Context: an optimization exercise on an open-source flow, tuned for small area, a short achievable clock period and few clock cycles. The choices shown serve that exercise and are no tape-out recipe.
Only simulation tests tie the RTL to the original design; equivalence was not proved.
Not every run is shown, and edits may drop behaviour that the tests do not exercise.

<file path="flow/run.sh">
#!/bin/bash
# The standard ORFS layout (standard.sh, unchanged synthesis) with two
# changes to how it is made: the port buffers buffer_ports inserts are
# buf_2 cells (every port still gets its buffer), and timing repair is asked
# to leave 18.5 ns of setup slack at the 25 ns clock, so that the layout is
# made for the shortest period it can reach. The full output of the make
# run goes to make_finish.log here; ORFS's own logs stay under orfs/logs.
set -uo pipefail
export BUFFER_PORTS_ARGS="-buffer_cell sky130_fd_sc_hd__buf_2"
bash standard.sh SETUP_SLACK_MARGIN=18.5 finish > make_finish.log 2>&1
status=$?
tail -n 20 make_finish.log
exit $status
</file>
<file path="standard.sh">
#!/bin/bash
# synth_recipe.tcl (not shown) runs the flow's synth.tcl, then flattens the netlist and writes it again
# the make line also repeats each setting of config.mk as NAME=value (left out here)
make -C /OpenROAD-flow-scripts/flow DESIGN_CONFIG=/design/flow/config.mk WORK_HOME=/design/flow/orfs CLKGATE_MAP_FILE= SYNTH_SCRIPT=/design/flow/synth_recipe.tcl "${@:-finish}"
</file>
<file path="config.mk">
export PLATFORM = sky130hd
export DESIGN_NAME = riscv_sys
export DESIGN_NICKNAME = riscv_sys
export VERILOG_FILES = /design/flow/design.v
export SDC_FILE = /design/flow/constraint.sdc
export NUM_CORES = 8
export LEC_CHECK = 0
export CAP_MARGIN = 40
export CORE_MARGIN = 2
export CORE_UTILIZATION = 40
export CTS_CLUSTER_DIAMETER = 80
export CTS_CLUSTER_SIZE = 24
export PLACE_DENSITY = 0.6
export SLEW_MARGIN = 40
</file>
<file path="constraint.sdc">
create_clock -name core_clock -period 25.0 [get_ports {i_clk}]
set_input_delay 5.0000 -clock core_clock [delete_from_list [all_inputs] [get_ports {i_clk}]]
set_output_delay 5.0000 -clock core_clock [all_outputs]
set_load 0.01 [all_outputs]
</file>
<file path="design.v">
module CHIP (
    input          i_clk,
    input          i_rst_n,
    input  [31:0]  i_IMEM_data,
    output [31:0]  o_IMEM_addr,
    output         o_mem_cen,
    output         o_mem_wen,
    output [31:0]  o_mem_addr,
    output [127:0] o_mem_wdata,
    input  [127:0] i_mem_rdata,
    input          i_mem_stall,
    output         o_finish
);
    reg  [31:2] fpc;             
    reg  [31:0] ir;              
    reg  [31:2] xpc;             
    reg         xpred;           
    reg         xv;              
    reg  [31:0] ms, mc;          
    reg  [27:0] ltag;            
    reg         lval, ldirty;
    reg  [127:0] line;
    reg         mcen, mwen;      
    reg         fin;
    assign o_IMEM_addr = {fpc, 2'b00};
    assign o_mem_cen   = mcen;
    assign o_mem_wen   = mwen;
    assign o_mem_addr  = {ltag, 4'b0000};
    assign o_mem_wdata = line;
    assign o_finish    = fin;
    wire [2:0] f3  = ir[14:12];
    wire [4:0] rs1 = ir[19:15];
    wire [4:0] rs2 = ir[24:20];
    wire [4:0] rd  = ir[11:7];
    wire op_jmp  =  ir[6] &  ir[2];                        
    wire op_jal  =  ir[6] &  ir[3];
    wire op_jalr =  ir[6] & ~ir[3] & ir[2];
    wire op_br   =  ir[6] & ~ir[4] & ~ir[2];
    wire op_sys  =  ir[6] &  ir[4];
    wire op_ld   = ~ir[6] & ~ir[5] & ~ir[4];
    wire op_st   = ~ir[6] &  ir[5] & ~ir[4];
    wire op_mem  = ~ir[6] & ~ir[4];
    wire op_r    = ~ir[6] &  ir[5] &  ir[4];
    wire op_i    = ~ir[6] & ~ir[5] &  ir[4] & ~ir[2];
    wire op_aui  = ~ir[6] &  ir[4] &  ir[2];
    wire op_mul  =  op_r & ir[25];
    wire op_wr   = ~(op_st | op_br | op_sys);
    wire [31:0] rfq [0:31];
    wire        rf_we;
    wire [4:0]  rf_wa;
    wire [31:0] rf_wd;
    reg  [31:0] wd;
    reg         rst_q;           
    always @(posedge i_clk)
        rst_q <= i_rst_n;
    wire [31:0] wd_all = rf_wd & {32{rst_q}};
    assign rfq[0] = 32'd0;
    genvar g;
    generate for (g = 1; g < 32; g = g + 1) begin : g_rf
        reg [31:0] r;
        wire [31:0] d = (g == 2) ? (rst_q ? rf_wd : 32'hbffffff0) :
                        (g == 3) ? (rst_q ? rf_wd : 32'h10008000) : wd_all;
        always @(posedge i_clk)
            if ((rf_we && rf_wa == g) || !rst_q) r <= d;
        assign rfq[g] = r;
    end endgenerate
    reg  [31:1] oh1, oh2;
    reg  [31:0] r1, r2;
    integer k;
    always @(*) begin
        r1 = 32'd0;
        r2 = 32'd0;
        for (k = 1; k < 32; k = k + 1) begin
            r1 = r1 | ({32{oh1[k]}} & rfq[k]);
            r2 = r2 | ({32{oh2[k]}} & rfq[k]);
        end
    end
    wire [31:0] imm_i = {{20{ir[31]}}, ir[31:20]};
    wire [31:0] imm_s = {{20{ir[31]}}, ir[31:25], ir[11:7]};
    wire        b_reg = ir[5] & (ir[4] | (ir[6] & ~ir[2]));   
    wire [31:0] bv    = b_reg ? r2 : (op_st ? imm_s : imm_i);
    wire        sub   = (op_r & ir[30]) | op_br | (op_i & f3 == 3'b010);
    wire [32:0] sum_c = {r1, 1'b1} + {bv ^ {32{sub}}, sub};
    wire [31:0] sum   = sum_c[32:1];
    wire        lt    = (r1[31] ^ bv[31]) ? r1[31] : sum[31];
    wire        eq    = r1 == r2;
    wire [31:0] sh_in, sh_out;
    wire [31:0] sh_r = $signed({f3[2] & r1[31], sh_in}) >>> rs2;
    generate for (g = 0; g < 32; g = g + 1) begin : g_rev
        assign sh_in[g]  = f3[2] ? r1[g] : r1[31-g];
        assign sh_out[g] = f3[2] ? sh_r[g] : sh_r[31-g];
    end endgenerate
    reg [31:0] alu;
    always @(*)
        case (f3)
            3'b000:         alu = sum;
            3'b001, 3'b101: alu = sh_out;
            3'b010:         alu = {31'd0, lt};
            3'b100:         alu = r1 ^ bv;
            3'b110:         alu = r1 | bv;
            default:        alu = r1 & bv;
        endcase
    reg  [31:0] ma, mb;
    reg         pm, pm1;         
    reg  [4:0]  pmrd;            
    wire [31:0] ts, tc;
    wire        mul_go;
    mul_csa u_mul (.a(ma), .b(mb), .ts(ts), .tc(tc));
    always @(posedge i_clk) begin
        if (mul_go) begin
            ma   <= r1;
            mb   <= r2;
            pmrd <= rd;
        end
        ms <= ts;
        mc <= tc;
    end
    wire [31:0] mul_res = ms + mc;
    wire [31:2] imm_t = op_br  ? (xpred ? 30'd1 : {{19{ir[31]}}, ir[31], ir[7], ir[30:25], ir[11:9]}) :
                        op_jal ? {{11{ir[31]}}, ir[31], ir[19:12], ir[20], ir[30:22]} :
                                 {ir[31:12], 10'd0};
    wire [31:2] tgt   = xpc + imm_t;
    wire        taken = op_br & (f3[2] ? (lt ^ f3[0]) : (eq ^ f3[0]));
    reg         pl, ps;          
    reg  [4:0]  prd;             
    reg  [1:0]  pwi;             
    wire [31:0] kt = {ltag, 4'd0};
    wire [4:0]  lo4 = {1'b0, r1[3:0]} + {1'b0, bv[3:0]};
    wire [31:4] ec;              
    assign ec[4] = lo4[4];
    generate for (g = 5; g < 32; g = g + 1) begin : g_ec
        assign ec[g] = (r1[g-1] & bv[g-1]) | ((r1[g-1] | bv[g-1]) & ~kt[g-1]);
    end endgenerate
    wire        hit      = lval & ((r1[31:4] ^ bv[31:4] ^ kt[31:4]) == ec[31:4]);
    wire        mem_done = mcen & ~i_mem_stall;
    wire        rd_act   = mcen & ~mwen;
    wire        rd_done  = mem_done & ~mwen;
    wire        wb_done  = mem_done & mwen;
    wire        xw_raw   = xv & op_wr & ~op_mem & ~op_mul & ~dep_hz & (rd != 5'd0);
    wire        lwb      = pl & lval & ~xw_raw;
    wire        mwb      = pm & pm1 & ~xw_raw & ~lwb;
    wire        can_rd   = (~mcen & ~ldirty) | wb_done;
    wire        mem_go   = xv & op_mem & ~dep_hz & (hit | can_rd);
    wire        start_rd = mem_go & ~hit;
    wire        ld_go    = mem_go & op_ld;
    wire        st_go    = mem_go & op_st;
    wire        dirty_n  = (st_go & hit) | (ldirty & ~wb_done) | (rd_done & ps);
    reg  [31:0] lwb_data;
    always @(*) begin
        case (pwi)
            2'd0: lwb_data = line[31:0];
            2'd1: lwb_data = line[63:32];
            2'd2: lwb_data = line[95:64];
            default: lwb_data = line[127:96];
        endcase
    end
    generate for (g = 0; g < 4; g = g + 1) begin : g_line
        wire st_here = st_go && sum[3:2] == g;
        wire keep    = ps && pwi == g;
        always @(posedge i_clk)
            if (st_here) line[32*g +: 32] <= r2;
            else if (rd_act && !keep) line[32*g +: 32] <= i_mem_rdata[32*g +: 32];
    end endgenerate
    always @(posedge i_clk) begin
        if (start_rd) ltag <= sum[31:4];
        if (start_rd | ld_go) begin
            pwi  <= sum[3:2];
            prd  <= rd;
        end
    end
    always @(posedge i_clk or negedge i_rst_n)
        if (!i_rst_n) begin
            lval   <= 1'b0;
            ldirty <= 1'b0;
            mcen   <= 1'b0;
            mwen   <= 1'b0;
            pl     <= 1'b0;
            ps     <= 1'b0;
            fin    <= 1'b0;
        end else begin
            if (start_rd) lval <= 1'b0;
            else if (rd_done) lval <= 1'b1;
            ldirty <= dirty_n;
            if (start_rd) ps <= op_st;
            else if (rd_done) ps <= 1'b0;
            if (start_rd | ld_go) pl <= op_ld & (rd != 5'd0);
            else if (lwb) pl <= 1'b0;
            if (~mcen | mem_done) begin
                if (start_rd) begin
                    mcen <= 1'b1;
                    mwen <= 1'b0;
                end else begin
                    mcen <= dirty_n;
                    mwen <= 1'b1;
                end
            end
            fin <= xv & op_sys & ~pl & ~pm & ((~mcen & ~ldirty) | wb_done);
        end
    wire [31:0] fi      = i_IMEM_data;
    wire [31:2] fpc_inc = fpc + 30'd1;
    wire [8:0]  f_bs    = {1'b0, fpc[9:2]} + {2'b01, fi[28:25], fi[11:9]};
    wire        f_pred  = fi[6] & ~fi[4] & ~fi[2] & fi[31] & fi[7] & fi[30] & fi[29] &
                          f_bs[8] & ~(&fpc[9:2]);
    wire [9:2]  f_lo    = f_bs[7:0];
    wire use1  = ~(op_jal | op_aui | op_sys);
    wire use2  = b_reg | op_st;
    wire pl_hz = pl & ((use1 & rs1 == prd) | (use2 & rs2 == prd) | (op_wr & rd == prd));
    wire pm_hz = pm & ((use1 & rs1 == pmrd) | (use2 & rs2 == pmrd) | (op_wr & rd == pmrd));
    wire dep_hz = pl_hz | pm_hz;
    wire hz    = dep_hz | (op_mul & pm);
    assign mul_go = xv & op_mul & ~hz & (rd != 5'd0);
    wire stall = xv & ((op_mem & ~mem_go) | op_sys | hz);
    wire redirect = xv & (op_jmp | (op_br & (taken ^ xpred)));
    wire x_we  = xv & op_wr & (rd != 5'd0) & ~op_mul & ~hz & ~op_mem;
    assign rf_we  = x_we | lwb | mwb;
    assign rf_wa  = lwb ? prd : mwb ? pmrd : rd;
    assign rf_wd  = lwb ? lwb_data : mwb ? mul_res : wd;
    always @(*) begin
        if (op_jmp)       wd = {fpc, 2'b00};      
        else if (op_aui)  wd = {tgt, 2'b00};
        else              wd = alu;
    end
    always @(posedge i_clk or negedge i_rst_n)
        if (!i_rst_n) begin
            fpc <= 30'h00004000;
            xv  <= 1'b0;
            pm  <= 1'b0;
            pm1 <= 1'b0;
        end else begin
            if (mul_go) pm <= 1'b1;
            else if (mwb) pm <= 1'b0;
            pm1 <= pm & ~mul_go & ~mwb;
            if (!stall) begin
                if (redirect) begin
                    fpc <= op_jalr ? sum[31:2] : tgt;
                    xv  <= 1'b0;
                end else begin
                    fpc <= {fpc_inc[31:10], f_pred ? f_lo : fpc_inc[9:2]};
                    xv  <= 1'b1;
                end
            end
        end
    always @(posedge i_clk)
        if (!stall) begin
            ir    <= i_IMEM_data;
            oh1   <= 31'h7fffffff & (32'd1 << i_IMEM_data[19:15]) >> 1;
            oh2   <= 31'h7fffffff & (32'd1 << i_IMEM_data[24:20]) >> 1;
            xpc   <= fpc;
            xpred <= f_pred;
        end
endmodule
module mul_csa (
    input  [31:0] a,
    input  [31:0] b,
    output [31:0] ts,
    output [31:0] tc
);
    wire [31:0] pp [0:31];
    genvar gi;
    generate for (gi = 0; gi < 32; gi = gi + 1) begin : g_pp
        assign pp[gi] = b[gi] ? a : 32'd0;
    end endgenerate
    wire t1 = pp[0][28] ^ pp[1][27];
    wire t2 = pp[0][28] & pp[1][27];
    wire t3 = pp[0][29] ^ pp[1][28] ^ pp[2][27];
    wire t4 = (pp[0][29] & pp[1][28]) | (pp[0][29] & pp[2][27]) | (pp[1][28] & pp[2][27]);
    wire t5 = pp[3][26] ^ pp[4][25];
    wire t6 = pp[3][26] & pp[4][25];
    wire t7 = pp[0][30] ^ pp[1][29] ^ pp[2][28];
    wire t8 = (pp[0][30] & pp[1][29]) | (pp[0][30] & pp[2][28]) | (pp[1][29] & pp[2][28]);
    wire t9 = pp[3][27] ^ pp[4][26] ^ pp[5][25];
    wire t10 = (pp[3][27] & pp[4][26]) | (pp[3][27] & pp[5][25]) | (pp[4][26] & pp[5][25]);
    wire t11 = pp[6][24] ^ pp[7][23];
    wire t12 = pp[6][24] & pp[7][23];
    wire t13 = pp[0][31] ^ pp[1][30] ^ pp[2][29];
    wire t15 = pp[3][28] ^ pp[4][27] ^ pp[5][26];
    wire t17 = pp[6][25] ^ pp[7][24] ^ pp[8][23];
    wire t19 = pp[9][22] ^ pp[10][21];
    wire t21 = pp[0][19] ^ pp[1][18];
    wire t22 = pp[0][19] & pp[1][18];
    wire t23 = pp[0][20] ^ pp[1][19] ^ pp[2][18];
    wire t24 = (pp[0][20] & pp[1][19]) | (pp[0][20] & pp[2][18]) | (pp[1][19] & pp[2][18]);
    wire t25 = pp[3][17] ^ pp[4][16];
    wire t26 = pp[3][17] & pp[4][16];
    wire t27 = pp[0][21] ^ pp[1][20] ^ pp[2][19];
    wire t28 = (pp[0][21] & pp[1][20]) | (pp[0][21] & pp[2][19]) | (pp[1][20] & pp[2][19]);
    wire t29 = pp[3][18] ^ pp[4][17] ^ pp[5][16];
    wire t30 = (pp[3][18] & pp[4][17]) | (pp[3][18] & pp[5][16]) | (pp[4][17] & pp[5][16]);
    wire t31 = pp[6][15] ^ pp[7][14];
    wire t32 = pp[6][15] & pp[7][14];
    wire t33 = pp[0][22] ^ pp[1][21] ^ pp[2][20];
    wire t34 = (pp[0][22] & pp[1][21]) | (pp[0][22] & pp[2][20]) | (pp[1][21] & pp[2][20]);
    wire t35 = pp[3][19] ^ pp[4][18] ^ pp[5][17];
    wire t36 = (pp[3][19] & pp[4][18]) | (pp[3][19] & pp[5][17]) | (pp[4][18] & pp[5][17]);
    wire t37 = pp[6][16] ^ pp[7][15] ^ pp[8][14];
    wire t38 = (pp[6][16] & pp[7][15]) | (pp[6][16] & pp[8][14]) | (pp[7][15] & pp[8][14]);
    wire t39 = pp[9][13] ^ pp[10][12];
    wire t40 = pp[9][13] & pp[10][12];
    wire t41 = pp[0][23] ^ pp[1][22] ^ pp[2][21];
    wire t42 = (pp[0][23] & pp[1][22]) | (pp[0][23] & pp[2][21]) | (pp[1][22] & pp[2][21]);
    wire t43 = pp[3][20] ^ pp[4][19] ^ pp[5][18];
    wire t44 = (pp[3][20] & pp[4][19]) | (pp[3][20] & pp[5][18]) | (pp[4][19] & pp[5][18]);
    wire t45 = pp[6][17] ^ pp[7][16] ^ pp[8][15];
    wire t46 = (pp[6][17] & pp[7][16]) | (pp[6][17] & pp[8][15]) | (pp[7][16] & pp[8][15]);
    wire t47 = pp[9][14] ^ pp[10][13] ^ pp[11][12];
    wire t48 = (pp[9][14] & pp[10][13]) | (pp[9][14] & pp[11][12]) | (pp[10][13] & pp[11][12]);
    wire t49 = pp[12][11] ^ pp[13][10];
    wire t50 = pp[12][11] & pp[13][10];
    wire t51 = pp[0][24] ^ pp[1][23] ^ pp[2][22];
    wire t52 = (pp[0][24] & pp[1][23]) | (pp[0][24] & pp[2][22]) | (pp[1][23] & pp[2][22]);
    wire t53 = pp[3][21] ^ pp[4][20] ^ pp[5][19];
    wire t54 = (pp[3][21] & pp[4][20]) | (pp[3][21] & pp[5][19]) | (pp[4][20] & pp[5][19]);
    wire t55 = pp[6][18] ^ pp[7][17] ^ pp[8][16];
    wire t56 = (pp[6][18] & pp[7][17]) | (pp[6][18] & pp[8][16]) | (pp[7][17] & pp[8][16]);
    wire t57 = pp[9][15] ^ pp[10][14] ^ pp[11][13];
    wire t58 = (pp[9][15] & pp[10][14]) | (pp[9][15] & pp[11][13]) | (pp[10][14] & pp[11][13]);
    wire t59 = pp[12][12] ^ pp[13][11] ^ pp[14][10];
    wire t60 = (pp[12][12] & pp[13][11]) | (pp[12][12] & pp[14][10]) | (pp[13][11] & pp[14][10]);
    wire t61 = pp[15][9] ^ pp[16][8];
    wire t62 = pp[15][9] & pp[16][8];
    wire t63 = pp[0][25] ^ pp[1][24] ^ pp[2][23];
    wire t64 = (pp[0][25] & pp[1][24]) | (pp[0][25] & pp[2][23]) | (pp[1][24] & pp[2][23]);
    wire t65 = pp[3][22] ^ pp[4][21] ^ pp[5][20];
    wire t66 = (pp[3][22] & pp[4][21]) | (pp[3][22] & pp[5][20]) | (pp[4][21] & pp[5][20]);
    wire t67 = pp[6][19] ^ pp[7][18] ^ pp[8][17];
    wire t68 = (pp[6][19] & pp[7][18]) | (pp[6][19] & pp[8][17]) | (pp[7][18] & pp[8][17]);
    wire t69 = pp[9][16] ^ pp[10][15] ^ pp[11][14];
    wire t70 = (pp[9][16] & pp[10][15]) | (pp[9][16] & pp[11][14]) | (pp[10][15] & pp[11][14]);
    wire t71 = pp[12][13] ^ pp[13][12] ^ pp[14][11];
    wire t72 = (pp[12][13] & pp[13][12]) | (pp[12][13] & pp[14][11]) | (pp[13][12] & pp[14][11]);
    wire t73 = pp[15][10] ^ pp[16][9] ^ pp[17][8];
    wire t74 = (pp[15][10] & pp[16][9]) | (pp[15][10] & pp[17][8]) | (pp[16][9] & pp[17][8]);
    wire t75 = pp[18][7] ^ pp[19][6];
    wire t76 = pp[18][7] & pp[19][6];
    wire t77 = pp[0][26] ^ pp[1][25] ^ pp[2][24];
    wire t78 = (pp[0][26] & pp[1][25]) | (pp[0][26] & pp[2][24]) | (pp[1][25] & pp[2][24]);
    wire t79 = pp[3][23] ^ pp[4][22] ^ pp[5][21];
    wire t80 = (pp[3][23] & pp[4][22]) | (pp[3][23] & pp[5][21]) | (pp[4][22] & pp[5][21]);
    wire t81 = pp[6][20] ^ pp[7][19] ^ pp[8][18];
    wire t82 = (pp[6][20] & pp[7][19]) | (pp[6][20] & pp[8][18]) | (pp[7][19] & pp[8][18]);
    wire t83 = pp[9][17] ^ pp[10][16] ^ pp[11][15];
    wire t84 = (pp[9][17] & pp[10][16]) | (pp[9][17] & pp[11][15]) | (pp[10][16] & pp[11][15]);
    wire t85 = pp[12][14] ^ pp[13][13] ^ pp[14][12];
    wire t86 = (pp[12][14] & pp[13][13]) | (pp[12][14] & pp[14][12]) | (pp[13][13] & pp[14][12]);
    wire t87 = pp[15][11] ^ pp[16][10] ^ pp[17][9];
    wire t88 = (pp[15][11] & pp[16][10]) | (pp[15][11] & pp[17][9]) | (pp[16][10] & pp[17][9]);
    wire t89 = pp[18][8] ^ pp[19][7] ^ pp[20][6];
    wire t90 = (pp[18][8] & pp[19][7]) | (pp[18][8] & pp[20][6]) | (pp[19][7] & pp[20][6]);
    wire t91 = pp[21][5] ^ pp[22][4];
    wire t92 = pp[21][5] & pp[22][4];
    wire t93 = pp[0][27] ^ pp[1][26] ^ pp[2][25];
    wire t94 = (pp[0][27] & pp[1][26]) | (pp[0][27] & pp[2][25]) | (pp[1][26] & pp[2][25]);
    wire t95 = pp[3][24] ^ pp[4][23] ^ pp[5][22];
    wire t96 = (pp[3][24] & pp[4][23]) | (pp[3][24] & pp[5][22]) | (pp[4][23] & pp[5][22]);
    wire t97 = pp[6][21] ^ pp[7][20] ^ pp[8][19];
    wire t98 = (pp[6][21] & pp[7][20]) | (pp[6][21] & pp[8][19]) | (pp[7][20] & pp[8][19]);
    wire t99 = pp[9][18] ^ pp[10][17] ^ pp[11][16];
    wire t100 = (pp[9][18] & pp[10][17]) | (pp[9][18] & pp[11][16]) | (pp[10][17] & pp[11][16]);
    wire t101 = pp[12][15] ^ pp[13][14] ^ pp[14][13];
    wire t102 = (pp[12][15] & pp[13][14]) | (pp[12][15] & pp[14][13]) | (pp[13][14] & pp[14][13]);
    wire t103 = pp[15][12] ^ pp[16][11] ^ pp[17][10];
    wire t104 = (pp[15][12] & pp[16][11]) | (pp[15][12] & pp[17][10]) | (pp[16][11] & pp[17][10]);
    wire t105 = pp[18][9] ^ pp[19][8] ^ pp[20][7];
    wire t106 = (pp[18][9] & pp[19][8]) | (pp[18][9] & pp[20][7]) | (pp[19][8] & pp[20][7]);
    wire t107 = pp[21][6] ^ pp[22][5] ^ pp[23][4];
    wire t108 = (pp[21][6] & pp[22][5]) | (pp[21][6] & pp[23][4]) | (pp[22][5] & pp[23][4]);
    wire t109 = pp[24][3] ^ pp[25][2];
    wire t110 = pp[24][3] & pp[25][2];
    wire t111 = t1 ^ pp[2][26] ^ pp[3][25];
    wire t112 = (t1 & pp[2][26]) | (t1 & pp[3][25]) | (pp[2][26] & pp[3][25]);
    wire t113 = pp[4][24] ^ pp[5][23] ^ pp[6][22];
    wire t114 = (pp[4][24] & pp[5][23]) | (pp[4][24] & pp[6][22]) | (pp[5][23] & pp[6][22]);
    wire t115 = pp[7][21] ^ pp[8][20] ^ pp[9][19];
    wire t116 = (pp[7][21] & pp[8][20]) | (pp[7][21] & pp[9][19]) | (pp[8][20] & pp[9][19]);
    wire t117 = pp[10][18] ^ pp[11][17] ^ pp[12][16];
    wire t118 = (pp[10][18] & pp[11][17]) | (pp[10][18] & pp[12][16]) | (pp[11][17] & pp[12][16]);
    wire t119 = pp[13][15] ^ pp[14][14] ^ pp[15][13];
    wire t120 = (pp[13][15] & pp[14][14]) | (pp[13][15] & pp[15][13]) | (pp[14][14] & pp[15][13]);
    wire t121 = pp[16][12] ^ pp[17][11] ^ pp[18][10];
    wire t122 = (pp[16][12] & pp[17][11]) | (pp[16][12] & pp[18][10]) | (pp[17][11] & pp[18][10]);
    wire t123 = pp[19][9] ^ pp[20][8] ^ pp[21][7];
    wire t124 = (pp[19][9] & pp[20][8]) | (pp[19][9] & pp[21][7]) | (pp[20][8] & pp[21][7]);
    wire t125 = pp[22][6] ^ pp[23][5] ^ pp[24][4];
    wire t126 = (pp[22][6] & pp[23][5]) | (pp[22][6] & pp[24][4]) | (pp[23][5] & pp[24][4]);
    wire t127 = pp[25][3] ^ pp[26][2] ^ pp[27][1];
    wire t128 = (pp[25][3] & pp[26][2]) | (pp[25][3] & pp[27][1]) | (pp[26][2] & pp[27][1]);
    wire t129 = t2 ^ t3 ^ t5;
    wire t130 = (t2 & t3) | (t2 & t5) | (t3 & t5);
    wire t131 = pp[5][24] ^ pp[6][23] ^ pp[7][22];
    wire t132 = (pp[5][24] & pp[6][23]) | (pp[5][24] & pp[7][22]) | (pp[6][23] & pp[7][22]);
    wire t133 = pp[8][21] ^ pp[9][20] ^ pp[10][19];
    wire t134 = (pp[8][21] & pp[9][20]) | (pp[8][21] & pp[10][19]) | (pp[9][20] & pp[10][19]);
    wire t135 = pp[11][18] ^ pp[12][17] ^ pp[13][16];
    wire t136 = (pp[11][18] & pp[12][17]) | (pp[11][18] & pp[13][16]) | (pp[12][17] & pp[13][16]);
    wire t137 = pp[14][15] ^ pp[15][14] ^ pp[16][13];
    wire t138 = (pp[14][15] & pp[15][14]) | (pp[14][15] & pp[16][13]) | (pp[15][14] & pp[16][13]);
    wire t139 = pp[17][12] ^ pp[18][11] ^ pp[19][10];
    wire t140 = (pp[17][12] & pp[18][11]) | (pp[17][12] & pp[19][10]) | (pp[18][11] & pp[19][10]);
    wire t141 = pp[20][9] ^ pp[21][8] ^ pp[22][7];
    wire t142 = (pp[20][9] & pp[21][8]) | (pp[20][9] & pp[22][7]) | (pp[21][8] & pp[22][7]);
    wire t143 = pp[23][6] ^ pp[24][5] ^ pp[25][4];
    wire t144 = (pp[23][6] & pp[24][5]) | (pp[23][6] & pp[25][4]) | (pp[24][5] & pp[25][4]);
    wire t145 = pp[26][3] ^ pp[27][2] ^ pp[28][1];
    wire t146 = (pp[26][3] & pp[27][2]) | (pp[26][3] & pp[28][1]) | (pp[27][2] & pp[28][1]);
    wire t147 = t4 ^ t6 ^ t7;
    wire t148 = (t4 & t6) | (t4 & t7) | (t6 & t7);
    wire t149 = t9 ^ t11 ^ pp[8][22];
    wire t150 = (t9 & t11) | (t9 & pp[8][22]) | (t11 & pp[8][22]);
    wire t151 = pp[9][21] ^ pp[10][20] ^ pp[11][19];
    wire t152 = (pp[9][21] & pp[10][20]) | (pp[9][21] & pp[11][19]) | (pp[10][20] & pp[11][19]);
    wire t153 = pp[12][18] ^ pp[13][17] ^ pp[14][16];
    wire t154 = (pp[12][18] & pp[13][17]) | (pp[12][18] & pp[14][16]) | (pp[13][17] & pp[14][16]);
    wire t155 = pp[15][15] ^ pp[16][14] ^ pp[17][13];
    wire t156 = (pp[15][15] & pp[16][14]) | (pp[15][15] & pp[17][13]) | (pp[16][14] & pp[17][13]);
    wire t157 = pp[18][12] ^ pp[19][11] ^ pp[20][10];
    wire t158 = (pp[18][12] & pp[19][11]) | (pp[18][12] & pp[20][10]) | (pp[19][11] & pp[20][10]);
    wire t159 = pp[21][9] ^ pp[22][8] ^ pp[23][7];
    wire t160 = (pp[21][9] & pp[22][8]) | (pp[21][9] & pp[23][7]) | (pp[22][8] & pp[23][7]);
    wire t161 = pp[24][6] ^ pp[25][5] ^ pp[26][4];
    wire t162 = (pp[24][6] & pp[25][5]) | (pp[24][6] & pp[26][4]) | (pp[25][5] & pp[26][4]);
    wire t163 = pp[27][3] ^ pp[28][2] ^ pp[29][1];
    wire t164 = (pp[27][3] & pp[28][2]) | (pp[27][3] & pp[29][1]) | (pp[28][2] & pp[29][1]);
    wire t165 = t8 ^ t10 ^ t12;
    wire t167 = t13 ^ t15 ^ t17;
    wire t169 = t19 ^ pp[11][20] ^ pp[12][19];
    wire t171 = pp[13][18] ^ pp[14][17] ^ pp[15][16];
    wire t173 = pp[16][15] ^ pp[17][14] ^ pp[18][13];
    wire t175 = pp[19][12] ^ pp[20][11] ^ pp[21][10];
    wire t177 = pp[22][9] ^ pp[23][8] ^ pp[24][7];
    wire t179 = pp[25][6] ^ pp[26][5] ^ pp[27][4];
    wire t181 = pp[28][3] ^ pp[29][2] ^ pp[30][1];
    wire t183 = pp[0][13] ^ pp[1][12];
    wire t184 = pp[0][13] & pp[1][12];
    wire t185 = pp[0][14] ^ pp[1][13] ^ pp[2][12];
    wire t186 = (pp[0][14] & pp[1][13]) | (pp[0][14] & pp[2][12]) | (pp[1][13] & pp[2][12]);
    wire t187 = pp[3][11] ^ pp[4][10];
    wire t188 = pp[3][11] & pp[4][10];
    wire t189 = pp[0][15] ^ pp[1][14] ^ pp[2][13];
    wire t190 = (pp[0][15] & pp[1][14]) | (pp[0][15] & pp[2][13]) | (pp[1][14] & pp[2][13]);
    wire t191 = pp[3][12] ^ pp[4][11] ^ pp[5][10];
    wire t192 = (pp[3][12] & pp[4][11]) | (pp[3][12] & pp[5][10]) | (pp[4][11] & pp[5][10]);
    wire t193 = pp[6][9] ^ pp[7][8];
    wire t194 = pp[6][9] & pp[7][8];
    wire t195 = pp[0][16] ^ pp[1][15] ^ pp[2][14];
    wire t196 = (pp[0][16] & pp[1][15]) | (pp[0][16] & pp[2][14]) | (pp[1][15] & pp[2][14]);
    wire t197 = pp[3][13] ^ pp[4][12] ^ pp[5][11];
    wire t198 = (pp[3][13] & pp[4][12]) | (pp[3][13] & pp[5][11]) | (pp[4][12] & pp[5][11]);
    wire t199 = pp[6][10] ^ pp[7][9] ^ pp[8][8];
    wire t200 = (pp[6][10] & pp[7][9]) | (pp[6][10] & pp[8][8]) | (pp[7][9] & pp[8][8]);
    wire t201 = pp[9][7] ^ pp[10][6];
    wire t202 = pp[9][7] & pp[10][6];
    wire t203 = pp[0][17] ^ pp[1][16] ^ pp[2][15];
    wire t204 = (pp[0][17] & pp[1][16]) | (pp[0][17] & pp[2][15]) | (pp[1][16] & pp[2][15]);
    wire t205 = pp[3][14] ^ pp[4][13] ^ pp[5][12];
    wire t206 = (pp[3][14] & pp[4][13]) | (pp[3][14] & pp[5][12]) | (pp[4][13] & pp[5][12]);
    wire t207 = pp[6][11] ^ pp[7][10] ^ pp[8][9];
    wire t208 = (pp[6][11] & pp[7][10]) | (pp[6][11] & pp[8][9]) | (pp[7][10] & pp[8][9]);
    wire t209 = pp[9][8] ^ pp[10][7] ^ pp[11][6];
    wire t210 = (pp[9][8] & pp[10][7]) | (pp[9][8] & pp[11][6]) | (pp[10][7] & pp[11][6]);
    wire t211 = pp[12][5] ^ pp[13][4];
    wire t212 = pp[12][5] & pp[13][4];
    wire t213 = pp[0][18] ^ pp[1][17] ^ pp[2][16];
    wire t214 = (pp[0][18] & pp[1][17]) | (pp[0][18] & pp[2][16]) | (pp[1][17] & pp[2][16]);
    wire t215 = pp[3][15] ^ pp[4][14] ^ pp[5][13];
    wire t216 = (pp[3][15] & pp[4][14]) | (pp[3][15] & pp[5][13]) | (pp[4][14] & pp[5][13]);
    wire t217 = pp[6][12] ^ pp[7][11] ^ pp[8][10];
    wire t218 = (pp[6][12] & pp[7][11]) | (pp[6][12] & pp[8][10]) | (pp[7][11] & pp[8][10]);
    wire t219 = pp[9][9] ^ pp[10][8] ^ pp[11][7];
    wire t220 = (pp[9][9] & pp[10][8]) | (pp[9][9] & pp[11][7]) | (pp[10][8] & pp[11][7]);
    wire t221 = pp[12][6] ^ pp[13][5] ^ pp[14][4];
    wire t222 = (pp[12][6] & pp[13][5]) | (pp[12][6] & pp[14][4]) | (pp[13][5] & pp[14][4]);
    wire t223 = pp[15][3] ^ pp[16][2];
    wire t224 = pp[15][3] & pp[16][2];
    wire t225 = t21 ^ pp[2][17] ^ pp[3][16];
    wire t226 = (t21 & pp[2][17]) | (t21 & pp[3][16]) | (pp[2][17] & pp[3][16]);
    wire t227 = pp[4][15] ^ pp[5][14] ^ pp[6][13];
    wire t228 = (pp[4][15] & pp[5][14]) | (pp[4][15] & pp[6][13]) | (pp[5][14] & pp[6][13]);
    wire t229 = pp[7][12] ^ pp[8][11] ^ pp[9][10];
    wire t230 = (pp[7][12] & pp[8][11]) | (pp[7][12] & pp[9][10]) | (pp[8][11] & pp[9][10]);
    wire t231 = pp[10][9] ^ pp[11][8] ^ pp[12][7];
    wire t232 = (pp[10][9] & pp[11][8]) | (pp[10][9] & pp[12][7]) | (pp[11][8] & pp[12][7]);
    wire t233 = pp[13][6] ^ pp[14][5] ^ pp[15][4];
    wire t234 = (pp[13][6] & pp[14][5]) | (pp[13][6] & pp[15][4]) | (pp[14][5] & pp[15][4]);
    wire t235 = pp[16][3] ^ pp[17][2] ^ pp[18][1];
    wire t236 = (pp[16][3] & pp[17][2]) | (pp[16][3] & pp[18][1]) | (pp[17][2] & pp[18][1]);
    wire t237 = t22 ^ t23 ^ t25;
    wire t238 = (t22 & t23) | (t22 & t25) | (t23 & t25);
    wire t239 = pp[5][15] ^ pp[6][14] ^ pp[7][13];
    wire t240 = (pp[5][15] & pp[6][14]) | (pp[5][15] & pp[7][13]) | (pp[6][14] & pp[7][13]);
    wire t241 = pp[8][12] ^ pp[9][11] ^ pp[10][10];
    wire t242 = (pp[8][12] & pp[9][11]) | (pp[8][12] & pp[10][10]) | (pp[9][11] & pp[10][10]);
    wire t243 = pp[11][9] ^ pp[12][8] ^ pp[13][7];
    wire t244 = (pp[11][9] & pp[12][8]) | (pp[11][9] & pp[13][7]) | (pp[12][8] & pp[13][7]);
    wire t245 = pp[14][6] ^ pp[15][5] ^ pp[16][4];
    wire t246 = (pp[14][6] & pp[15][5]) | (pp[14][6] & pp[16][4]) | (pp[15][5] & pp[16][4]);
    wire t247 = pp[17][3] ^ pp[18][2] ^ pp[19][1];
    wire t248 = (pp[17][3] & pp[18][2]) | (pp[17][3] & pp[19][1]) | (pp[18][2] & pp[19][1]);
    wire t249 = t24 ^ t26 ^ t27;
    wire t250 = (t24 & t26) | (t24 & t27) | (t26 & t27);
    wire t251 = t29 ^ t31 ^ pp[8][13];
    wire t252 = (t29 & t31) | (t29 & pp[8][13]) | (t31 & pp[8][13]);
    wire t253 = pp[9][12] ^ pp[10][11] ^ pp[11][10];
    wire t254 = (pp[9][12] & pp[10][11]) | (pp[9][12] & pp[11][10]) | (pp[10][11] & pp[11][10]);
    wire t255 = pp[12][9] ^ pp[13][8] ^ pp[14][7];
    wire t256 = (pp[12][9] & pp[13][8]) | (pp[12][9] & pp[14][7]) | (pp[13][8] & pp[14][7]);
    wire t257 = pp[15][6] ^ pp[16][5] ^ pp[17][4];
    wire t258 = (pp[15][6] & pp[16][5]) | (pp[15][6] & pp[17][4]) | (pp[16][5] & pp[17][4]);
    wire t259 = pp[18][3] ^ pp[19][2] ^ pp[20][1];
    wire t260 = (pp[18][3] & pp[19][2]) | (pp[18][3] & pp[20][1]) | (pp[19][2] & pp[20][1]);
    wire t261 = t28 ^ t30 ^ t32;
    wire t262 = (t28 & t30) | (t28 & t32) | (t30 & t32);
    wire t263 = t33 ^ t35 ^ t37;
    wire t264 = (t33 & t35) | (t33 & t37) | (t35 & t37);
    wire t265 = t39 ^ pp[11][11] ^ pp[12][10];
    wire t266 = (t39 & pp[11][11]) | (t39 & pp[12][10]) | (pp[11][11] & pp[12][10]);
    wire t267 = pp[13][9] ^ pp[14][8] ^ pp[15][7];
    wire t268 = (pp[13][9] & pp[14][8]) | (pp[13][9] & pp[15][7]) | (pp[14][8] & pp[15][7]);
    wire t269 = pp[16][6] ^ pp[17][5] ^ pp[18][4];
    wire t270 = (pp[16][6] & pp[17][5]) | (pp[16][6] & pp[18][4]) | (pp[17][5] & pp[18][4]);
    wire t271 = pp[19][3] ^ pp[20][2] ^ pp[21][1];
    wire t272 = (pp[19][3] & pp[20][2]) | (pp[19][3] & pp[21][1]) | (pp[20][2] & pp[21][1]);
    wire t273 = t34 ^ t36 ^ t38;
    wire t274 = (t34 & t36) | (t34 & t38) | (t36 & t38);
    wire t275 = t40 ^ t41 ^ t43;
    wire t276 = (t40 & t41) | (t40 & t43) | (t41 & t43);
    wire t277 = t45 ^ t47 ^ t49;
    wire t278 = (t45 & t47) | (t45 & t49) | (t47 & t49);
    wire t279 = pp[14][9] ^ pp[15][8] ^ pp[16][7];
    wire t280 = (pp[14][9] & pp[15][8]) | (pp[14][9] & pp[16][7]) | (pp[15][8] & pp[16][7]);
    wire t281 = pp[17][6] ^ pp[18][5] ^ pp[19][4];
    wire t282 = (pp[17][6] & pp[18][5]) | (pp[17][6] & pp[19][4]) | (pp[18][5] & pp[19][4]);
    wire t283 = pp[20][3] ^ pp[21][2] ^ pp[22][1];
    wire t284 = (pp[20][3] & pp[21][2]) | (pp[20][3] & pp[22][1]) | (pp[21][2] & pp[22][1]);
    wire t285 = t42 ^ t44 ^ t46;
    wire t286 = (t42 & t44) | (t42 & t46) | (t44 & t46);
    wire t287 = t48 ^ t50 ^ t51;
    wire t288 = (t48 & t50) | (t48 & t51) | (t50 & t51);
    wire t289 = t53 ^ t55 ^ t57;
    wire t290 = (t53 & t55) | (t53 & t57) | (t55 & t57);
    wire t291 = t59 ^ t61 ^ pp[17][7];
    wire t292 = (t59 & t61) | (t59 & pp[17][7]) | (t61 & pp[17][7]);
    wire t293 = pp[18][6] ^ pp[19][5] ^ pp[20][4];
    wire t294 = (pp[18][6] & pp[19][5]) | (pp[18][6] & pp[20][4]) | (pp[19][5] & pp[20][4]);
    wire t295 = pp[21][3] ^ pp[22][2] ^ pp[23][1];
    wire t296 = (pp[21][3] & pp[22][2]) | (pp[21][3] & pp[23][1]) | (pp[22][2] & pp[23][1]);
    wire t297 = t52 ^ t54 ^ t56;
    wire t298 = (t52 & t54) | (t52 & t56) | (t54 & t56);
    wire t299 = t58 ^ t60 ^ t62;
    wire t300 = (t58 & t60) | (t58 & t62) | (t60 & t62);
    wire t301 = t63 ^ t65 ^ t67;
    wire t302 = (t63 & t65) | (t63 & t67) | (t65 & t67);
    wire t303 = t69 ^ t71 ^ t73;
    wire t304 = (t69 & t71) | (t69 & t73) | (t71 & t73);
    wire t305 = t75 ^ pp[20][5] ^ pp[21][4];
    wire t306 = (t75 & pp[20][5]) | (t75 & pp[21][4]) | (pp[20][5] & pp[21][4]);
    wire t307 = pp[22][3] ^ pp[23][2] ^ pp[24][1];
    wire t308 = (pp[22][3] & pp[23][2]) | (pp[22][3] & pp[24][1]) | (pp[23][2] & pp[24][1]);
    wire t309 = t64 ^ t66 ^ t68;
    wire t310 = (t64 & t66) | (t64 & t68) | (t66 & t68);
    wire t311 = t70 ^ t72 ^ t74;
    wire t312 = (t70 & t72) | (t70 & t74) | (t72 & t74);
    wire t313 = t76 ^ t77 ^ t79;
    wire t314 = (t76 & t77) | (t76 & t79) | (t77 & t79);
    wire t315 = t81 ^ t83 ^ t85;
    wire t316 = (t81 & t83) | (t81 & t85) | (t83 & t85);
    wire t317 = t87 ^ t89 ^ t91;
    wire t318 = (t87 & t89) | (t87 & t91) | (t89 & t91);
    wire t319 = pp[23][3] ^ pp[24][2] ^ pp[25][1];
    wire t320 = (pp[23][3] & pp[24][2]) | (pp[23][3] & pp[25][1]) | (pp[24][2] & pp[25][1]);
    wire t321 = t78 ^ t80 ^ t82;
    wire t322 = (t78 & t80) | (t78 & t82) | (t80 & t82);
    wire t323 = t84 ^ t86 ^ t88;
    wire t324 = (t84 & t86) | (t84 & t88) | (t86 & t88);
    wire t325 = t90 ^ t92 ^ t93;
    wire t326 = (t90 & t92) | (t90 & t93) | (t92 & t93);
    wire t327 = t95 ^ t97 ^ t99;
    wire t328 = (t95 & t97) | (t95 & t99) | (t97 & t99);
    wire t329 = t101 ^ t103 ^ t105;
    wire t330 = (t101 & t103) | (t101 & t105) | (t103 & t105);
    wire t331 = t107 ^ t109 ^ pp[26][1];
    wire t332 = (t107 & t109) | (t107 & pp[26][1]) | (t109 & pp[26][1]);
    wire t333 = t94 ^ t96 ^ t98;
    wire t334 = (t94 & t96) | (t94 & t98) | (t96 & t98);
    wire t335 = t100 ^ t102 ^ t104;
    wire t336 = (t100 & t102) | (t100 & t104) | (t102 & t104);
    wire t337 = t106 ^ t108 ^ t110;
    wire t338 = (t106 & t108) | (t106 & t110) | (t108 & t110);
    wire t339 = t111 ^ t113 ^ t115;
    wire t340 = (t111 & t113) | (t111 & t115) | (t113 & t115);
    wire t341 = t117 ^ t119 ^ t121;
    wire t342 = (t117 & t119) | (t117 & t121) | (t119 & t121);
    wire t343 = t123 ^ t125 ^ t127;
    wire t344 = (t123 & t125) | (t123 & t127) | (t125 & t127);
    wire t345 = t112 ^ t114 ^ t116;
    wire t346 = (t112 & t114) | (t112 & t116) | (t114 & t116);
    wire t347 = t118 ^ t120 ^ t122;
    wire t348 = (t118 & t120) | (t118 & t122) | (t120 & t122);
    wire t349 = t124 ^ t126 ^ t128;
    wire t350 = (t124 & t126) | (t124 & t128) | (t126 & t128);
    wire t351 = t129 ^ t131 ^ t133;
    wire t352 = (t129 & t131) | (t129 & t133) | (t131 & t133);
    wire t353 = t135 ^ t137 ^ t139;
    wire t354 = (t135 & t137) | (t135 & t139) | (t137 & t139);
    wire t355 = t141 ^ t143 ^ t145;
    wire t356 = (t141 & t143) | (t141 & t145) | (t143 & t145);
    wire t357 = t130 ^ t132 ^ t134;
    wire t358 = (t130 & t132) | (t130 & t134) | (t132 & t134);
    wire t359 = t136 ^ t138 ^ t140;
    wire t360 = (t136 & t138) | (t136 & t140) | (t138 & t140);
    wire t361 = t142 ^ t144 ^ t146;
    wire t362 = (t142 & t144) | (t142 & t146) | (t144 & t146);
    wire t363 = t147 ^ t149 ^ t151;
    wire t364 = (t147 & t149) | (t147 & t151) | (t149 & t151);
    wire t365 = t153 ^ t155 ^ t157;
    wire t366 = (t153 & t155) | (t153 & t157) | (t155 & t157);
    wire t367 = t159 ^ t161 ^ t163;
    wire t368 = (t159 & t161) | (t159 & t163) | (t161 & t163);
    wire t369 = t148 ^ t150 ^ t152;
    wire t371 = t154 ^ t156 ^ t158;
    wire t373 = t160 ^ t162 ^ t164;
    wire t375 = t165 ^ t167 ^ t169;
    wire t377 = t171 ^ t173 ^ t175;
    wire t379 = t177 ^ t179 ^ t181;
    wire t381 = pp[0][9] ^ pp[1][8];
    wire t382 = pp[0][9] & pp[1][8];
    wire t383 = pp[0][10] ^ pp[1][9] ^ pp[2][8];
    wire t384 = (pp[0][10] & pp[1][9]) | (pp[0][10] & pp[2][8]) | (pp[1][9] & pp[2][8]);
    wire t385 = pp[3][7] ^ pp[4][6];
    wire t386 = pp[3][7] & pp[4][6];
    wire t387 = pp[0][11] ^ pp[1][10] ^ pp[2][9];
    wire t388 = (pp[0][11] & pp[1][10]) | (pp[0][11] & pp[2][9]) | (pp[1][10] & pp[2][9]);
    wire t389 = pp[3][8] ^ pp[4][7] ^ pp[5][6];
    wire t390 = (pp[3][8] & pp[4][7]) | (pp[3][8] & pp[5][6]) | (pp[4][7] & pp[5][6]);
    wire t391 = pp[6][5] ^ pp[7][4];
    wire t392 = pp[6][5] & pp[7][4];
    wire t393 = pp[0][12] ^ pp[1][11] ^ pp[2][10];
    wire t394 = (pp[0][12] & pp[1][11]) | (pp[0][12] & pp[2][10]) | (pp[1][11] & pp[2][10]);
    wire t395 = pp[3][9] ^ pp[4][8] ^ pp[5][7];
    wire t396 = (pp[3][9] & pp[4][8]) | (pp[3][9] & pp[5][7]) | (pp[4][8] & pp[5][7]);
    wire t397 = pp[6][6] ^ pp[7][5] ^ pp[8][4];
    wire t398 = (pp[6][6] & pp[7][5]) | (pp[6][6] & pp[8][4]) | (pp[7][5] & pp[8][4]);
    wire t399 = pp[9][3] ^ pp[10][2];
    wire t400 = pp[9][3] & pp[10][2];
    wire t401 = t183 ^ pp[2][11] ^ pp[3][10];
    wire t402 = (t183 & pp[2][11]) | (t183 & pp[3][10]) | (pp[2][11] & pp[3][10]);
    wire t403 = pp[4][9] ^ pp[5][8] ^ pp[6][7];
    wire t404 = (pp[4][9] & pp[5][8]) | (pp[4][9] & pp[6][7]) | (pp[5][8] & pp[6][7]);
    wire t405 = pp[7][6] ^ pp[8][5] ^ pp[9][4];
    wire t406 = (pp[7][6] & pp[8][5]) | (pp[7][6] & pp[9][4]) | (pp[8][5] & pp[9][4]);
    wire t407 = pp[10][3] ^ pp[11][2] ^ pp[12][1];
    wire t408 = (pp[10][3] & pp[11][2]) | (pp[10][3] & pp[12][1]) | (pp[11][2] & pp[12][1]);
    wire t409 = t184 ^ t185 ^ t187;
    wire t410 = (t184 & t185) | (t184 & t187) | (t185 & t187);
    wire t411 = pp[5][9] ^ pp[6][8] ^ pp[7][7];
    wire t412 = (pp[5][9] & pp[6][8]) | (pp[5][9] & pp[7][7]) | (pp[6][8] & pp[7][7]);
    wire t413 = pp[8][6] ^ pp[9][5] ^ pp[10][4];
    wire t414 = (pp[8][6] & pp[9][5]) | (pp[8][6] & pp[10][4]) | (pp[9][5] & pp[10][4]);
    wire t415 = pp[11][3] ^ pp[12][2] ^ pp[13][1];
    wire t416 = (pp[11][3] & pp[12][2]) | (pp[11][3] & pp[13][1]) | (pp[12][2] & pp[13][1]);
    wire t417 = t186 ^ t188 ^ t189;
    wire t418 = (t186 & t188) | (t186 & t189) | (t188 & t189);
    wire t419 = t191 ^ t193 ^ pp[8][7];
    wire t420 = (t191 & t193) | (t191 & pp[8][7]) | (t193 & pp[8][7]);
    wire t421 = pp[9][6] ^ pp[10][5] ^ pp[11][4];
    wire t422 = (pp[9][6] & pp[10][5]) | (pp[9][6] & pp[11][4]) | (pp[10][5] & pp[11][4]);
    wire t423 = pp[12][3] ^ pp[13][2] ^ pp[14][1];
    wire t424 = (pp[12][3] & pp[13][2]) | (pp[12][3] & pp[14][1]) | (pp[13][2] & pp[14][1]);
    wire t425 = t190 ^ t192 ^ t194;
    wire t426 = (t190 & t192) | (t190 & t194) | (t192 & t194);
    wire t427 = t195 ^ t197 ^ t199;
    wire t428 = (t195 & t197) | (t195 & t199) | (t197 & t199);
    wire t429 = t201 ^ pp[11][5] ^ pp[12][4];
    wire t430 = (t201 & pp[11][5]) | (t201 & pp[12][4]) | (pp[11][5] & pp[12][4]);
    wire t431 = pp[13][3] ^ pp[14][2] ^ pp[15][1];
    wire t432 = (pp[13][3] & pp[14][2]) | (pp[13][3] & pp[15][1]) | (pp[14][2] & pp[15][1]);
    wire t433 = t196 ^ t198 ^ t200;
    wire t434 = (t196 & t198) | (t196 & t200) | (t198 & t200);
    wire t435 = t202 ^ t203 ^ t205;
    wire t436 = (t202 & t203) | (t202 & t205) | (t203 & t205);
    wire t437 = t207 ^ t209 ^ t211;
    wire t438 = (t207 & t209) | (t207 & t211) | (t209 & t211);
    wire t439 = pp[14][3] ^ pp[15][2] ^ pp[16][1];
    wire t440 = (pp[14][3] & pp[15][2]) | (pp[14][3] & pp[16][1]) | (pp[15][2] & pp[16][1]);
    wire t441 = t204 ^ t206 ^ t208;
    wire t442 = (t204 & t206) | (t204 & t208) | (t206 & t208);
    wire t443 = t210 ^ t212 ^ t213;
    wire t444 = (t210 & t212) | (t210 & t213) | (t212 & t213);
    wire t445 = t215 ^ t217 ^ t219;
    wire t446 = (t215 & t217) | (t215 & t219) | (t217 & t219);
    wire t447 = t221 ^ t223 ^ pp[17][1];
    wire t448 = (t221 & t223) | (t221 & pp[17][1]) | (t223 & pp[17][1]);
    wire t449 = t214 ^ t216 ^ t218;
    wire t450 = (t214 & t216) | (t214 & t218) | (t216 & t218);
    wire t451 = t220 ^ t222 ^ t224;
    wire t452 = (t220 & t222) | (t220 & t224) | (t222 & t224);
    wire t453 = t225 ^ t227 ^ t229;
    wire t454 = (t225 & t227) | (t225 & t229) | (t227 & t229);
    wire t455 = t231 ^ t233 ^ t235;
    wire t456 = (t231 & t233) | (t231 & t235) | (t233 & t235);
    wire t457 = t226 ^ t228 ^ t230;
    wire t458 = (t226 & t228) | (t226 & t230) | (t228 & t230);
    wire t459 = t232 ^ t234 ^ t236;
    wire t460 = (t232 & t234) | (t232 & t236) | (t234 & t236);
    wire t461 = t237 ^ t239 ^ t241;
    wire t462 = (t237 & t239) | (t237 & t241) | (t239 & t241);
    wire t463 = t243 ^ t245 ^ t247;
    wire t464 = (t243 & t245) | (t243 & t247) | (t245 & t247);
    wire t465 = t238 ^ t240 ^ t242;
    wire t466 = (t238 & t240) | (t238 & t242) | (t240 & t242);
    wire t467 = t244 ^ t246 ^ t248;
    wire t468 = (t244 & t246) | (t244 & t248) | (t246 & t248);
    wire t469 = t249 ^ t251 ^ t253;
    wire t470 = (t249 & t251) | (t249 & t253) | (t251 & t253);
    wire t471 = t255 ^ t257 ^ t259;
    wire t472 = (t255 & t257) | (t255 & t259) | (t257 & t259);
    wire t473 = t250 ^ t252 ^ t254;
    wire t474 = (t250 & t252) | (t250 & t254) | (t252 & t254);
    wire t475 = t256 ^ t258 ^ t260;
    wire t476 = (t256 & t258) | (t256 & t260) | (t258 & t260);
    wire t477 = t261 ^ t263 ^ t265;
    wire t478 = (t261 & t263) | (t261 & t265) | (t263 & t265);
    wire t479 = t267 ^ t269 ^ t271;
    wire t480 = (t267 & t269) | (t267 & t271) | (t269 & t271);
    wire t481 = t262 ^ t264 ^ t266;
    wire t482 = (t262 & t264) | (t262 & t266) | (t264 & t266);
    wire t483 = t268 ^ t270 ^ t272;
    wire t484 = (t268 & t270) | (t268 & t272) | (t270 & t272);
    wire t485 = t273 ^ t275 ^ t277;
    wire t486 = (t273 & t275) | (t273 & t277) | (t275 & t277);
    wire t487 = t279 ^ t281 ^ t283;
    wire t488 = (t279 & t281) | (t279 & t283) | (t281 & t283);
    wire t489 = t274 ^ t276 ^ t278;
    wire t490 = (t274 & t276) | (t274 & t278) | (t276 & t278);
    wire t491 = t280 ^ t282 ^ t284;
    wire t492 = (t280 & t282) | (t280 & t284) | (t282 & t284);
    wire t493 = t285 ^ t287 ^ t289;
    wire t494 = (t285 & t287) | (t285 & t289) | (t287 & t289);
    wire t495 = t291 ^ t293 ^ t295;
    wire t496 = (t291 & t293) | (t291 & t295) | (t293 & t295);
    wire t497 = t286 ^ t288 ^ t290;
    wire t498 = (t286 & t288) | (t286 & t290) | (t288 & t290);
    wire t499 = t292 ^ t294 ^ t296;
    wire t500 = (t292 & t294) | (t292 & t296) | (t294 & t296);
    wire t501 = t297 ^ t299 ^ t301;
    wire t502 = (t297 & t299) | (t297 & t301) | (t299 & t301);
    wire t503 = t303 ^ t305 ^ t307;
    wire t504 = (t303 & t305) | (t303 & t307) | (t305 & t307);
    wire t505 = t298 ^ t300 ^ t302;
    wire t506 = (t298 & t300) | (t298 & t302) | (t300 & t302);
    wire t507 = t304 ^ t306 ^ t308;
    wire t508 = (t304 & t306) | (t304 & t308) | (t306 & t308);
    wire t509 = t309 ^ t311 ^ t313;
    wire t510 = (t309 & t311) | (t309 & t313) | (t311 & t313);
    wire t511 = t315 ^ t317 ^ t319;
    wire t512 = (t315 & t317) | (t315 & t319) | (t317 & t319);
    wire t513 = t310 ^ t312 ^ t314;
    wire t514 = (t310 & t312) | (t310 & t314) | (t312 & t314);
    wire t515 = t316 ^ t318 ^ t320;
    wire t516 = (t316 & t318) | (t316 & t320) | (t318 & t320);
    wire t517 = t321 ^ t323 ^ t325;
    wire t518 = (t321 & t323) | (t321 & t325) | (t323 & t325);
    wire t519 = t327 ^ t329 ^ t331;
    wire t520 = (t327 & t329) | (t327 & t331) | (t329 & t331);
    wire t521 = t322 ^ t324 ^ t326;
    wire t522 = (t322 & t324) | (t322 & t326) | (t324 & t326);
    wire t523 = t328 ^ t330 ^ t332;
    wire t524 = (t328 & t330) | (t328 & t332) | (t330 & t332);
    wire t525 = t333 ^ t335 ^ t337;
    wire t526 = (t333 & t335) | (t333 & t337) | (t335 & t337);
    wire t527 = t339 ^ t341 ^ t343;
    wire t528 = (t339 & t341) | (t339 & t343) | (t341 & t343);
    wire t529 = t334 ^ t336 ^ t338;
    wire t530 = (t334 & t336) | (t334 & t338) | (t336 & t338);
    wire t531 = t340 ^ t342 ^ t344;
    wire t532 = (t340 & t342) | (t340 & t344) | (t342 & t344);
    wire t533 = t345 ^ t347 ^ t349;
    wire t534 = (t345 & t347) | (t345 & t349) | (t347 & t349);
    wire t535 = t351 ^ t353 ^ t355;
    wire t536 = (t351 & t353) | (t351 & t355) | (t353 & t355);
    wire t537 = t346 ^ t348 ^ t350;
    wire t538 = (t346 & t348) | (t346 & t350) | (t348 & t350);
    wire t539 = t352 ^ t354 ^ t356;
    wire t540 = (t352 & t354) | (t352 & t356) | (t354 & t356);
    wire t541 = t357 ^ t359 ^ t361;
    wire t542 = (t357 & t359) | (t357 & t361) | (t359 & t361);
    wire t543 = t363 ^ t365 ^ t367;
    wire t544 = (t363 & t365) | (t363 & t367) | (t365 & t367);
    wire t545 = t358 ^ t360 ^ t362;
    wire t547 = t364 ^ t366 ^ t368;
    wire t549 = t369 ^ t371 ^ t373;
    wire t551 = t375 ^ t377 ^ t379;
    wire t553 = pp[0][6] ^ pp[1][5];
    wire t554 = pp[0][6] & pp[1][5];
    wire t555 = pp[0][7] ^ pp[1][6] ^ pp[2][5];
    wire t556 = (pp[0][7] & pp[1][6]) | (pp[0][7] & pp[2][5]) | (pp[1][6] & pp[2][5]);
    wire t557 = pp[3][4] ^ pp[4][3];
    wire t558 = pp[3][4] & pp[4][3];
    wire t559 = pp[0][8] ^ pp[1][7] ^ pp[2][6];
    wire t560 = (pp[0][8] & pp[1][7]) | (pp[0][8] & pp[2][6]) | (pp[1][7] & pp[2][6]);
    wire t561 = pp[3][5] ^ pp[4][4] ^ pp[5][3];
    wire t562 = (pp[3][5] & pp[4][4]) | (pp[3][5] & pp[5][3]) | (pp[4][4] & pp[5][3]);
    wire t563 = pp[6][2] ^ pp[7][1];
    wire t564 = pp[6][2] & pp[7][1];
    wire t565 = t381 ^ pp[2][7] ^ pp[3][6];
    wire t566 = (t381 & pp[2][7]) | (t381 & pp[3][6]) | (pp[2][7] & pp[3][6]);
    wire t567 = pp[4][5] ^ pp[5][4] ^ pp[6][3];
    wire t568 = (pp[4][5] & pp[5][4]) | (pp[4][5] & pp[6][3]) | (pp[5][4] & pp[6][3]);
    wire t569 = pp[7][2] ^ pp[8][1] ^ pp[9][0];
    wire t570 = (pp[7][2] & pp[8][1]) | (pp[7][2] & pp[9][0]) | (pp[8][1] & pp[9][0]);
    wire t571 = t382 ^ t383 ^ t385;
    wire t572 = (t382 & t383) | (t382 & t385) | (t383 & t385);
    wire t573 = pp[5][5] ^ pp[6][4] ^ pp[7][3];
    wire t574 = (pp[5][5] & pp[6][4]) | (pp[5][5] & pp[7][3]) | (pp[6][4] & pp[7][3]);
    wire t575 = pp[8][2] ^ pp[9][1] ^ pp[10][0];
    wire t576 = (pp[8][2] & pp[9][1]) | (pp[8][2] & pp[10][0]) | (pp[9][1] & pp[10][0]);
    wire t577 = t384 ^ t386 ^ t387;
    wire t578 = (t384 & t386) | (t384 & t387) | (t386 & t387);
    wire t579 = t389 ^ t391 ^ pp[8][3];
    wire t580 = (t389 & t391) | (t389 & pp[8][3]) | (t391 & pp[8][3]);
    wire t581 = pp[9][2] ^ pp[10][1] ^ pp[11][0];
    wire t582 = (pp[9][2] & pp[10][1]) | (pp[9][2] & pp[11][0]) | (pp[10][1] & pp[11][0]);
    wire t583 = t388 ^ t390 ^ t392;
    wire t584 = (t388 & t390) | (t388 & t392) | (t390 & t392);
    wire t585 = t393 ^ t395 ^ t397;
    wire t586 = (t393 & t395) | (t393 & t397) | (t395 & t397);
    wire t587 = t399 ^ pp[11][1] ^ pp[12][0];
    wire t588 = (t399 & pp[11][1]) | (t399 & pp[12][0]) | (pp[11][1] & pp[12][0]);
    wire t589 = t394 ^ t396 ^ t398;
    wire t590 = (t394 & t396) | (t394 & t398) | (t396 & t398);
    wire t591 = t400 ^ t401 ^ t403;
    wire t592 = (t400 & t401) | (t400 & t403) | (t401 & t403);
    wire t593 = t405 ^ t407 ^ pp[13][0];
    wire t594 = (t405 & t407) | (t405 & pp[13][0]) | (t407 & pp[13][0]);
    wire t595 = t402 ^ t404 ^ t406;
    wire t596 = (t402 & t404) | (t402 & t406) | (t404 & t406);
    wire t597 = t408 ^ t409 ^ t411;
    wire t598 = (t408 & t409) | (t408 & t411) | (t409 & t411);
    wire t599 = t413 ^ t415 ^ pp[14][0];
    wire t600 = (t413 & t415) | (t413 & pp[14][0]) | (t415 & pp[14][0]);
    wire t601 = t410 ^ t412 ^ t414;
    wire t602 = (t410 & t412) | (t410 & t414) | (t412 & t414);
    wire t603 = t416 ^ t417 ^ t419;
    wire t604 = (t416 & t417) | (t416 & t419) | (t417 & t419);
    wire t605 = t421 ^ t423 ^ pp[15][0];
    wire t606 = (t421 & t423) | (t421 & pp[15][0]) | (t423 & pp[15][0]);
    wire t607 = t418 ^ t420 ^ t422;
    wire t608 = (t418 & t420) | (t418 & t422) | (t420 & t422);
    wire t609 = t424 ^ t425 ^ t427;
    wire t610 = (t424 & t425) | (t424 & t427) | (t425 & t427);
    wire t611 = t429 ^ t431 ^ pp[16][0];
    wire t612 = (t429 & t431) | (t429 & pp[16][0]) | (t431 & pp[16][0]);
    wire t613 = t426 ^ t428 ^ t430;
    wire t614 = (t426 & t428) | (t426 & t430) | (t428 & t430);
    wire t615 = t432 ^ t433 ^ t435;
    wire t616 = (t432 & t433) | (t432 & t435) | (t433 & t435);
    wire t617 = t437 ^ t439 ^ pp[17][0];
    wire t618 = (t437 & t439) | (t437 & pp[17][0]) | (t439 & pp[17][0]);
    wire t619 = t434 ^ t436 ^ t438;
    wire t620 = (t434 & t436) | (t434 & t438) | (t436 & t438);
    wire t621 = t440 ^ t441 ^ t443;
    wire t622 = (t440 & t441) | (t440 & t443) | (t441 & t443);
    wire t623 = t445 ^ t447 ^ pp[18][0];
    wire t624 = (t445 & t447) | (t445 & pp[18][0]) | (t447 & pp[18][0]);
    wire t625 = t442 ^ t444 ^ t446;
    wire t626 = (t442 & t444) | (t442 & t446) | (t444 & t446);
    wire t627 = t448 ^ t449 ^ t451;
    wire t628 = (t448 & t449) | (t448 & t451) | (t449 & t451);
    wire t629 = t453 ^ t455 ^ pp[19][0];
    wire t630 = (t453 & t455) | (t453 & pp[19][0]) | (t455 & pp[19][0]);
    wire t631 = t450 ^ t452 ^ t454;
    wire t632 = (t450 & t452) | (t450 & t454) | (t452 & t454);
    wire t633 = t456 ^ t457 ^ t459;
    wire t634 = (t456 & t457) | (t456 & t459) | (t457 & t459);
    wire t635 = t461 ^ t463 ^ pp[20][0];
    wire t636 = (t461 & t463) | (t461 & pp[20][0]) | (t463 & pp[20][0]);
    wire t637 = t458 ^ t460 ^ t462;
    wire t638 = (t458 & t460) | (t458 & t462) | (t460 & t462);
    wire t639 = t464 ^ t465 ^ t467;
    wire t640 = (t464 & t465) | (t464 & t467) | (t465 & t467);
    wire t641 = t469 ^ t471 ^ pp[21][0];
    wire t642 = (t469 & t471) | (t469 & pp[21][0]) | (t471 & pp[21][0]);
    wire t643 = t466 ^ t468 ^ t470;
    wire t644 = (t466 & t468) | (t466 & t470) | (t468 & t470);
    wire t645 = t472 ^ t473 ^ t475;
    wire t646 = (t472 & t473) | (t472 & t475) | (t473 & t475);
    wire t647 = t477 ^ t479 ^ pp[22][0];
    wire t648 = (t477 & t479) | (t477 & pp[22][0]) | (t479 & pp[22][0]);
    wire t649 = t474 ^ t476 ^ t478;
    wire t650 = (t474 & t476) | (t474 & t478) | (t476 & t478);
    wire t651 = t480 ^ t481 ^ t483;
    wire t652 = (t480 & t481) | (t480 & t483) | (t481 & t483);
    wire t653 = t485 ^ t487 ^ pp[23][0];
    wire t654 = (t485 & t487) | (t485 & pp[23][0]) | (t487 & pp[23][0]);
    wire t655 = t482 ^ t484 ^ t486;
    wire t656 = (t482 & t484) | (t482 & t486) | (t484 & t486);
    wire t657 = t488 ^ t489 ^ t491;
    wire t658 = (t488 & t489) | (t488 & t491) | (t489 & t491);
    wire t659 = t493 ^ t495 ^ pp[24][0];
    wire t660 = (t493 & t495) | (t493 & pp[24][0]) | (t495 & pp[24][0]);
    wire t661 = t490 ^ t492 ^ t494;
    wire t662 = (t490 & t492) | (t490 & t494) | (t492 & t494);
    wire t663 = t496 ^ t497 ^ t499;
    wire t664 = (t496 & t497) | (t496 & t499) | (t497 & t499);
    wire t665 = t501 ^ t503 ^ pp[25][0];
    wire t666 = (t501 & t503) | (t501 & pp[25][0]) | (t503 & pp[25][0]);
    wire t667 = t498 ^ t500 ^ t502;
    wire t668 = (t498 & t500) | (t498 & t502) | (t500 & t502);
    wire t669 = t504 ^ t505 ^ t507;
    wire t670 = (t504 & t505) | (t504 & t507) | (t505 & t507);
    wire t671 = t509 ^ t511 ^ pp[26][0];
    wire t672 = (t509 & t511) | (t509 & pp[26][0]) | (t511 & pp[26][0]);
    wire t673 = t506 ^ t508 ^ t510;
    wire t674 = (t506 & t508) | (t506 & t510) | (t508 & t510);
    wire t675 = t512 ^ t513 ^ t515;
    wire t676 = (t512 & t513) | (t512 & t515) | (t513 & t515);
    wire t677 = t517 ^ t519 ^ pp[27][0];
    wire t678 = (t517 & t519) | (t517 & pp[27][0]) | (t519 & pp[27][0]);
    wire t679 = t514 ^ t516 ^ t518;
    wire t680 = (t514 & t516) | (t514 & t518) | (t516 & t518);
    wire t681 = t520 ^ t521 ^ t523;
    wire t682 = (t520 & t521) | (t520 & t523) | (t521 & t523);
    wire t683 = t525 ^ t527 ^ pp[28][0];
    wire t684 = (t525 & t527) | (t525 & pp[28][0]) | (t527 & pp[28][0]);
    wire t685 = t522 ^ t524 ^ t526;
    wire t686 = (t522 & t524) | (t522 & t526) | (t524 & t526);
    wire t687 = t528 ^ t529 ^ t531;
    wire t688 = (t528 & t529) | (t528 & t531) | (t529 & t531);
    wire t689 = t533 ^ t535 ^ pp[29][0];
    wire t690 = (t533 & t535) | (t533 & pp[29][0]) | (t535 & pp[29][0]);
    wire t691 = t530 ^ t532 ^ t534;
    wire t692 = (t530 & t532) | (t530 & t534) | (t532 & t534);
    wire t693 = t536 ^ t537 ^ t539;
    wire t694 = (t536 & t537) | (t536 & t539) | (t537 & t539);
    wire t695 = t541 ^ t543 ^ pp[30][0];
    wire t696 = (t541 & t543) | (t541 & pp[30][0]) | (t543 & pp[30][0]);
    wire t697 = t538 ^ t540 ^ t542;
    wire t699 = t544 ^ t545 ^ t547;
    wire t701 = t549 ^ t551 ^ pp[31][0];
    wire t703 = pp[0][4] ^ pp[1][3];
    wire t704 = pp[0][4] & pp[1][3];
    wire t705 = pp[0][5] ^ pp[1][4] ^ pp[2][3];
    wire t706 = (pp[0][5] & pp[1][4]) | (pp[0][5] & pp[2][3]) | (pp[1][4] & pp[2][3]);
    wire t707 = pp[3][2] ^ pp[4][1];
    wire t708 = pp[3][2] & pp[4][1];
    wire t709 = t553 ^ pp[2][4] ^ pp[3][3];
    wire t710 = (t553 & pp[2][4]) | (t553 & pp[3][3]) | (pp[2][4] & pp[3][3]);
    wire t711 = pp[4][2] ^ pp[5][1] ^ pp[6][0];
    wire t712 = (pp[4][2] & pp[5][1]) | (pp[4][2] & pp[6][0]) | (pp[5][1] & pp[6][0]);
    wire t713 = t554 ^ t555 ^ t557;
    wire t714 = (t554 & t555) | (t554 & t557) | (t555 & t557);
    wire t715 = pp[5][2] ^ pp[6][1] ^ pp[7][0];
    wire t716 = (pp[5][2] & pp[6][1]) | (pp[5][2] & pp[7][0]) | (pp[6][1] & pp[7][0]);
    wire t717 = t556 ^ t558 ^ t559;
    wire t718 = (t556 & t558) | (t556 & t559) | (t558 & t559);
    wire t719 = t561 ^ t563 ^ pp[8][0];
    wire t720 = (t561 & t563) | (t561 & pp[8][0]) | (t563 & pp[8][0]);
    wire t721 = t560 ^ t562 ^ t564;
    wire t722 = (t560 & t562) | (t560 & t564) | (t562 & t564);
    wire t723 = t565 ^ t567 ^ t569;
    wire t724 = (t565 & t567) | (t565 & t569) | (t567 & t569);
    wire t725 = t566 ^ t568 ^ t570;
    wire t726 = (t566 & t568) | (t566 & t570) | (t568 & t570);
    wire t727 = t571 ^ t573 ^ t575;
    wire t728 = (t571 & t573) | (t571 & t575) | (t573 & t575);
    wire t729 = t572 ^ t574 ^ t576;
    wire t730 = (t572 & t574) | (t572 & t576) | (t574 & t576);
    wire t731 = t577 ^ t579 ^ t581;
    wire t732 = (t577 & t579) | (t577 & t581) | (t579 & t581);
    wire t733 = t578 ^ t580 ^ t582;
    wire t734 = (t578 & t580) | (t578 & t582) | (t580 & t582);
    wire t735 = t583 ^ t585 ^ t587;
    wire t736 = (t583 & t585) | (t583 & t587) | (t585 & t587);
    wire t737 = t584 ^ t586 ^ t588;
    wire t738 = (t584 & t586) | (t584 & t588) | (t586 & t588);
    wire t739 = t589 ^ t591 ^ t593;
    wire t740 = (t589 & t591) | (t589 & t593) | (t591 & t593);
    wire t741 = t590 ^ t592 ^ t594;
    wire t742 = (t590 & t592) | (t590 & t594) | (t592 & t594);
    wire t743 = t595 ^ t597 ^ t599;
    wire t744 = (t595 & t597) | (t595 & t599) | (t597 & t599);
    wire t745 = t596 ^ t598 ^ t600;
    wire t746 = (t596 & t598) | (t596 & t600) | (t598 & t600);
    wire t747 = t601 ^ t603 ^ t605;
    wire t748 = (t601 & t603) | (t601 & t605) | (t603 & t605);
    wire t749 = t602 ^ t604 ^ t606;
    wire t750 = (t602 & t604) | (t602 & t606) | (t604 & t606);
    wire t751 = t607 ^ t609 ^ t611;
    wire t752 = (t607 & t609) | (t607 & t611) | (t609 & t611);
    wire t753 = t608 ^ t610 ^ t612;
    wire t754 = (t608 & t610) | (t608 & t612) | (t610 & t612);
    wire t755 = t613 ^ t615 ^ t617;
    wire t756 = (t613 & t615) | (t613 & t617) | (t615 & t617);
    wire t757 = t614 ^ t616 ^ t618;
    wire t758 = (t614 & t616) | (t614 & t618) | (t616 & t618);
    wire t759 = t619 ^ t621 ^ t623;
    wire t760 = (t619 & t621) | (t619 & t623) | (t621 & t623);
    wire t761 = t620 ^ t622 ^ t624;
    wire t762 = (t620 & t622) | (t620 & t624) | (t622 & t624);
    wire t763 = t625 ^ t627 ^ t629;
    wire t764 = (t625 & t627) | (t625 & t629) | (t627 & t629);
    wire t765 = t626 ^ t628 ^ t630;
    wire t766 = (t626 & t628) | (t626 & t630) | (t628 & t630);
    wire t767 = t631 ^ t633 ^ t635;
    wire t768 = (t631 & t633) | (t631 & t635) | (t633 & t635);
    wire t769 = t632 ^ t634 ^ t636;
    wire t770 = (t632 & t634) | (t632 & t636) | (t634 & t636);
    wire t771 = t637 ^ t639 ^ t641;
    wire t772 = (t637 & t639) | (t637 & t641) | (t639 & t641);
    wire t773 = t638 ^ t640 ^ t642;
    wire t774 = (t638 & t640) | (t638 & t642) | (t640 & t642);
    wire t775 = t643 ^ t645 ^ t647;
    wire t776 = (t643 & t645) | (t643 & t647) | (t645 & t647);
    wire t777 = t644 ^ t646 ^ t648;
    wire t778 = (t644 & t646) | (t644 & t648) | (t646 & t648);
    wire t779 = t649 ^ t651 ^ t653;
    wire t780 = (t649 & t651) | (t649 & t653) | (t651 & t653);
    wire t781 = t650 ^ t652 ^ t654;
    wire t782 = (t650 & t652) | (t650 & t654) | (t652 & t654);
    wire t783 = t655 ^ t657 ^ t659;
    wire t784 = (t655 & t657) | (t655 & t659) | (t657 & t659);
    wire t785 = t656 ^ t658 ^ t660;
    wire t786 = (t656 & t658) | (t656 & t660) | (t658 & t660);
    wire t787 = t661 ^ t663 ^ t665;
    wire t788 = (t661 & t663) | (t661 & t665) | (t663 & t665);
    wire t789 = t662 ^ t664 ^ t666;
    wire t790 = (t662 & t664) | (t662 & t666) | (t664 & t666);
    wire t791 = t667 ^ t669 ^ t671;
    wire t792 = (t667 & t669) | (t667 & t671) | (t669 & t671);
    wire t793 = t668 ^ t670 ^ t672;
    wire t794 = (t668 & t670) | (t668 & t672) | (t670 & t672);
    wire t795 = t673 ^ t675 ^ t677;
    wire t796 = (t673 & t675) | (t673 & t677) | (t675 & t677);
    wire t797 = t674 ^ t676 ^ t678;
    wire t798 = (t674 & t676) | (t674 & t678) | (t676 & t678);
    wire t799 = t679 ^ t681 ^ t683;
    wire t800 = (t679 & t681) | (t679 & t683) | (t681 & t683);
    wire t801 = t680 ^ t682 ^ t684;
    wire t802 = (t680 & t682) | (t680 & t684) | (t682 & t684);
    wire t803 = t685 ^ t687 ^ t689;
    wire t804 = (t685 & t687) | (t685 & t689) | (t687 & t689);
    wire t805 = t686 ^ t688 ^ t690;
    wire t806 = (t686 & t688) | (t686 & t690) | (t688 & t690);
    wire t807 = t691 ^ t693 ^ t695;
    wire t808 = (t691 & t693) | (t691 & t695) | (t693 & t695);
    wire t809 = t692 ^ t694 ^ t696;
    wire t811 = t697 ^ t699 ^ t701;
    wire t813 = pp[0][3] ^ pp[1][2];
    wire t814 = pp[0][3] & pp[1][2];
    wire t815 = t703 ^ pp[2][2] ^ pp[3][1];
    wire t816 = (t703 & pp[2][2]) | (t703 & pp[3][1]) | (pp[2][2] & pp[3][1]);
    wire t817 = t704 ^ t705 ^ t707;
    wire t818 = (t704 & t705) | (t704 & t707) | (t705 & t707);
    wire t819 = t706 ^ t708 ^ t709;
    wire t820 = (t706 & t708) | (t706 & t709) | (t708 & t709);
    wire t821 = t710 ^ t712 ^ t713;
    wire t822 = (t710 & t712) | (t710 & t713) | (t712 & t713);
    wire t823 = t714 ^ t716 ^ t717;
    wire t824 = (t714 & t716) | (t714 & t717) | (t716 & t717);
    wire t825 = t718 ^ t720 ^ t721;
    wire t826 = (t718 & t720) | (t718 & t721) | (t720 & t721);
    wire t827 = t722 ^ t724 ^ t725;
    wire t828 = (t722 & t724) | (t722 & t725) | (t724 & t725);
    wire t829 = t726 ^ t728 ^ t729;
    wire t830 = (t726 & t728) | (t726 & t729) | (t728 & t729);
    wire t831 = t730 ^ t732 ^ t733;
    wire t832 = (t730 & t732) | (t730 & t733) | (t732 & t733);
    wire t833 = t734 ^ t736 ^ t737;
    wire t834 = (t734 & t736) | (t734 & t737) | (t736 & t737);
    wire t835 = t738 ^ t740 ^ t741;
    wire t836 = (t738 & t740) | (t738 & t741) | (t740 & t741);
    wire t837 = t742 ^ t744 ^ t745;
    wire t838 = (t742 & t744) | (t742 & t745) | (t744 & t745);
    wire t839 = t746 ^ t748 ^ t749;
    wire t840 = (t746 & t748) | (t746 & t749) | (t748 & t749);
    wire t841 = t750 ^ t752 ^ t753;
    wire t842 = (t750 & t752) | (t750 & t753) | (t752 & t753);
    wire t843 = t754 ^ t756 ^ t757;
    wire t844 = (t754 & t756) | (t754 & t757) | (t756 & t757);
    wire t845 = t758 ^ t760 ^ t761;
    wire t846 = (t758 & t760) | (t758 & t761) | (t760 & t761);
    wire t847 = t762 ^ t764 ^ t765;
    wire t848 = (t762 & t764) | (t762 & t765) | (t764 & t765);
    wire t849 = t766 ^ t768 ^ t769;
    wire t850 = (t766 & t768) | (t766 & t769) | (t768 & t769);
    wire t851 = t770 ^ t772 ^ t773;
    wire t852 = (t770 & t772) | (t770 & t773) | (t772 & t773);
    wire t853 = t774 ^ t776 ^ t777;
    wire t854 = (t774 & t776) | (t774 & t777) | (t776 & t777);
    wire t855 = t778 ^ t780 ^ t781;
    wire t856 = (t778 & t780) | (t778 & t781) | (t780 & t781);
    wire t857 = t782 ^ t784 ^ t785;
    wire t858 = (t782 & t784) | (t782 & t785) | (t784 & t785);
    wire t859 = t786 ^ t788 ^ t789;
    wire t860 = (t786 & t788) | (t786 & t789) | (t788 & t789);
    wire t861 = t790 ^ t792 ^ t793;
    wire t862 = (t790 & t792) | (t790 & t793) | (t792 & t793);
    wire t863 = t794 ^ t796 ^ t797;
    wire t864 = (t794 & t796) | (t794 & t797) | (t796 & t797);
    wire t865 = t798 ^ t800 ^ t801;
    wire t866 = (t798 & t800) | (t798 & t801) | (t800 & t801);
    wire t867 = t802 ^ t804 ^ t805;
    wire t868 = (t802 & t804) | (t802 & t805) | (t804 & t805);
    wire t869 = t806 ^ t808 ^ t809;
    wire t871 = pp[0][2] ^ pp[1][1];
    wire t872 = pp[0][2] & pp[1][1];
    wire t873 = t813 ^ pp[2][1] ^ pp[3][0];
    wire t874 = (t813 & pp[2][1]) | (t813 & pp[3][0]) | (pp[2][1] & pp[3][0]);
    wire t875 = t814 ^ t815 ^ pp[4][0];
    wire t876 = (t814 & t815) | (t814 & pp[4][0]) | (t815 & pp[4][0]);
    wire t877 = t816 ^ t817 ^ pp[5][0];
    wire t878 = (t816 & t817) | (t816 & pp[5][0]) | (t817 & pp[5][0]);
    wire t879 = t818 ^ t819 ^ t711;
    wire t880 = (t818 & t819) | (t818 & t711) | (t819 & t711);
    wire t881 = t820 ^ t821 ^ t715;
    wire t882 = (t820 & t821) | (t820 & t715) | (t821 & t715);
    wire t883 = t822 ^ t823 ^ t719;
    wire t884 = (t822 & t823) | (t822 & t719) | (t823 & t719);
    wire t885 = t824 ^ t825 ^ t723;
    wire t886 = (t824 & t825) | (t824 & t723) | (t825 & t723);
    wire t887 = t826 ^ t827 ^ t727;
    wire t888 = (t826 & t827) | (t826 & t727) | (t827 & t727);
    wire t889 = t828 ^ t829 ^ t731;
    wire t890 = (t828 & t829) | (t828 & t731) | (t829 & t731);
    wire t891 = t830 ^ t831 ^ t735;
    wire t892 = (t830 & t831) | (t830 & t735) | (t831 & t735);
    wire t893 = t832 ^ t833 ^ t739;
    wire t894 = (t832 & t833) | (t832 & t739) | (t833 & t739);
    wire t895 = t834 ^ t835 ^ t743;
    wire t896 = (t834 & t835) | (t834 & t743) | (t835 & t743);
    wire t897 = t836 ^ t837 ^ t747;
    wire t898 = (t836 & t837) | (t836 & t747) | (t837 & t747);
    wire t899 = t838 ^ t839 ^ t751;
    wire t900 = (t838 & t839) | (t838 & t751) | (t839 & t751);
    wire t901 = t840 ^ t841 ^ t755;
    wire t902 = (t840 & t841) | (t840 & t755) | (t841 & t755);
    wire t903 = t842 ^ t843 ^ t759;
    wire t904 = (t842 & t843) | (t842 & t759) | (t843 & t759);
    wire t905 = t844 ^ t845 ^ t763;
    wire t906 = (t844 & t845) | (t844 & t763) | (t845 & t763);
    wire t907 = t846 ^ t847 ^ t767;
    wire t908 = (t846 & t847) | (t846 & t767) | (t847 & t767);
    wire t909 = t848 ^ t849 ^ t771;
    wire t910 = (t848 & t849) | (t848 & t771) | (t849 & t771);
    wire t911 = t850 ^ t851 ^ t775;
    wire t912 = (t850 & t851) | (t850 & t775) | (t851 & t775);
    wire t913 = t852 ^ t853 ^ t779;
    wire t914 = (t852 & t853) | (t852 & t779) | (t853 & t779);
    wire t915 = t854 ^ t855 ^ t783;
    wire t916 = (t854 & t855) | (t854 & t783) | (t855 & t783);
    wire t917 = t856 ^ t857 ^ t787;
    wire t918 = (t856 & t857) | (t856 & t787) | (t857 & t787);
    wire t919 = t858 ^ t859 ^ t791;
    wire t920 = (t858 & t859) | (t858 & t791) | (t859 & t791);
    wire t921 = t860 ^ t861 ^ t795;
    wire t922 = (t860 & t861) | (t860 & t795) | (t861 & t795);
    wire t923 = t862 ^ t863 ^ t799;
    wire t924 = (t862 & t863) | (t862 & t799) | (t863 & t799);
    wire t925 = t864 ^ t865 ^ t803;
    wire t926 = (t864 & t865) | (t864 & t803) | (t865 & t803);
    wire t927 = t866 ^ t867 ^ t807;
    wire t928 = (t866 & t867) | (t866 & t807) | (t867 & t807);
    wire t929 = t868 ^ t869 ^ t811;
    assign ts[0] = pp[0][0];
    assign tc[0] = 1'b0;
    assign ts[1] = pp[0][1];
    assign tc[1] = pp[1][0];
    assign ts[2] = t871;
    assign tc[2] = pp[2][0];
    assign ts[3] = t872;
    assign tc[3] = t873;
    assign ts[4] = t874;
    assign tc[4] = t875;
    assign ts[5] = t876;
    assign tc[5] = t877;
    assign ts[6] = t878;
    assign tc[6] = t879;
    assign ts[7] = t880;
    assign tc[7] = t881;
    assign ts[8] = t882;
    assign tc[8] = t883;
    assign ts[9] = t884;
    assign tc[9] = t885;
    assign ts[10] = t886;
    assign tc[10] = t887;
    assign ts[11] = t888;
    assign tc[11] = t889;
    assign ts[12] = t890;
    assign tc[12] = t891;
    assign ts[13] = t892;
    assign tc[13] = t893;
    assign ts[14] = t894;
    assign tc[14] = t895;
    assign ts[15] = t896;
    assign tc[15] = t897;
    assign ts[16] = t898;
    assign tc[16] = t899;
    assign ts[17] = t900;
    assign tc[17] = t901;
    assign ts[18] = t902;
    assign tc[18] = t903;
    assign ts[19] = t904;
    assign tc[19] = t905;
    assign ts[20] = t906;
    assign tc[20] = t907;
    assign ts[21] = t908;
    assign tc[21] = t909;
    assign ts[22] = t910;
    assign tc[22] = t911;
    assign ts[23] = t912;
    assign tc[23] = t913;
    assign ts[24] = t914;
    assign tc[24] = t915;
    assign ts[25] = t916;
    assign tc[25] = t917;
    assign ts[26] = t918;
    assign tc[26] = t919;
    assign ts[27] = t920;
    assign tc[27] = t921;
    assign ts[28] = t922;
    assign tc[28] = t923;
    assign ts[29] = t924;
    assign tc[29] = t925;
    assign ts[30] = t926;
    assign tc[30] = t927;
    assign ts[31] = t928;
    assign tc[31] = t929;
endmodule
module riscv_sys (
    input          i_clk,
    input          i_rst_n,
    input  [31:0]  i_IMEM_data,
    output [31:0]  o_IMEM_addr,
    output         o_mem_cen,
    output         o_mem_wen,
    output [31:0]  o_mem_addr,
    output [127:0] o_mem_wdata,
    input  [127:0] i_mem_rdata,
    input          i_mem_stall,
    output         o_finish
);
    CHIP u_chip (
        .i_clk       (i_clk),
        .i_rst_n     (i_rst_n),
        .i_IMEM_data (i_IMEM_data),
        .o_IMEM_addr (o_IMEM_addr),
        .o_mem_cen   (o_mem_cen),
        .o_mem_wen   (o_mem_wen),
        .o_mem_addr  (o_mem_addr),
        .o_mem_wdata (o_mem_wdata),
        .i_mem_rdata (i_mem_rdata),
        .i_mem_stall (i_mem_stall),
        .o_finish    (o_finish)
    );
endmodule
</file>
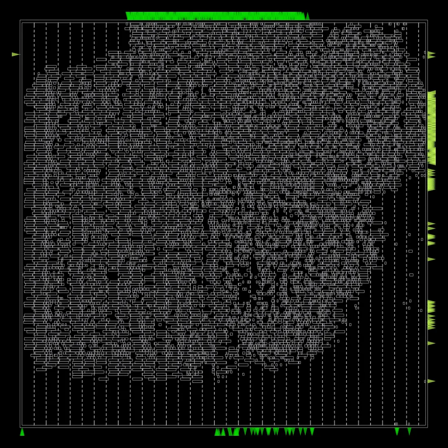
run_1/final_placement.png
# Taps: 2,838
fraction of area in registers: 43.5%

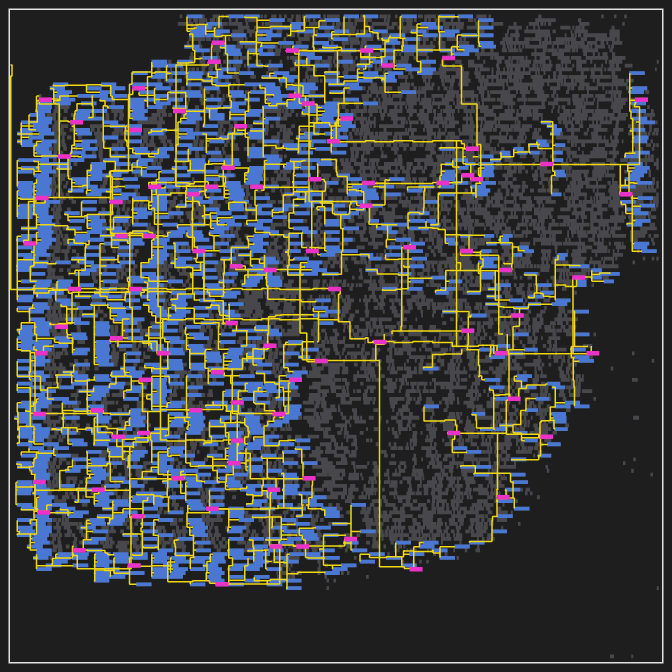
run_1/clock_map.png
Key: flip-flops = blue [count 1,451]; cells driving clock nets = magenta [count 91]; clock wires = yellow [length 17,400 um]
Position of the flops: all over the die. There are 92 routed clock nets.
worst-skew pair later-pin latency: 830 ps
Layout Skew: 69.2 ps

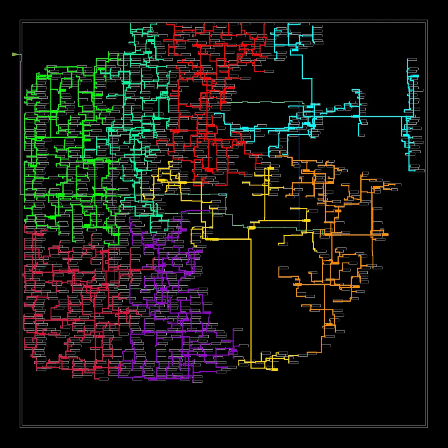
run_1/cts_layout.png
FFs & Latches: 1,451
clock sinks: 1,451
root buf cell: clkbuf_16
CTS H-Tree Depth: 3

==> notes.md, run 1 <==
Critical Path Slowest Stage Cell=edfxtp_1; worst-path maximum fanout=29; initial antenna violation count=37; worst slack at placement=16,380 ps; WHS=560 ps; total count of max-transition violations in the final report=0; CP top delay family=compound AO/OA/AOI/OAI gates; CTS Buf Count=91; layout cell share with drive strength beyond 1=18.4%; worst slew pin tran=1070 ps; most flop-heavy register=u_chip.g_rf.r; # IOs=358; DR pass1 iterations=12; core footprint=214,000 um2; Reg2Reg Setup Slack=18,370 ps; leading cell type in the layout, fill and taps excluded=edfxtp_1; Die Height=468 um; initial DRC count=14,600; IO Port Bufs=349; Most used DFF post-synth=edfxtp_1; Die X=468 um; Fill cells=19,400; Initial Util=40.2%; Async SR Flop Fraction=2.76%; CP Buf/Inv Count=4; mux cell area share after synthesis=4.64%; first-pass GRT wire length=566,000 um; Reg area=42,800 um2; Post-DP Area=92,900 um2; Total Routing Usage GR=37.5%; Layout area overhead=14.1%; num rows=170; critical-path cell list=buf_4, a22o_1, a221oi_1, nand4_1, or3_1, buf_4, ha_2, and3_1, nand4_1, or2_2, a311oi_4, buf_4, o21ai_2, a21oi_2, o41ai_4, xnor2_2, a221oi_4, o221a_4, nor2_1, buf_4; Avg Synthesized Cell Area=12.0 um2; die area=219,000 um2; final core occ=45.9%; Post-Syn Area=86,200 um2; fin crit share=26.5%; kind of end point of the critical path=flip-flop; Final Cell Area=98,400 um2; Setup Viol. Count Final=0; DR vias/cell=6.97; RePlAce Congestion=1.02; Reg clk slew, reported paths=90 ps; setup_tns=0 ps; adder-cell share of the synthesized area=12.9%; Crit Path Category=reg -> reg; most used cell, CP=buf_4; fin crit period=6630 ps; ANT nets after route=0; Regs by FF count=u_chip.g_rf.r: 992 flops, u_chip.line: 128 flops; RSZ-0062 raised after global routing=yes; final worst slack=18,370 ps; Fmax=151 MHz; Mapped Cells=7,183; xor/xnor share of the synthesized area=2.81%; crit start category=flip-flop; highest-count cells in the layout ignoring fill and taps=edfxtp_1, a22oi_1, inv_1, fa_1, and2_1; WP data required=25,540 ps; routed vias=73,100; status=no timing/DRC/antenna violations; Fin. Hold Viols=0; library cells used by synthesis=90; grt ovf=0; fin cells=10,500; drt drc=0; Cell Count Post-Placement=10,200; max reg flops=992
Testbench counts for the RTL of run 1, summed over its fixed seeds: cycles 88,284.
[run 1: layout make-up]
class / count / share of cell area, %
Timing Repair Buffer: 774 / 5.93
Antenna cell: 32 / 0.0814
Sequential cell: 1451 / 43.5
Clock inverter: 55 / 0.703
Tap cell: 2838 / 3.61
Clock buffer: 101 / 2.43
Multi-Input combinational cell: 4617 / 41.3
Inverter: 623 / 2.41
Timing Repair inverter: 2 / 0.0229
[run 1: timing repair]
item,CTS,global route
resized for setup,170,121
pin swaps,28,31
setup endpoints to repair,1311,1094
cloned,8,8
setup buffers,52,33
hold buffers,0,0
[run 1: cells in the mapped netlist (53+ instances only)]
library cell / number / share of area [%]
edfxtp_1: 1347 / 47
a22oi_1: 665 / 5.8
inv_1: 622 / 2.7
fa_1: 436 / 10
and2_1: 419 / 3.0
nand2_1: 408 / 1.8
clkbuf_1: 361 / 1.6
nor2_1: 294 / 1.3
o21ai_0: 194 / 1.1
ha_1: 191 / 2.8
nand3_1: 186 / 1.1
xnor2_1: 167 / 1.7
a21oi_1: 160 / 0.93
a221oi_1: 148 / 1.5
nand4_1: 144 / 1.0
mux2_2: 134 / 1.7
a22o_1: 128 / 1.3
xor2_1: 107 / 1.1
mux4_2: 86 / 2.2
a21o_1: 68 / 0.59
a222oi_1: 67 / 0.78
dfxtp_1: 64 / 1.5
buf_2: 60 / 0.35
buf_1: 55 / 0.24
mux2i_1: 53 / 0.62
[run 1: per-layer routing]
layer / track usage [%] / part of all wire [%]
met1: 45.0 / 33
met2: 52.8 / 41
met3: 17.1 / 16
met4: 27.1 / 9.7
met5: 0 / 0.064
[run 1: path summary, 6_finish.rpt]
kind                                         end  cells past startpoint      startpoint
min                               u_chip.xpc[13]                      0  u_chip.fpc[13]
max reg2reg                u_chip.g_rf[19].r[28]                     20  u_chip.oh1[24]
max in group asynchronous         u_chip.fpc[31]                      2         i_rst_n
min reg2reg                       u_chip.xpc[13]                      0  u_chip.fpc[13]
max                        u_chip.g_rf[19].r[28]                     20  u_chip.oh1[24]
min in group asynchronous             u_chip.fin                      2         i_rst_n
==> run 2: too many edits to list; what changed since run 1 <==
design.v: 1254 -> 816 lines; modules unchanged: 1
  CHIP: edited, 251 -> 260 lines
  mul_step: new, 529 lines
  removed: mul_csa
--- a/config.mk
+++ b/config.mk
@@ -11,4 +11,4 @@
 export CTS_CLUSTER_DIAMETER = 80
 export CTS_CLUSTER_SIZE = 24
-export PLACE_DENSITY = 0.6
+export PLACE_DENSITY = 0.5
 export SLEW_MARGIN = 40
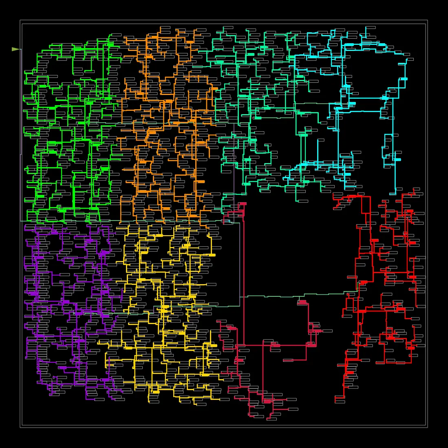
run_2/cts_layout.png
clock sinks: 1,455
CTS Buf Count: 100
FFs & Latches: 1,455

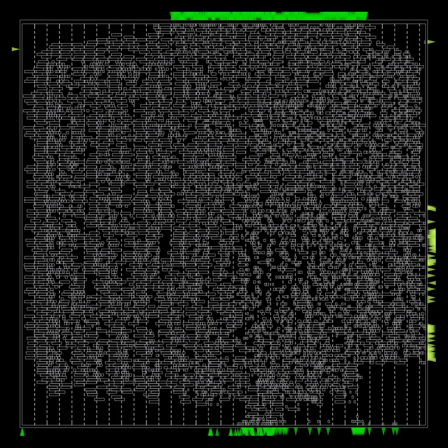
run_2/final_placement.png
Fill cells: 18,300
num rows: 164
fraction of area in registers: 46.0%

==> run 2 against run 1 <==
  * Still clean on timing, DRC and antenna
  * Cell count shrank 6.2%
  * Die area decreased by 6.4%
  * Clock skew is 6.1 ps higher
  * Synthesized area shrank 6.5%
  * First-iteration DRC count decreased by 6.4%
  * Maximum frequency is 1.1% lower
  * Hold slack lost 100 ps
  * Register-to-register slack worse by 70 ps
  * Via count shrank 6.2%
  * Wire length is 0.42% lower
  * Critical endpoint is now u_chip.g_rf[27].r[21]
==> notes.md, run 2 <==
RSZ-0062 raised after global routing=yes; Reg clk slew, reported paths=80 ps; ANT nets after route=0; status=no timing/DRC/antenna violations; initial antenna violation count=25; Yosys top cell by area=edfxtp_1; DR vias/cell=6.97; library cells used by synthesis=94; root buf cell=clkbuf_16; Initial Util=40.3%; core footprint=200,000 um2; setup_tns=0 ps; Hold Crit Start=u_chip.mc[4]; first-pass GRT wire length=562,000 um; Regs by FF count=u_chip.g_rf.r: 992 flops, u_chip.line: 128 flops; Most used DFF post-synth=edfxtp_1; worst-skew pair later-pin latency=830 ps; initial DRC count=13,700; fin crit share=26.8%; Fin. Hold Viols=0; grt ovf=0; top cells by count, synth=edfxtp_1, a22oi_1, nand2_1; Die X=453 um; R2R cell count=12; worst slew pin tran=1090 ps; Critical Path Slowest Stage Cell=o21ai_4; crit start category=flip-flop; Post-CTS Hold Buffers=0; Avg Synthesized Cell Area=12.0 um2; crit path capture=u_chip.g_rf[27].r[21]; kind of end point of the critical path=flip-flop; Reg2Reg Setup Slack=18,290 ps; final core occ=46.5%; Post-Syn Area=80,700 um2; Crit Reg-Reg Startpoint=u_chip.ir[5]; Total Routing Usage GR=40.1%; Layout Skew=75.4 ps; total count of max-transition violations in the final report=0; WP data required=25,440 ps; reg2reg end=u_chip.g_rf[27].r[21]; Setup Viol. Count Final=0; leading cell type in the layout, fill and taps excluded=edfxtp_1; Die Height=453 um; RePlAce Congestion=1.04; die area=205,000 um2
Testbench counts for the RTL of run 2, summed over its fixed seeds: cycles 90,648.
run 2: cell types whose count changed after synthesis, moves of 27 or more:
cell / before / now
a21oi_1: 160 / 262
mux2_2: 134 / 161
a22o_1: 128 / 78
and2_1: 419 / 221
xnor2_1: 167 / 135
a22oi_1: 665 / 769
inv_1: 622 / 420
nor2_1: 294 / 331
fa_1: 436 / 242
a221oi_1: 148 / 89
nand2_1: 408 / 456
buf_2: 60 / 31
run 2: logic make-up (layout without fill, tap and decap cells):
kind of cell    after synthesis  in the layout  share of synthesized area (%)
simple gates               1609           1610                           9.87
flops                      1455           1455                           53.1
other cells                   1             19                        0.00465
compound gates             1825           1828                           16.3
mux                         294            294                           5.35
fa+ha+maj                   410            410                           8.61
buf+inv                     891           1339                           4.28
xor+xnor                    232            232                           2.53
run 2: critical path: cells and delay by family, from the launching register on:
kind / cells / cell delay (ps)
AND/OR/NAND/NOR: 6 / 2250
buffers and inverters: 2 / 1160
AO/OA/AOI/OAI: 4 / 2080
flip-flops: 1 / 770
run 2: metal layers:
metal	vias up	track usage, %	share of wire [%]
li1	26400	-	-
met2	6096	58.5	42
met1	34400	50.3	35
met5	-	0	0.073
met4	18	27.2	8.5
met3	1620	13.7	14
run 2: how the worst min path moves through the flow:
stage	endpoint	slack, ps	cells past startpoint
global placement	u_chip.ms[0]	440	2
global route	u_chip.mc[4]	480	2
detailed placement	u_chip.ms[7]	450	2
CTS	u_chip.ms[7]	460	2
floorplan	u_chip.ms[0]	440	2
finish	u_chip.mc[4]	460	2
run 2: final cells by class:
type	count	area [um2]	share of cell area [%]
Sequential cell	1455	42900	46.0
Clock buffer	103	2560	2.75
Inverter	426	1620	1.74
Timing Repair inverter	1	8.76	0.00941
Multi-Input combinational cell	4380	36300	39.0
Timing Repair Buffer	740	5570	5.99
Antenna cell	13	32.5	0.0349
Tap cell	2656	3320	3.57
Clock inverter	69	845	0.907
run 2: metrics by stage:
step	cells	setup slack, ps
finish	9843	18290
CTS	9797	18330
global placement	9538	16390
detailed placement	9558	16460
global route	9834	18240
floorplan	6722	17760
==> run 3, diff against run 2 <==
--- a/design.v
+++ b/design.v
@@ -32,22 +32,51 @@
     wire [4:0] rs1 = ir[19:15];
     wire [4:0] rs2 = ir[24:20];
     wire [4:0] rd  = ir[11:7];
-    wire op_jmp  =  ir[6] &  ir[2];                        
-    wire op_jal  =  ir[6] &  ir[3];
-    wire op_jalr =  ir[6] & ~ir[3] & ir[2];
-    wire op_br   =  ir[6] & ~ir[4] & ~ir[2];
-    wire op_sys  =  ir[6] &  ir[4];
-    wire op_ld   = ~ir[6] & ~ir[5] & ~ir[4];
-    wire op_st   = ~ir[6] &  ir[5] & ~ir[4];
-    wire op_mem  = ~ir[6] & ~ir[4];
-    wire op_r    = ~ir[6] &  ir[5] &  ir[4];
-    wire op_i    = ~ir[6] & ~ir[5] &  ir[4] & ~ir[2];
-    wire op_aui  = ~ir[6] &  ir[4] &  ir[2];
-    wire op_mul  =  op_r & ir[25];
-    wire op_wr   = ~(op_st | op_br | op_sys);
+    function [15:0] decode(input [31:0] w);
+        reg jmp, jal, jalr, br, sys, ld, st, mem, r, i, aui, mul, wr;
+        begin
+            jmp  =  w[6] &  w[2];                          
+            jal  =  w[6] &  w[3];
+            jalr =  w[6] & ~w[3] & w[2];
+            br   =  w[6] & ~w[4] & ~w[2];
+            sys  =  w[6] &  w[4];
+            ld   = ~w[6] & ~w[5] & ~w[4];
+            st   = ~w[6] &  w[5] & ~w[4];
+            mem  = ~w[6] & ~w[4];
+            r    = ~w[6] &  w[5] &  w[4];
+            i    = ~w[6] & ~w[5] &  w[4] & ~w[2];
+            aui  = ~w[6] &  w[4] &  w[2];
+            mul  =  r & w[25];
+            wr   = ~(st | br | sys);
+            decode = {
+                wr & (w[11:7] != 5'd0),                      
+                (r & w[30]) | br | (i & w[14:12] == 3'b010),   
+                w[5] & (w[4] | (w[6] & ~w[2])),              
+                ~(jal | aui | sys),                          
+                (w[5] & (w[4] | (w[6] & ~w[2]))) | st,       
+                wr, mul, aui, mem, st, ld, sys, br, jalr, jal, jmp};
+        end
+    endfunction
+    reg  [15:0] xc;
+    wire op_jmp  = xc[0];
+    wire op_jal  = xc[1];
+    wire op_jalr = xc[2];
+    wire op_br   = xc[3];
+    wire op_sys  = xc[4];
+    wire op_ld   = xc[5];
+    wire op_st   = xc[6];
+    wire op_mem  = xc[7];
+    wire op_aui  = xc[8];
+    wire op_mul  = xc[9];
+    wire op_wr   = xc[10];
+    wire use2    = xc[11];
+    wire use1    = xc[12];
+    wire b_reg   = xc[13];
+    wire sub     = xc[14];
+    wire op_wrz  = xc[15];
     wire [31:0] rfq [0:31];
-    wire        rf_we;
-    wire [4:0]  rf_wa;
+    wire        x_we, lwb, mwb;  
+    wire [4:0]  prd, pmrd;       
     wire [31:0] rf_wd;
     reg  [31:0] wd;
     reg         rst_q;           
@@ -60,8 +89,9 @@
         reg [31:0] r;
         wire [31:0] d = (g == 2) ? (rst_q ? rf_wd : 32'hbffffff0) :
                         (g == 3) ? (rst_q ? rf_wd : 32'h10008000) : wd_all;
+        wire we = (x_we & (rd == g)) | (lwb & (prd == g)) | (mwb & (pmrd == g)) | !rst_q;
         always @(posedge i_clk)
-            if ((rf_we && rf_wa == g) || !rst_q) r <= d;
+            if (we) r <= d;
         assign rfq[g] = r;
     end endgenerate
     reg  [31:1] oh1, oh2;
@@ -77,9 +107,7 @@
     end
     wire [31:0] imm_i = {{20{ir[31]}}, ir[31:20]};
     wire [31:0] imm_s = {{20{ir[31]}}, ir[31:25], ir[11:7]};
-    wire        b_reg = ir[5] & (ir[4] | (ir[6] & ~ir[2]));   
     wire [31:0] bv    = b_reg ? r2 : (op_st ? imm_s : imm_i);
-    wire        sub   = (op_r & ir[30]) | op_br | (op_i & f3 == 3'b010);
     wire [32:0] sum_c = {r1, 1'b1} + {bv ^ {32{sub}}, sub};
     wire [31:0] sum   = sum_c[32:1];
     wire        lt    = (r1[31] ^ bv[31]) ? r1[31] : sum[31];
@@ -104,7 +132,8 @@
     reg  [31:0] ma, mb;
     reg         pm;              
     reg  [3:0]  mcnt;            
-    reg  [4:0]  pmrd;            
+    reg  [4:0]  pmrd_r;          
+    assign pmrd = pmrd_r;
     wire [31:0] ts, tc;
     wire        mul_go;
     wire        pm1 = pm & (mcnt == 4'd0);     
@@ -115,7 +144,7 @@
             mb   <= r2;
             ms   <= 32'd0;
             mc   <= 32'd0;
-            pmrd <= rd;
+            pmrd_r <= rd;
         end else if (mcnt != 4'd0) begin
             ma   <= ma << MK;
             mb   <= mb >> MK;
@@ -130,7 +159,8 @@
     wire [31:2] tgt   = xpc + imm_t;
     wire        taken = op_br & (f3[2] ? (lt ^ f3[0]) : (eq ^ f3[0]));
     reg         pl, ps;          
-    reg  [4:0]  prd;             
+    reg  [4:0]  prd_r;           
+    assign prd = prd_r;
     reg  [1:0]  pwi;             
     wire [31:0] kt = {ltag, 4'd0};
     wire [4:0]  lo4 = {1'b0, r1[3:0]} + {1'b0, bv[3:0]};
@@ -144,9 +174,9 @@
     wire        rd_act   = mcen & ~mwen;
     wire        rd_done  = mem_done & ~mwen;
     wire        wb_done  = mem_done & mwen;
-    wire        xw_raw   = xv & op_wr & ~op_mem & ~op_mul & ~dep_hz & (rd != 5'd0);
-    wire        lwb      = pl & lval & ~xw_raw;
-    wire        mwb      = pm & pm1 & ~xw_raw & ~lwb;
+    wire        xw_raw   = xv & op_wrz & ~op_mem & ~op_mul & ~dep_hz;
+    assign      lwb      = pl & lval & ~xw_raw;
+    assign      mwb      = pm & pm1 & ~xw_raw & ~lwb;
     wire        can_rd   = (~mcen & ~ldirty) | wb_done;
     wire        mem_go   = xv & op_mem & ~dep_hz & (hit | can_rd);
     wire        start_rd = mem_go & ~hit;
@@ -173,7 +203,7 @@
         if (start_rd) ltag <= sum[31:4];
         if (start_rd | ld_go) begin
             pwi  <= sum[3:2];
-            prd  <= rd;
+            prd_r <= rd;
         end
     end
     always @(posedge i_clk or negedge i_rst_n)
@@ -191,7 +221,7 @@
             ldirty <= dirty_n;
             if (start_rd) ps <= op_st;
             else if (rd_done) ps <= 1'b0;
-            if (start_rd | ld_go) pl <= op_ld & (rd != 5'd0);
+            if (start_rd | ld_go) pl <= op_ld & op_wrz;
             else if (lwb) pl <= 1'b0;
             if (~mcen | mem_done) begin
                 if (start_rd) begin
@@ -210,18 +240,14 @@
     wire        f_pred  = fi[6] & ~fi[4] & ~fi[2] & fi[31] & fi[7] & fi[30] & fi[29] &
                           f_bs[8] & ~(&fpc[9:2]);
     wire [9:2]  f_lo    = f_bs[7:0];
-    wire use1  = ~(op_jal | op_aui | op_sys);
-    wire use2  = b_reg | op_st;
     wire pl_hz = pl & ((use1 & rs1 == prd) | (use2 & rs2 == prd) | (op_wr & rd == prd));
     wire pm_hz = pm & ((use1 & rs1 == pmrd) | (use2 & rs2 == pmrd) | (op_wr & rd == pmrd));
     wire dep_hz = pl_hz | pm_hz;
     wire hz    = dep_hz | (op_mul & pm);
-    assign mul_go = xv & op_mul & ~hz & (rd != 5'd0);
+    assign mul_go = xv & op_mul & ~hz & op_wrz;
     wire stall = xv & ((op_mem & ~mem_go) | op_sys | hz);
     wire redirect = xv & (op_jmp | (op_br & (taken ^ xpred)));
-    wire x_we  = xv & op_wr & (rd != 5'd0) & ~op_mul & ~hz & ~op_mem;
-    assign rf_we  = x_we | lwb | mwb;
-    assign rf_wa  = lwb ? prd : mwb ? pmrd : rd;
+    assign x_we   = xv & op_wrz & ~op_mul & ~hz & ~op_mem;
     assign rf_wd  = lwb ? lwb_data : mwb ? mul_res : wd;
     always @(*) begin
         if (op_jmp)       wd = {fpc, 2'b00};      
@@ -249,11 +275,16 @@
                 end
             end
         end
+    wire [4:0]  n_rs1 = stall ? ir[19:15] : i_IMEM_data[19:15];
+    wire [4:0]  n_rs2 = stall ? ir[24:20] : i_IMEM_data[24:20];
+    always @(posedge i_clk) begin
+        oh1 <= 31'h7fffffff & (32'd1 << n_rs1) >> 1;
+        oh2 <= 31'h7fffffff & (32'd1 << n_rs2) >> 1;
+        xc  <= decode(stall ? ir : i_IMEM_data);
+    end
     always @(posedge i_clk)
         if (!stall) begin
             ir    <= i_IMEM_data;
-            oh1   <= 31'h7fffffff & (32'd1 << i_IMEM_data[19:15]) >> 1;
-            oh2   <= 31'h7fffffff & (32'd1 << i_IMEM_data[24:20]) >> 1;
             xpc   <= fpc;
             xpred <= f_pred;
         end
==> run 3 against run 2 <==
  * Synthesized cell count rose by 2.7%
  * Die area rose by 0.16%
  * Count of clock-buffer cells in the layout rose by 4
  * Critical path depth rose by 10
  * Via count rose by 2.5%
  * Global-route usage rose by 0.086 points
  * First-iteration DRC count fell by 2.0%
==> notes.md, run 3 <==
drt drc=0; library cells used by synthesis=88; synth top area cells=edfxtp_1, a22oi_1, fa_1; total count of max-transition violations in the final report=0; die area=206,000 um2; ANT nets after route=0; fin crit period=6710 ps; Mapped Cells=6,897; IO Port Bufs=349; Yosys top cell by area=edfxtp_1; CTS Buf Count=100; fin crit share=26.8%; Critical Path Slowest Stage Cell=dfxtp_2; initial antenna violation count=23; Layout area overhead=15.9%; clock sinks=1,471; routed vias=70,300; Post-Syn Area=80,800 um2; Worst path depth=22; Layout Skew=89.6 ps; hold path cells=2; leading cell type in the layout, fill and taps excluded=edfxtp_1; Most used DFF post-synth=edfxtp_1; Regs by FF count=u_chip.g_rf.r: 992 flops, u_chip.line: 128 flops; Fmax=149 MHz; num rows=164; max_cap viols=0; total detailed-routing wirelength=430,000 um; worst slew pin tran=1060 ps; root buf cell=clkbuf_16; kind of end point of the critical path=flip-flop; CTS H-Tree Depth=3; WP data required=25,720 ps; status=no timing/DRC/antenna violations; layout cell share with drive strength beyond 1=20.6%; Fin. Hold Viols=0; DR vias/cell=6.99; crit start category=flip-flop; crit path DAT=7430 ps; grt ovf=0; first-pass GRT wire length=567,000 um; Setup Viol. Count Final=0; CP top delay family=compound AO/OA/AOI/OAI gates; post-synth top area share=47.2%; critical-path cell list=buf_4, a22oi_1, nand4_1, nor4_4, buf_12, a21oi_1, buf_4, xnor2_1, ha_1, a21o_1, a21o_1, a21oi_1, o21ai_0, o21bai_2, o211ai_2, nor4b_4, nor4b_1, or4b_4, a31oi_1, buf_6, mux2_4, a21oi_1; RSZ-0062 raised after global routing=yes; Reg clk slew, reported paths=100 ps; # IOs=358; vias in the first global route=65,900; worst-skew pair later-pin latency=850 ps; RePlAce Congestion=1.05; R2R cell count=22; most numerous cell in the Yosys netlist=edfxtp_1; CP Buf/Inv Count=4; highest-count cells in the layout ignoring fill and taps=edfxtp_1, a22oi_1, nand2_1, inv_1, nor2_1; Total Routing Usage GR=40.2%; initial DRC count=13,400; Async SR Flop Fraction=2.92%; setup_tns=0 ps; worst-path maximum fanout=19; most used cell, CP=a21oi_1; Avg Synthesized Cell Area=11.7 um2; Die X=453 um; top cells by count, synth=edfxtp_1, a22oi_1, nand2_1; DR pass1 iterations=10; Die Height=453 um; most flop-heavy register=u_chip.g_rf.r; worst min-delay path class=reg -> reg; Crit Path Category=reg -> reg; max reg flops=992
Testbench counts for the RTL of run 3, summed over its fixed seeds: cycles 90,648.
-- run 3: worst paths after layout --
check                      slack, ps          start             end
setup / recovery               18290  u_chip.oh2[1]   u_chip.fpc[7]
hold / removal                   460   u_chip.ms[0]    u_chip.ms[0]
setup reg to reg               18290  u_chip.oh2[1]   u_chip.fpc[7]
hold reg to reg                  460   u_chip.ms[0]    u_chip.ms[0]
max in group asynchronous      20030        i_rst_n  u_chip.fpc[23]
min in group asynchronous       4360        i_rst_n   u_chip.fpc[6]
-- run 3: layout make-up --
cell class                 count  area (um2)
timing repair inverter         3        26.3
fill                       18300      107000
inverter                     434        1650
multi-input combinational   4528       36600
clock buffer                 107        2540
clock inverter                78        1030
tap                         2656        3320
timing repair buffer         767        5900
antenna                       17        42.5
sequential                  1471       42500
-- run 3: timing repair --
action                                   CTS  global route
hold buffers                               0             0
pin swaps                                 36            26
gates resized for setup                  196           115
endpoints found under the setup margin  1297           906
setup buffers                             90            29
endpoints found under the hold margin      0             0
gates cloned                               7            17
-- run 3: metal layers --
layer	track usage [%]	routed length [um]	share of wire [%]
met1	50.7	153000	36
met3	12.8	58300	14
met4	26.0	36700	8.5
met5	0	44	0.010
met2	59.5	182000	42
-- run 3: cells by family (layout without fill, tap and decap cells) --
family	Yosys count	in the layout	share of synthesized area, %
flip-flops	1471	1471	52.4
buffers and inverters	906	1389	4.35
adder cells (fa/ha/maj)	410	410	8.60
AO/OA/AOI/OAI	1946	1949	17.2
other	1	23	0.00464
AND/OR/NAND/NOR	1672	1672	10.1
XOR/XNOR	237	237	2.57
multiplexers	254	254	4.72
-- run 3: metrics by stage --
step,hold WS [ps],instances,area (um2),setup WS (ps)
2_1_floorplan,424,6902,81400,17760
3_3_place_gp,442,9711,86800,15710
3_5_place_dp,452,9716,87200,16130
4_1_cts,465,9998,92400,18380
5_1_grt,481,10000,93600,18290
6_report,464,10100,93600,18290
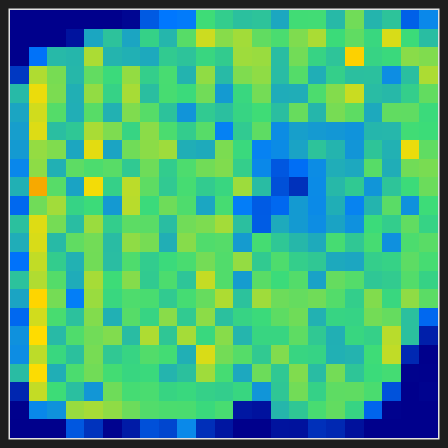
run_3/density.png
The die is cut into 23 by 23 equal tiles; dark blue is low, red is high, 0 to 100% covered.
The fullest tile reaches 81%. The mean over all tiles is 44%. 0.80% of the tiles are over 75% full. 5.7% of the tiles are nearly empty.
Initial Util: 40.3%
core footprint: 200,000 um2
final core occ: 46.7%

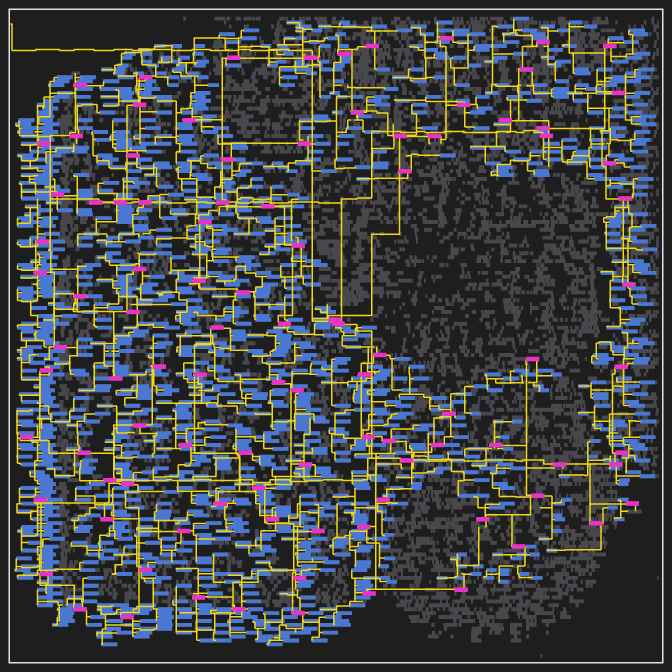
run_3/clock_map.png
Key: clock wires = yellow [length 18,500 um]; flip-flops = blue [count 1,471]; cells driving clock nets = magenta [count 100]
Position of the flops: all over the die. There are 101 routed clock nets.

run_3/final_placement.png
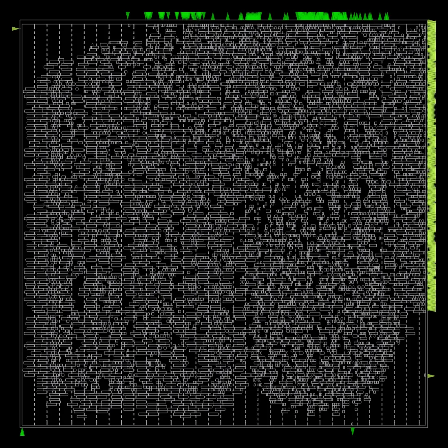

==> run 4, diff against run 3 <==
--- a/config.mk
+++ b/config.mk
@@ -12,3 +12,4 @@
 export CTS_CLUSTER_SIZE = 24
 export PLACE_DENSITY = 0.5
 export SLEW_MARGIN = 40
+export TNS_END_PERCENT = 20
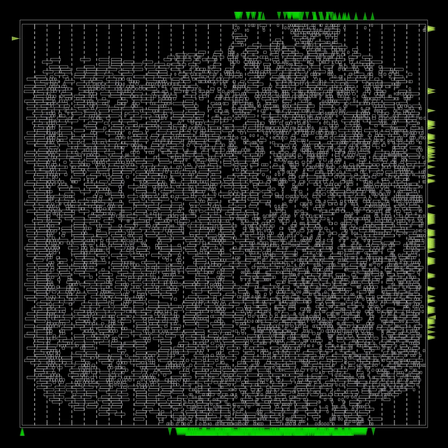
run_4/final_placement.png
fraction of area in registers: 46.1%
Fill cells: 18,500
FFs & Latches: 1,471

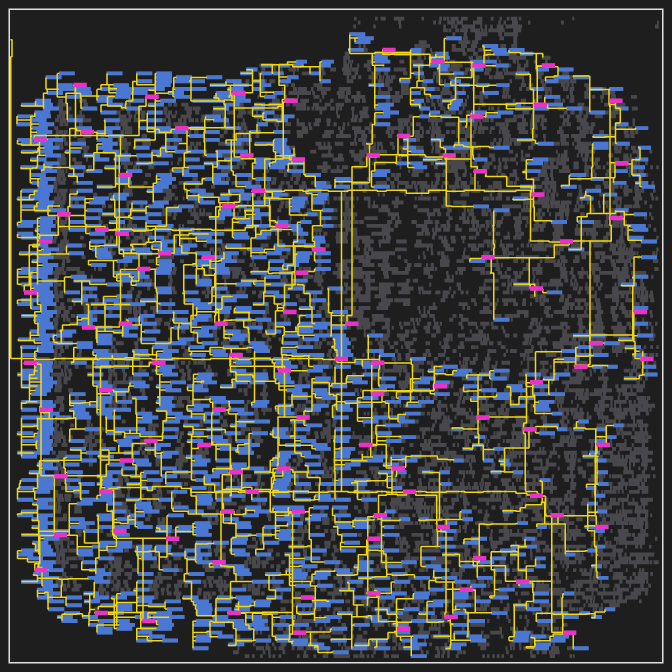
run_4/clock_map.png
Key: cells driving clock nets = magenta [count 101]; clock wires = yellow [length 19,000 um]; flip-flops = blue [count 1,471]
There are 102 routed clock nets. Position of the flops: all over the die.
Layout Skew: 70.2 ps

==> run 4 against run 3 <==
  * Still clean on timing, DRC and antenna
  * Die area is the same
  * Utilization shrank 0.75 points
  * Sequential cell count is the same
  * Register-to-register slack is essentially flat
  * First-iteration DRC count shrank 6.3%
  * Highest routed layer unchanged
==> notes.md, run 4 <==
core footprint=200,000 um2; total count of max-transition violations in the final report=0; routed vias=69,700; num rows=164; worst min-delay path class=reg -> reg; post-synthesis sequential area ratio=52.4%; Layout area overhead=14.0%; initial antenna violation count=20; flops & latches, synth=1,471; drt drc=0; fin crit period=6710 ps; most flop-heavy register=u_chip.g_rf.r; die area=206,000 um2; # IOs=358; Die Height=453 um; largest net degree at the start of global routing=91; root buf cell=clkbuf_16; Total Routing Usage GR=39.9%; synth top area cells=edfxtp_1, a22oi_1, fa_1; number of enable flip-flop cells after synthesis=1,270; post-synth top area share=47.2%; most numerous cell in the Yosys netlist=edfxtp_1; R2R cell count=17; Critical Path Slowest Stage Cell=or3_2; ANT nets after route=0; grt ovf=0; clock sinks=1,471; CP Buf/Inv Count=2; Mapped Cells=6,897; leading cell type in the layout, fill and taps excluded=edfxtp_1; Critical Path Start=i_mem_stall; top cells by count, synth=edfxtp_1, a22oi_1, nand2_1; Avg Synthesized Cell Area=11.7 um2; vias in the first global route=65,300; DR vias/cell=6.97; fin crit share=26.8%; crit start category=primary input; Yosys top cell by area=edfxtp_1; final core occ=46.0%; worst-path maximum fanout=11; Crit Path Category=in -> reg; Crit Reg-Reg Startpoint=u_chip.oh2[2]; worst slew pin tran=1050 ps; DR pass1 iterations=13; Die X=453 um; crit path capture=u_chip.line[22]; Most used DFF post-synth=edfxtp_1; WP data required=25,550 ps; layout cell share with drive strength beyond 1=18.7%; Fmax=149 MHz; Max Root-Sink Buffers=3; Post-DP HPWL=265,000 um; Rel. slew slack=30.2%; CP top delay family=simple AND/OR/NAND/NOR gates; Regs by FF count=u_chip.g_rf.r: 992 flops, u_chip.line: 128 flops; IO Port Bufs=349; kind of end point of the critical path=flip-flop; Fin. Hold Viols=0; nets=7,817; Worst path depth=8; yosys warns=1; reg2reg end=u_chip.line[22]; max_cap viols=0; Avg WL per Cell=42.2 um; critical-path cell list=buf_12, nor2b_4, a21oi_4, a2111oi_4, buf_4, nand2_2, or3_2, mux2_2; max reg flops=992; multi-input logic area=36,200 um2; Async SR Flop Fraction=2.92%; Reg area=42,500 um2; setup_tns=0 ps; CTS H-Tree Depth=3; worst-skew pair later-pin latency=830 ps; RePlAce Congestion=1.00; crit-path max cell delay=820 ps; Reg clk slew, reported paths=90 ps; highest-count cells in the layout ignoring fill and taps=edfxtp_1, a22oi_1, nand2_1, inv_1, nor2_1; crit path DAT=7260 ps; initial DRC count=12,600; Reg2Reg Setup Slack=18,300 ps; status=no timing/DRC/antenna violations; Setup Viol. Count Final=0; library cells used by synthesis=88; CTS tree=done; RSZ-0062 raised after global routing=yes; total detailed-routing wirelength=422,000 um; CTS Buf Count=101; Post-Syn Area=80,800 um2; Initial Util=40.3%; first-pass GRT wire length=563,000 um
[run 4: cell counts after synthesis]
Identical to the previous run, type by type.
[run 4: area by class of cell]
class                   instances  share of cell area [%]
clock inverters                67                   0.903
multi-input cells            4533                    39.3
diodes                         16                  0.0435
repair buffers                700                    5.34
clock buffers                 114                    2.88
flip-flops and latches       1471                    46.1
inverters                     434                    1.80
repair inverters                3                  0.0312
well taps                    2656                    3.61
[run 4: through the flow]
| step | hold WS [ps] | instances | setup WS (ps) | cell area, um2 |
|---|---|---|---|---|
| after detailed placement | 453 | 9720 | 16370 | 87100 |
| after floorplan | 424 | 6902 | 17760 | 81000 |
| after global placement | 442 | 9711 | 15690 | 86600 |
| final | 463 | 9994 | 18290 | 92100 |
| after global routing | 471 | 9980 | 18260 | 92100 |
| after CTS | 464 | 9958 | 18250 | 91600 |
[run 4: logic make-up (layout without fill, tap and decap cells)]
kind of cell | count (synthesis) | count (layout) | share of synthesized area, %
other | 1 | 22 | 0.00464
flip-flops | 1471 | 1471 | 52.4
adder cells (fa/ha/maj) | 410 | 410 | 8.60
AO/OA/AOI/OAI | 1946 | 1947 | 17.2
XOR/XNOR | 237 | 237 | 2.57
buffers and inverters | 906 | 1318 | 4.35
multiplexers | 254 | 254 | 4.72
AND/OR/NAND/NOR | 1672 | 1679 | 10.1
[run 4: what timing repair did]
item / in CTS / in global routing
setup endpoints to repair: 1348 / 1064
setup buffers: 48 / 12
pin swaps: 34 / 15
resized for setup: 103 / 67
hold buffers: 0 / 0
cloned: 9 / 4
[run 4: how the worst min path moves through the flow]
stage,endpoint,from,depth (start not counted)
finish,u_chip.mc[7],u_chip.mc[7],2
global route,u_chip.ms[2],u_chip.ms[2],2
CTS,u_chip.mc[7],u_chip.mc[7],2
detailed placement,u_chip.mc[7],u_chip.mc[7],2
global placement,u_chip.ms[0],u_chip.ms[0],2
floorplan,u_chip.fin,u_chip.xc[4],2
[run 4: per-layer routing]
layer  routed length (um)  vias up  track usage, %
met5                  284        -           0.350
met4                32700       27            23.3
met3                56400     1573            13.0
met2               179000     5903            59.1
met1               153000    35200            51.1
li1                     -    27000               -
[run 4: tightest hold or removal path, cell delays in order, from the launching register on]
cell	delay, ps
dfxtp_1	320
nand2_1	50
a21oi_1	50

==> screenshots <==
Cell density map.
The die is cut into 23 by 23 equal tiles; dark blue is low, red is high, 0 to 100% covered.
(a)
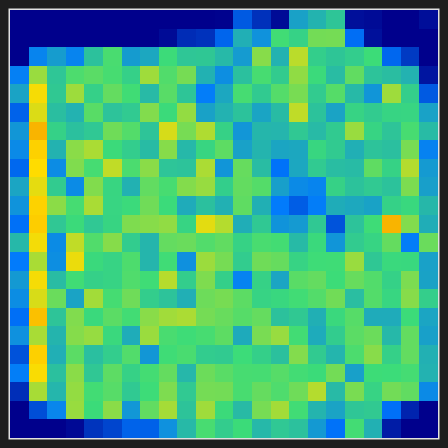
(b)
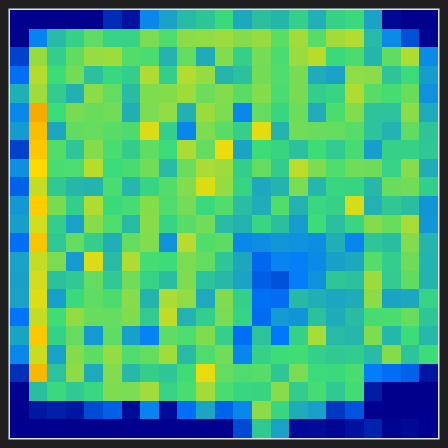
(c)
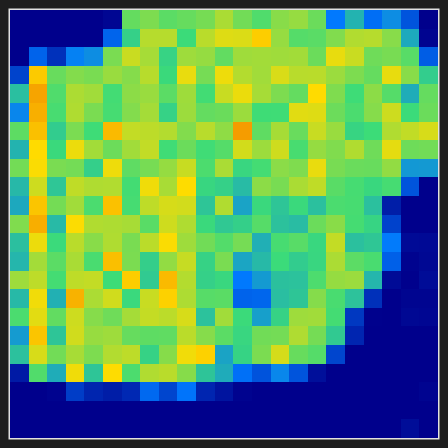
(b) -> run 2
(a) -> run 4
(c) -> run 1

Key to (b):
6.6% of the tiles are nearly empty. The mean over all tiles is 44%. 1.5% of the tiles are over 75% full. The fullest tile reaches 81%. The emptiest ninth of the die: lower right.


==> layout pictures side by side <==
Cell classes on the final placement.
Fill, decap, tap and diode cells in grey.
image #1
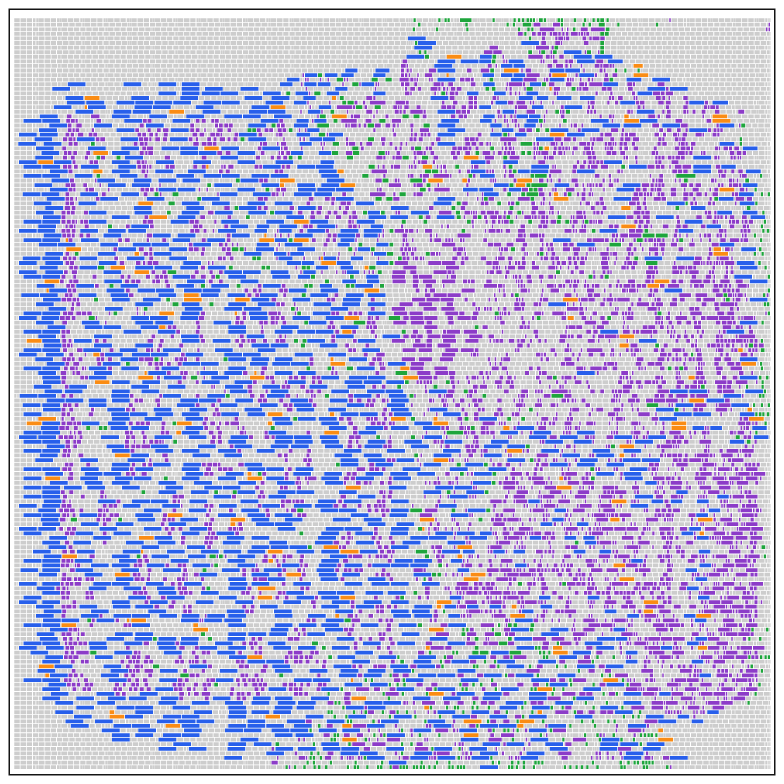
image #2
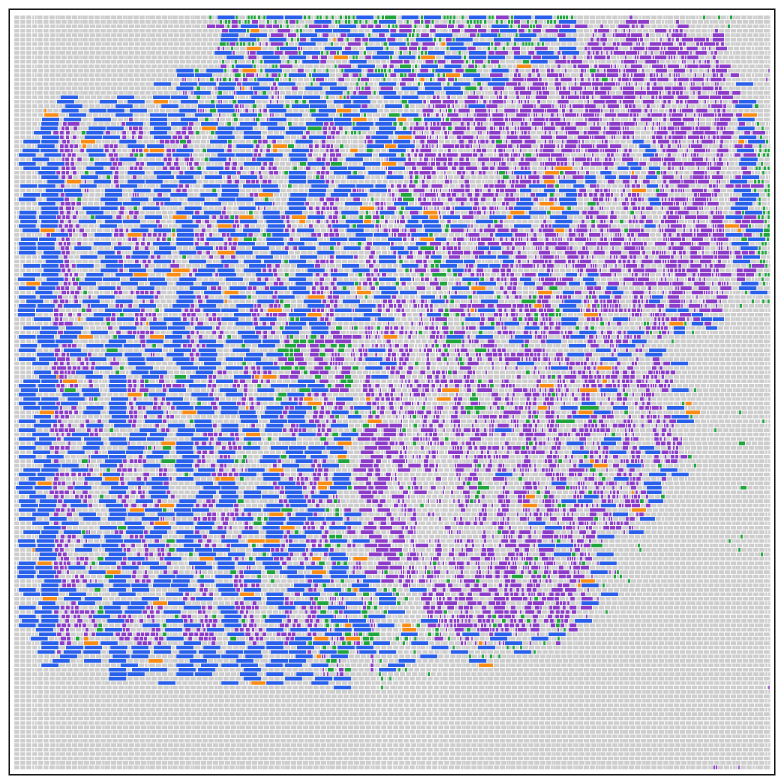
image #3
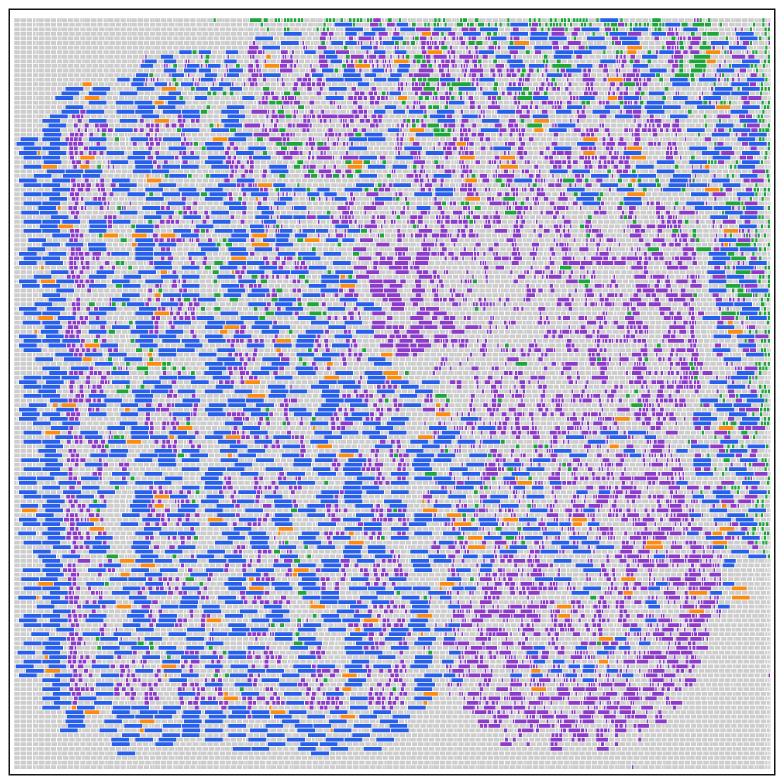
image #4
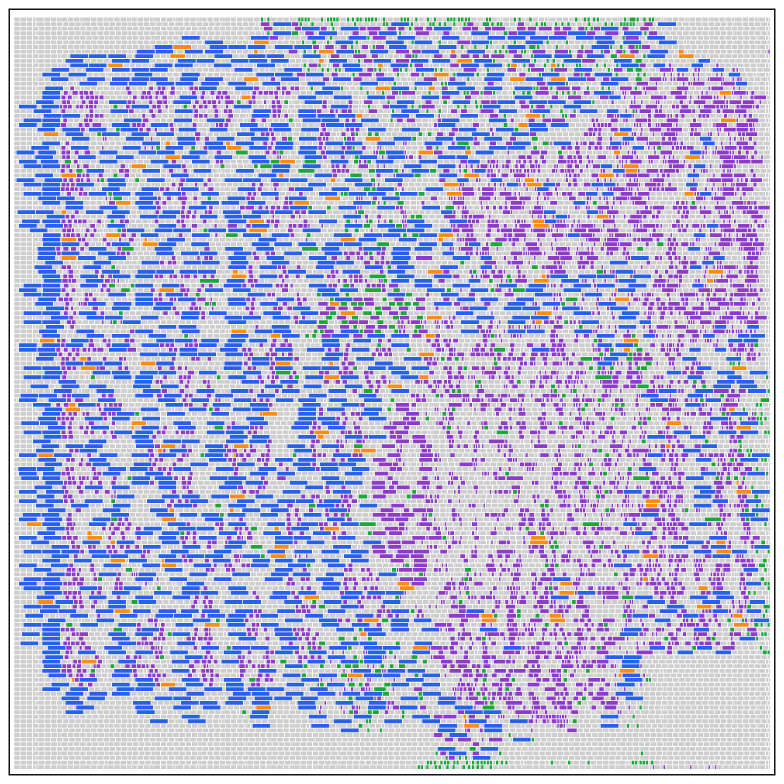
- image #3 = run 3
- image #2 = run 1
- image #1 = run 4
- image #4 = run 2

Key to image #4:
Key: flip-flops = blue [cells 1,455]; clock drivers and dummy loads = orange [cells 172]; all other logic = purple [cells 4,807]; other buffers and delay cells = green [cells 740]

-- separate check: timing with driven ports --
In the flow no input, the clock included, has a driving cell. The finished layouts below were timed again as built, in two steps.
Step 1 sets driving cells, clkbuf_16 on the clock port and buf_2 on the other inputs (assumed; they add their load-dependent delay and slew).
Step 2 times the ports against the registers' clock, not the clock port: input delays grow and output delays shrink by t, the midpoint of the rising clock arrivals with the driver on.
Three values: ideal, step 1, step 2; two values: the first two.
run	t (ns)	setup slack, ns	slew at the worst register clock pin (ns)	worst slew at a driven data input, ns	pins driven straight from the clock port
run 1	0.883	18.368 / 18.368 / 17.548	0.11 / 0.11	0.26	1
run 2	0.881	18.294 / 18.294 / 17.509	0.10 / 0.10	0.14	1
run 3	0.907	18.294 / 18.294 / 17.451	0.10 / 0.10	0.10	1
run 4	0.885	18.293 / 18.230 / 17.452	0.10 / 0.10	0.09	1
After both steps setup and hold are still met in every run listed. For run 3, which loses most, drivers alone change the setup slack by 0.000 ns; drivers and shift together by -0.843 ns.
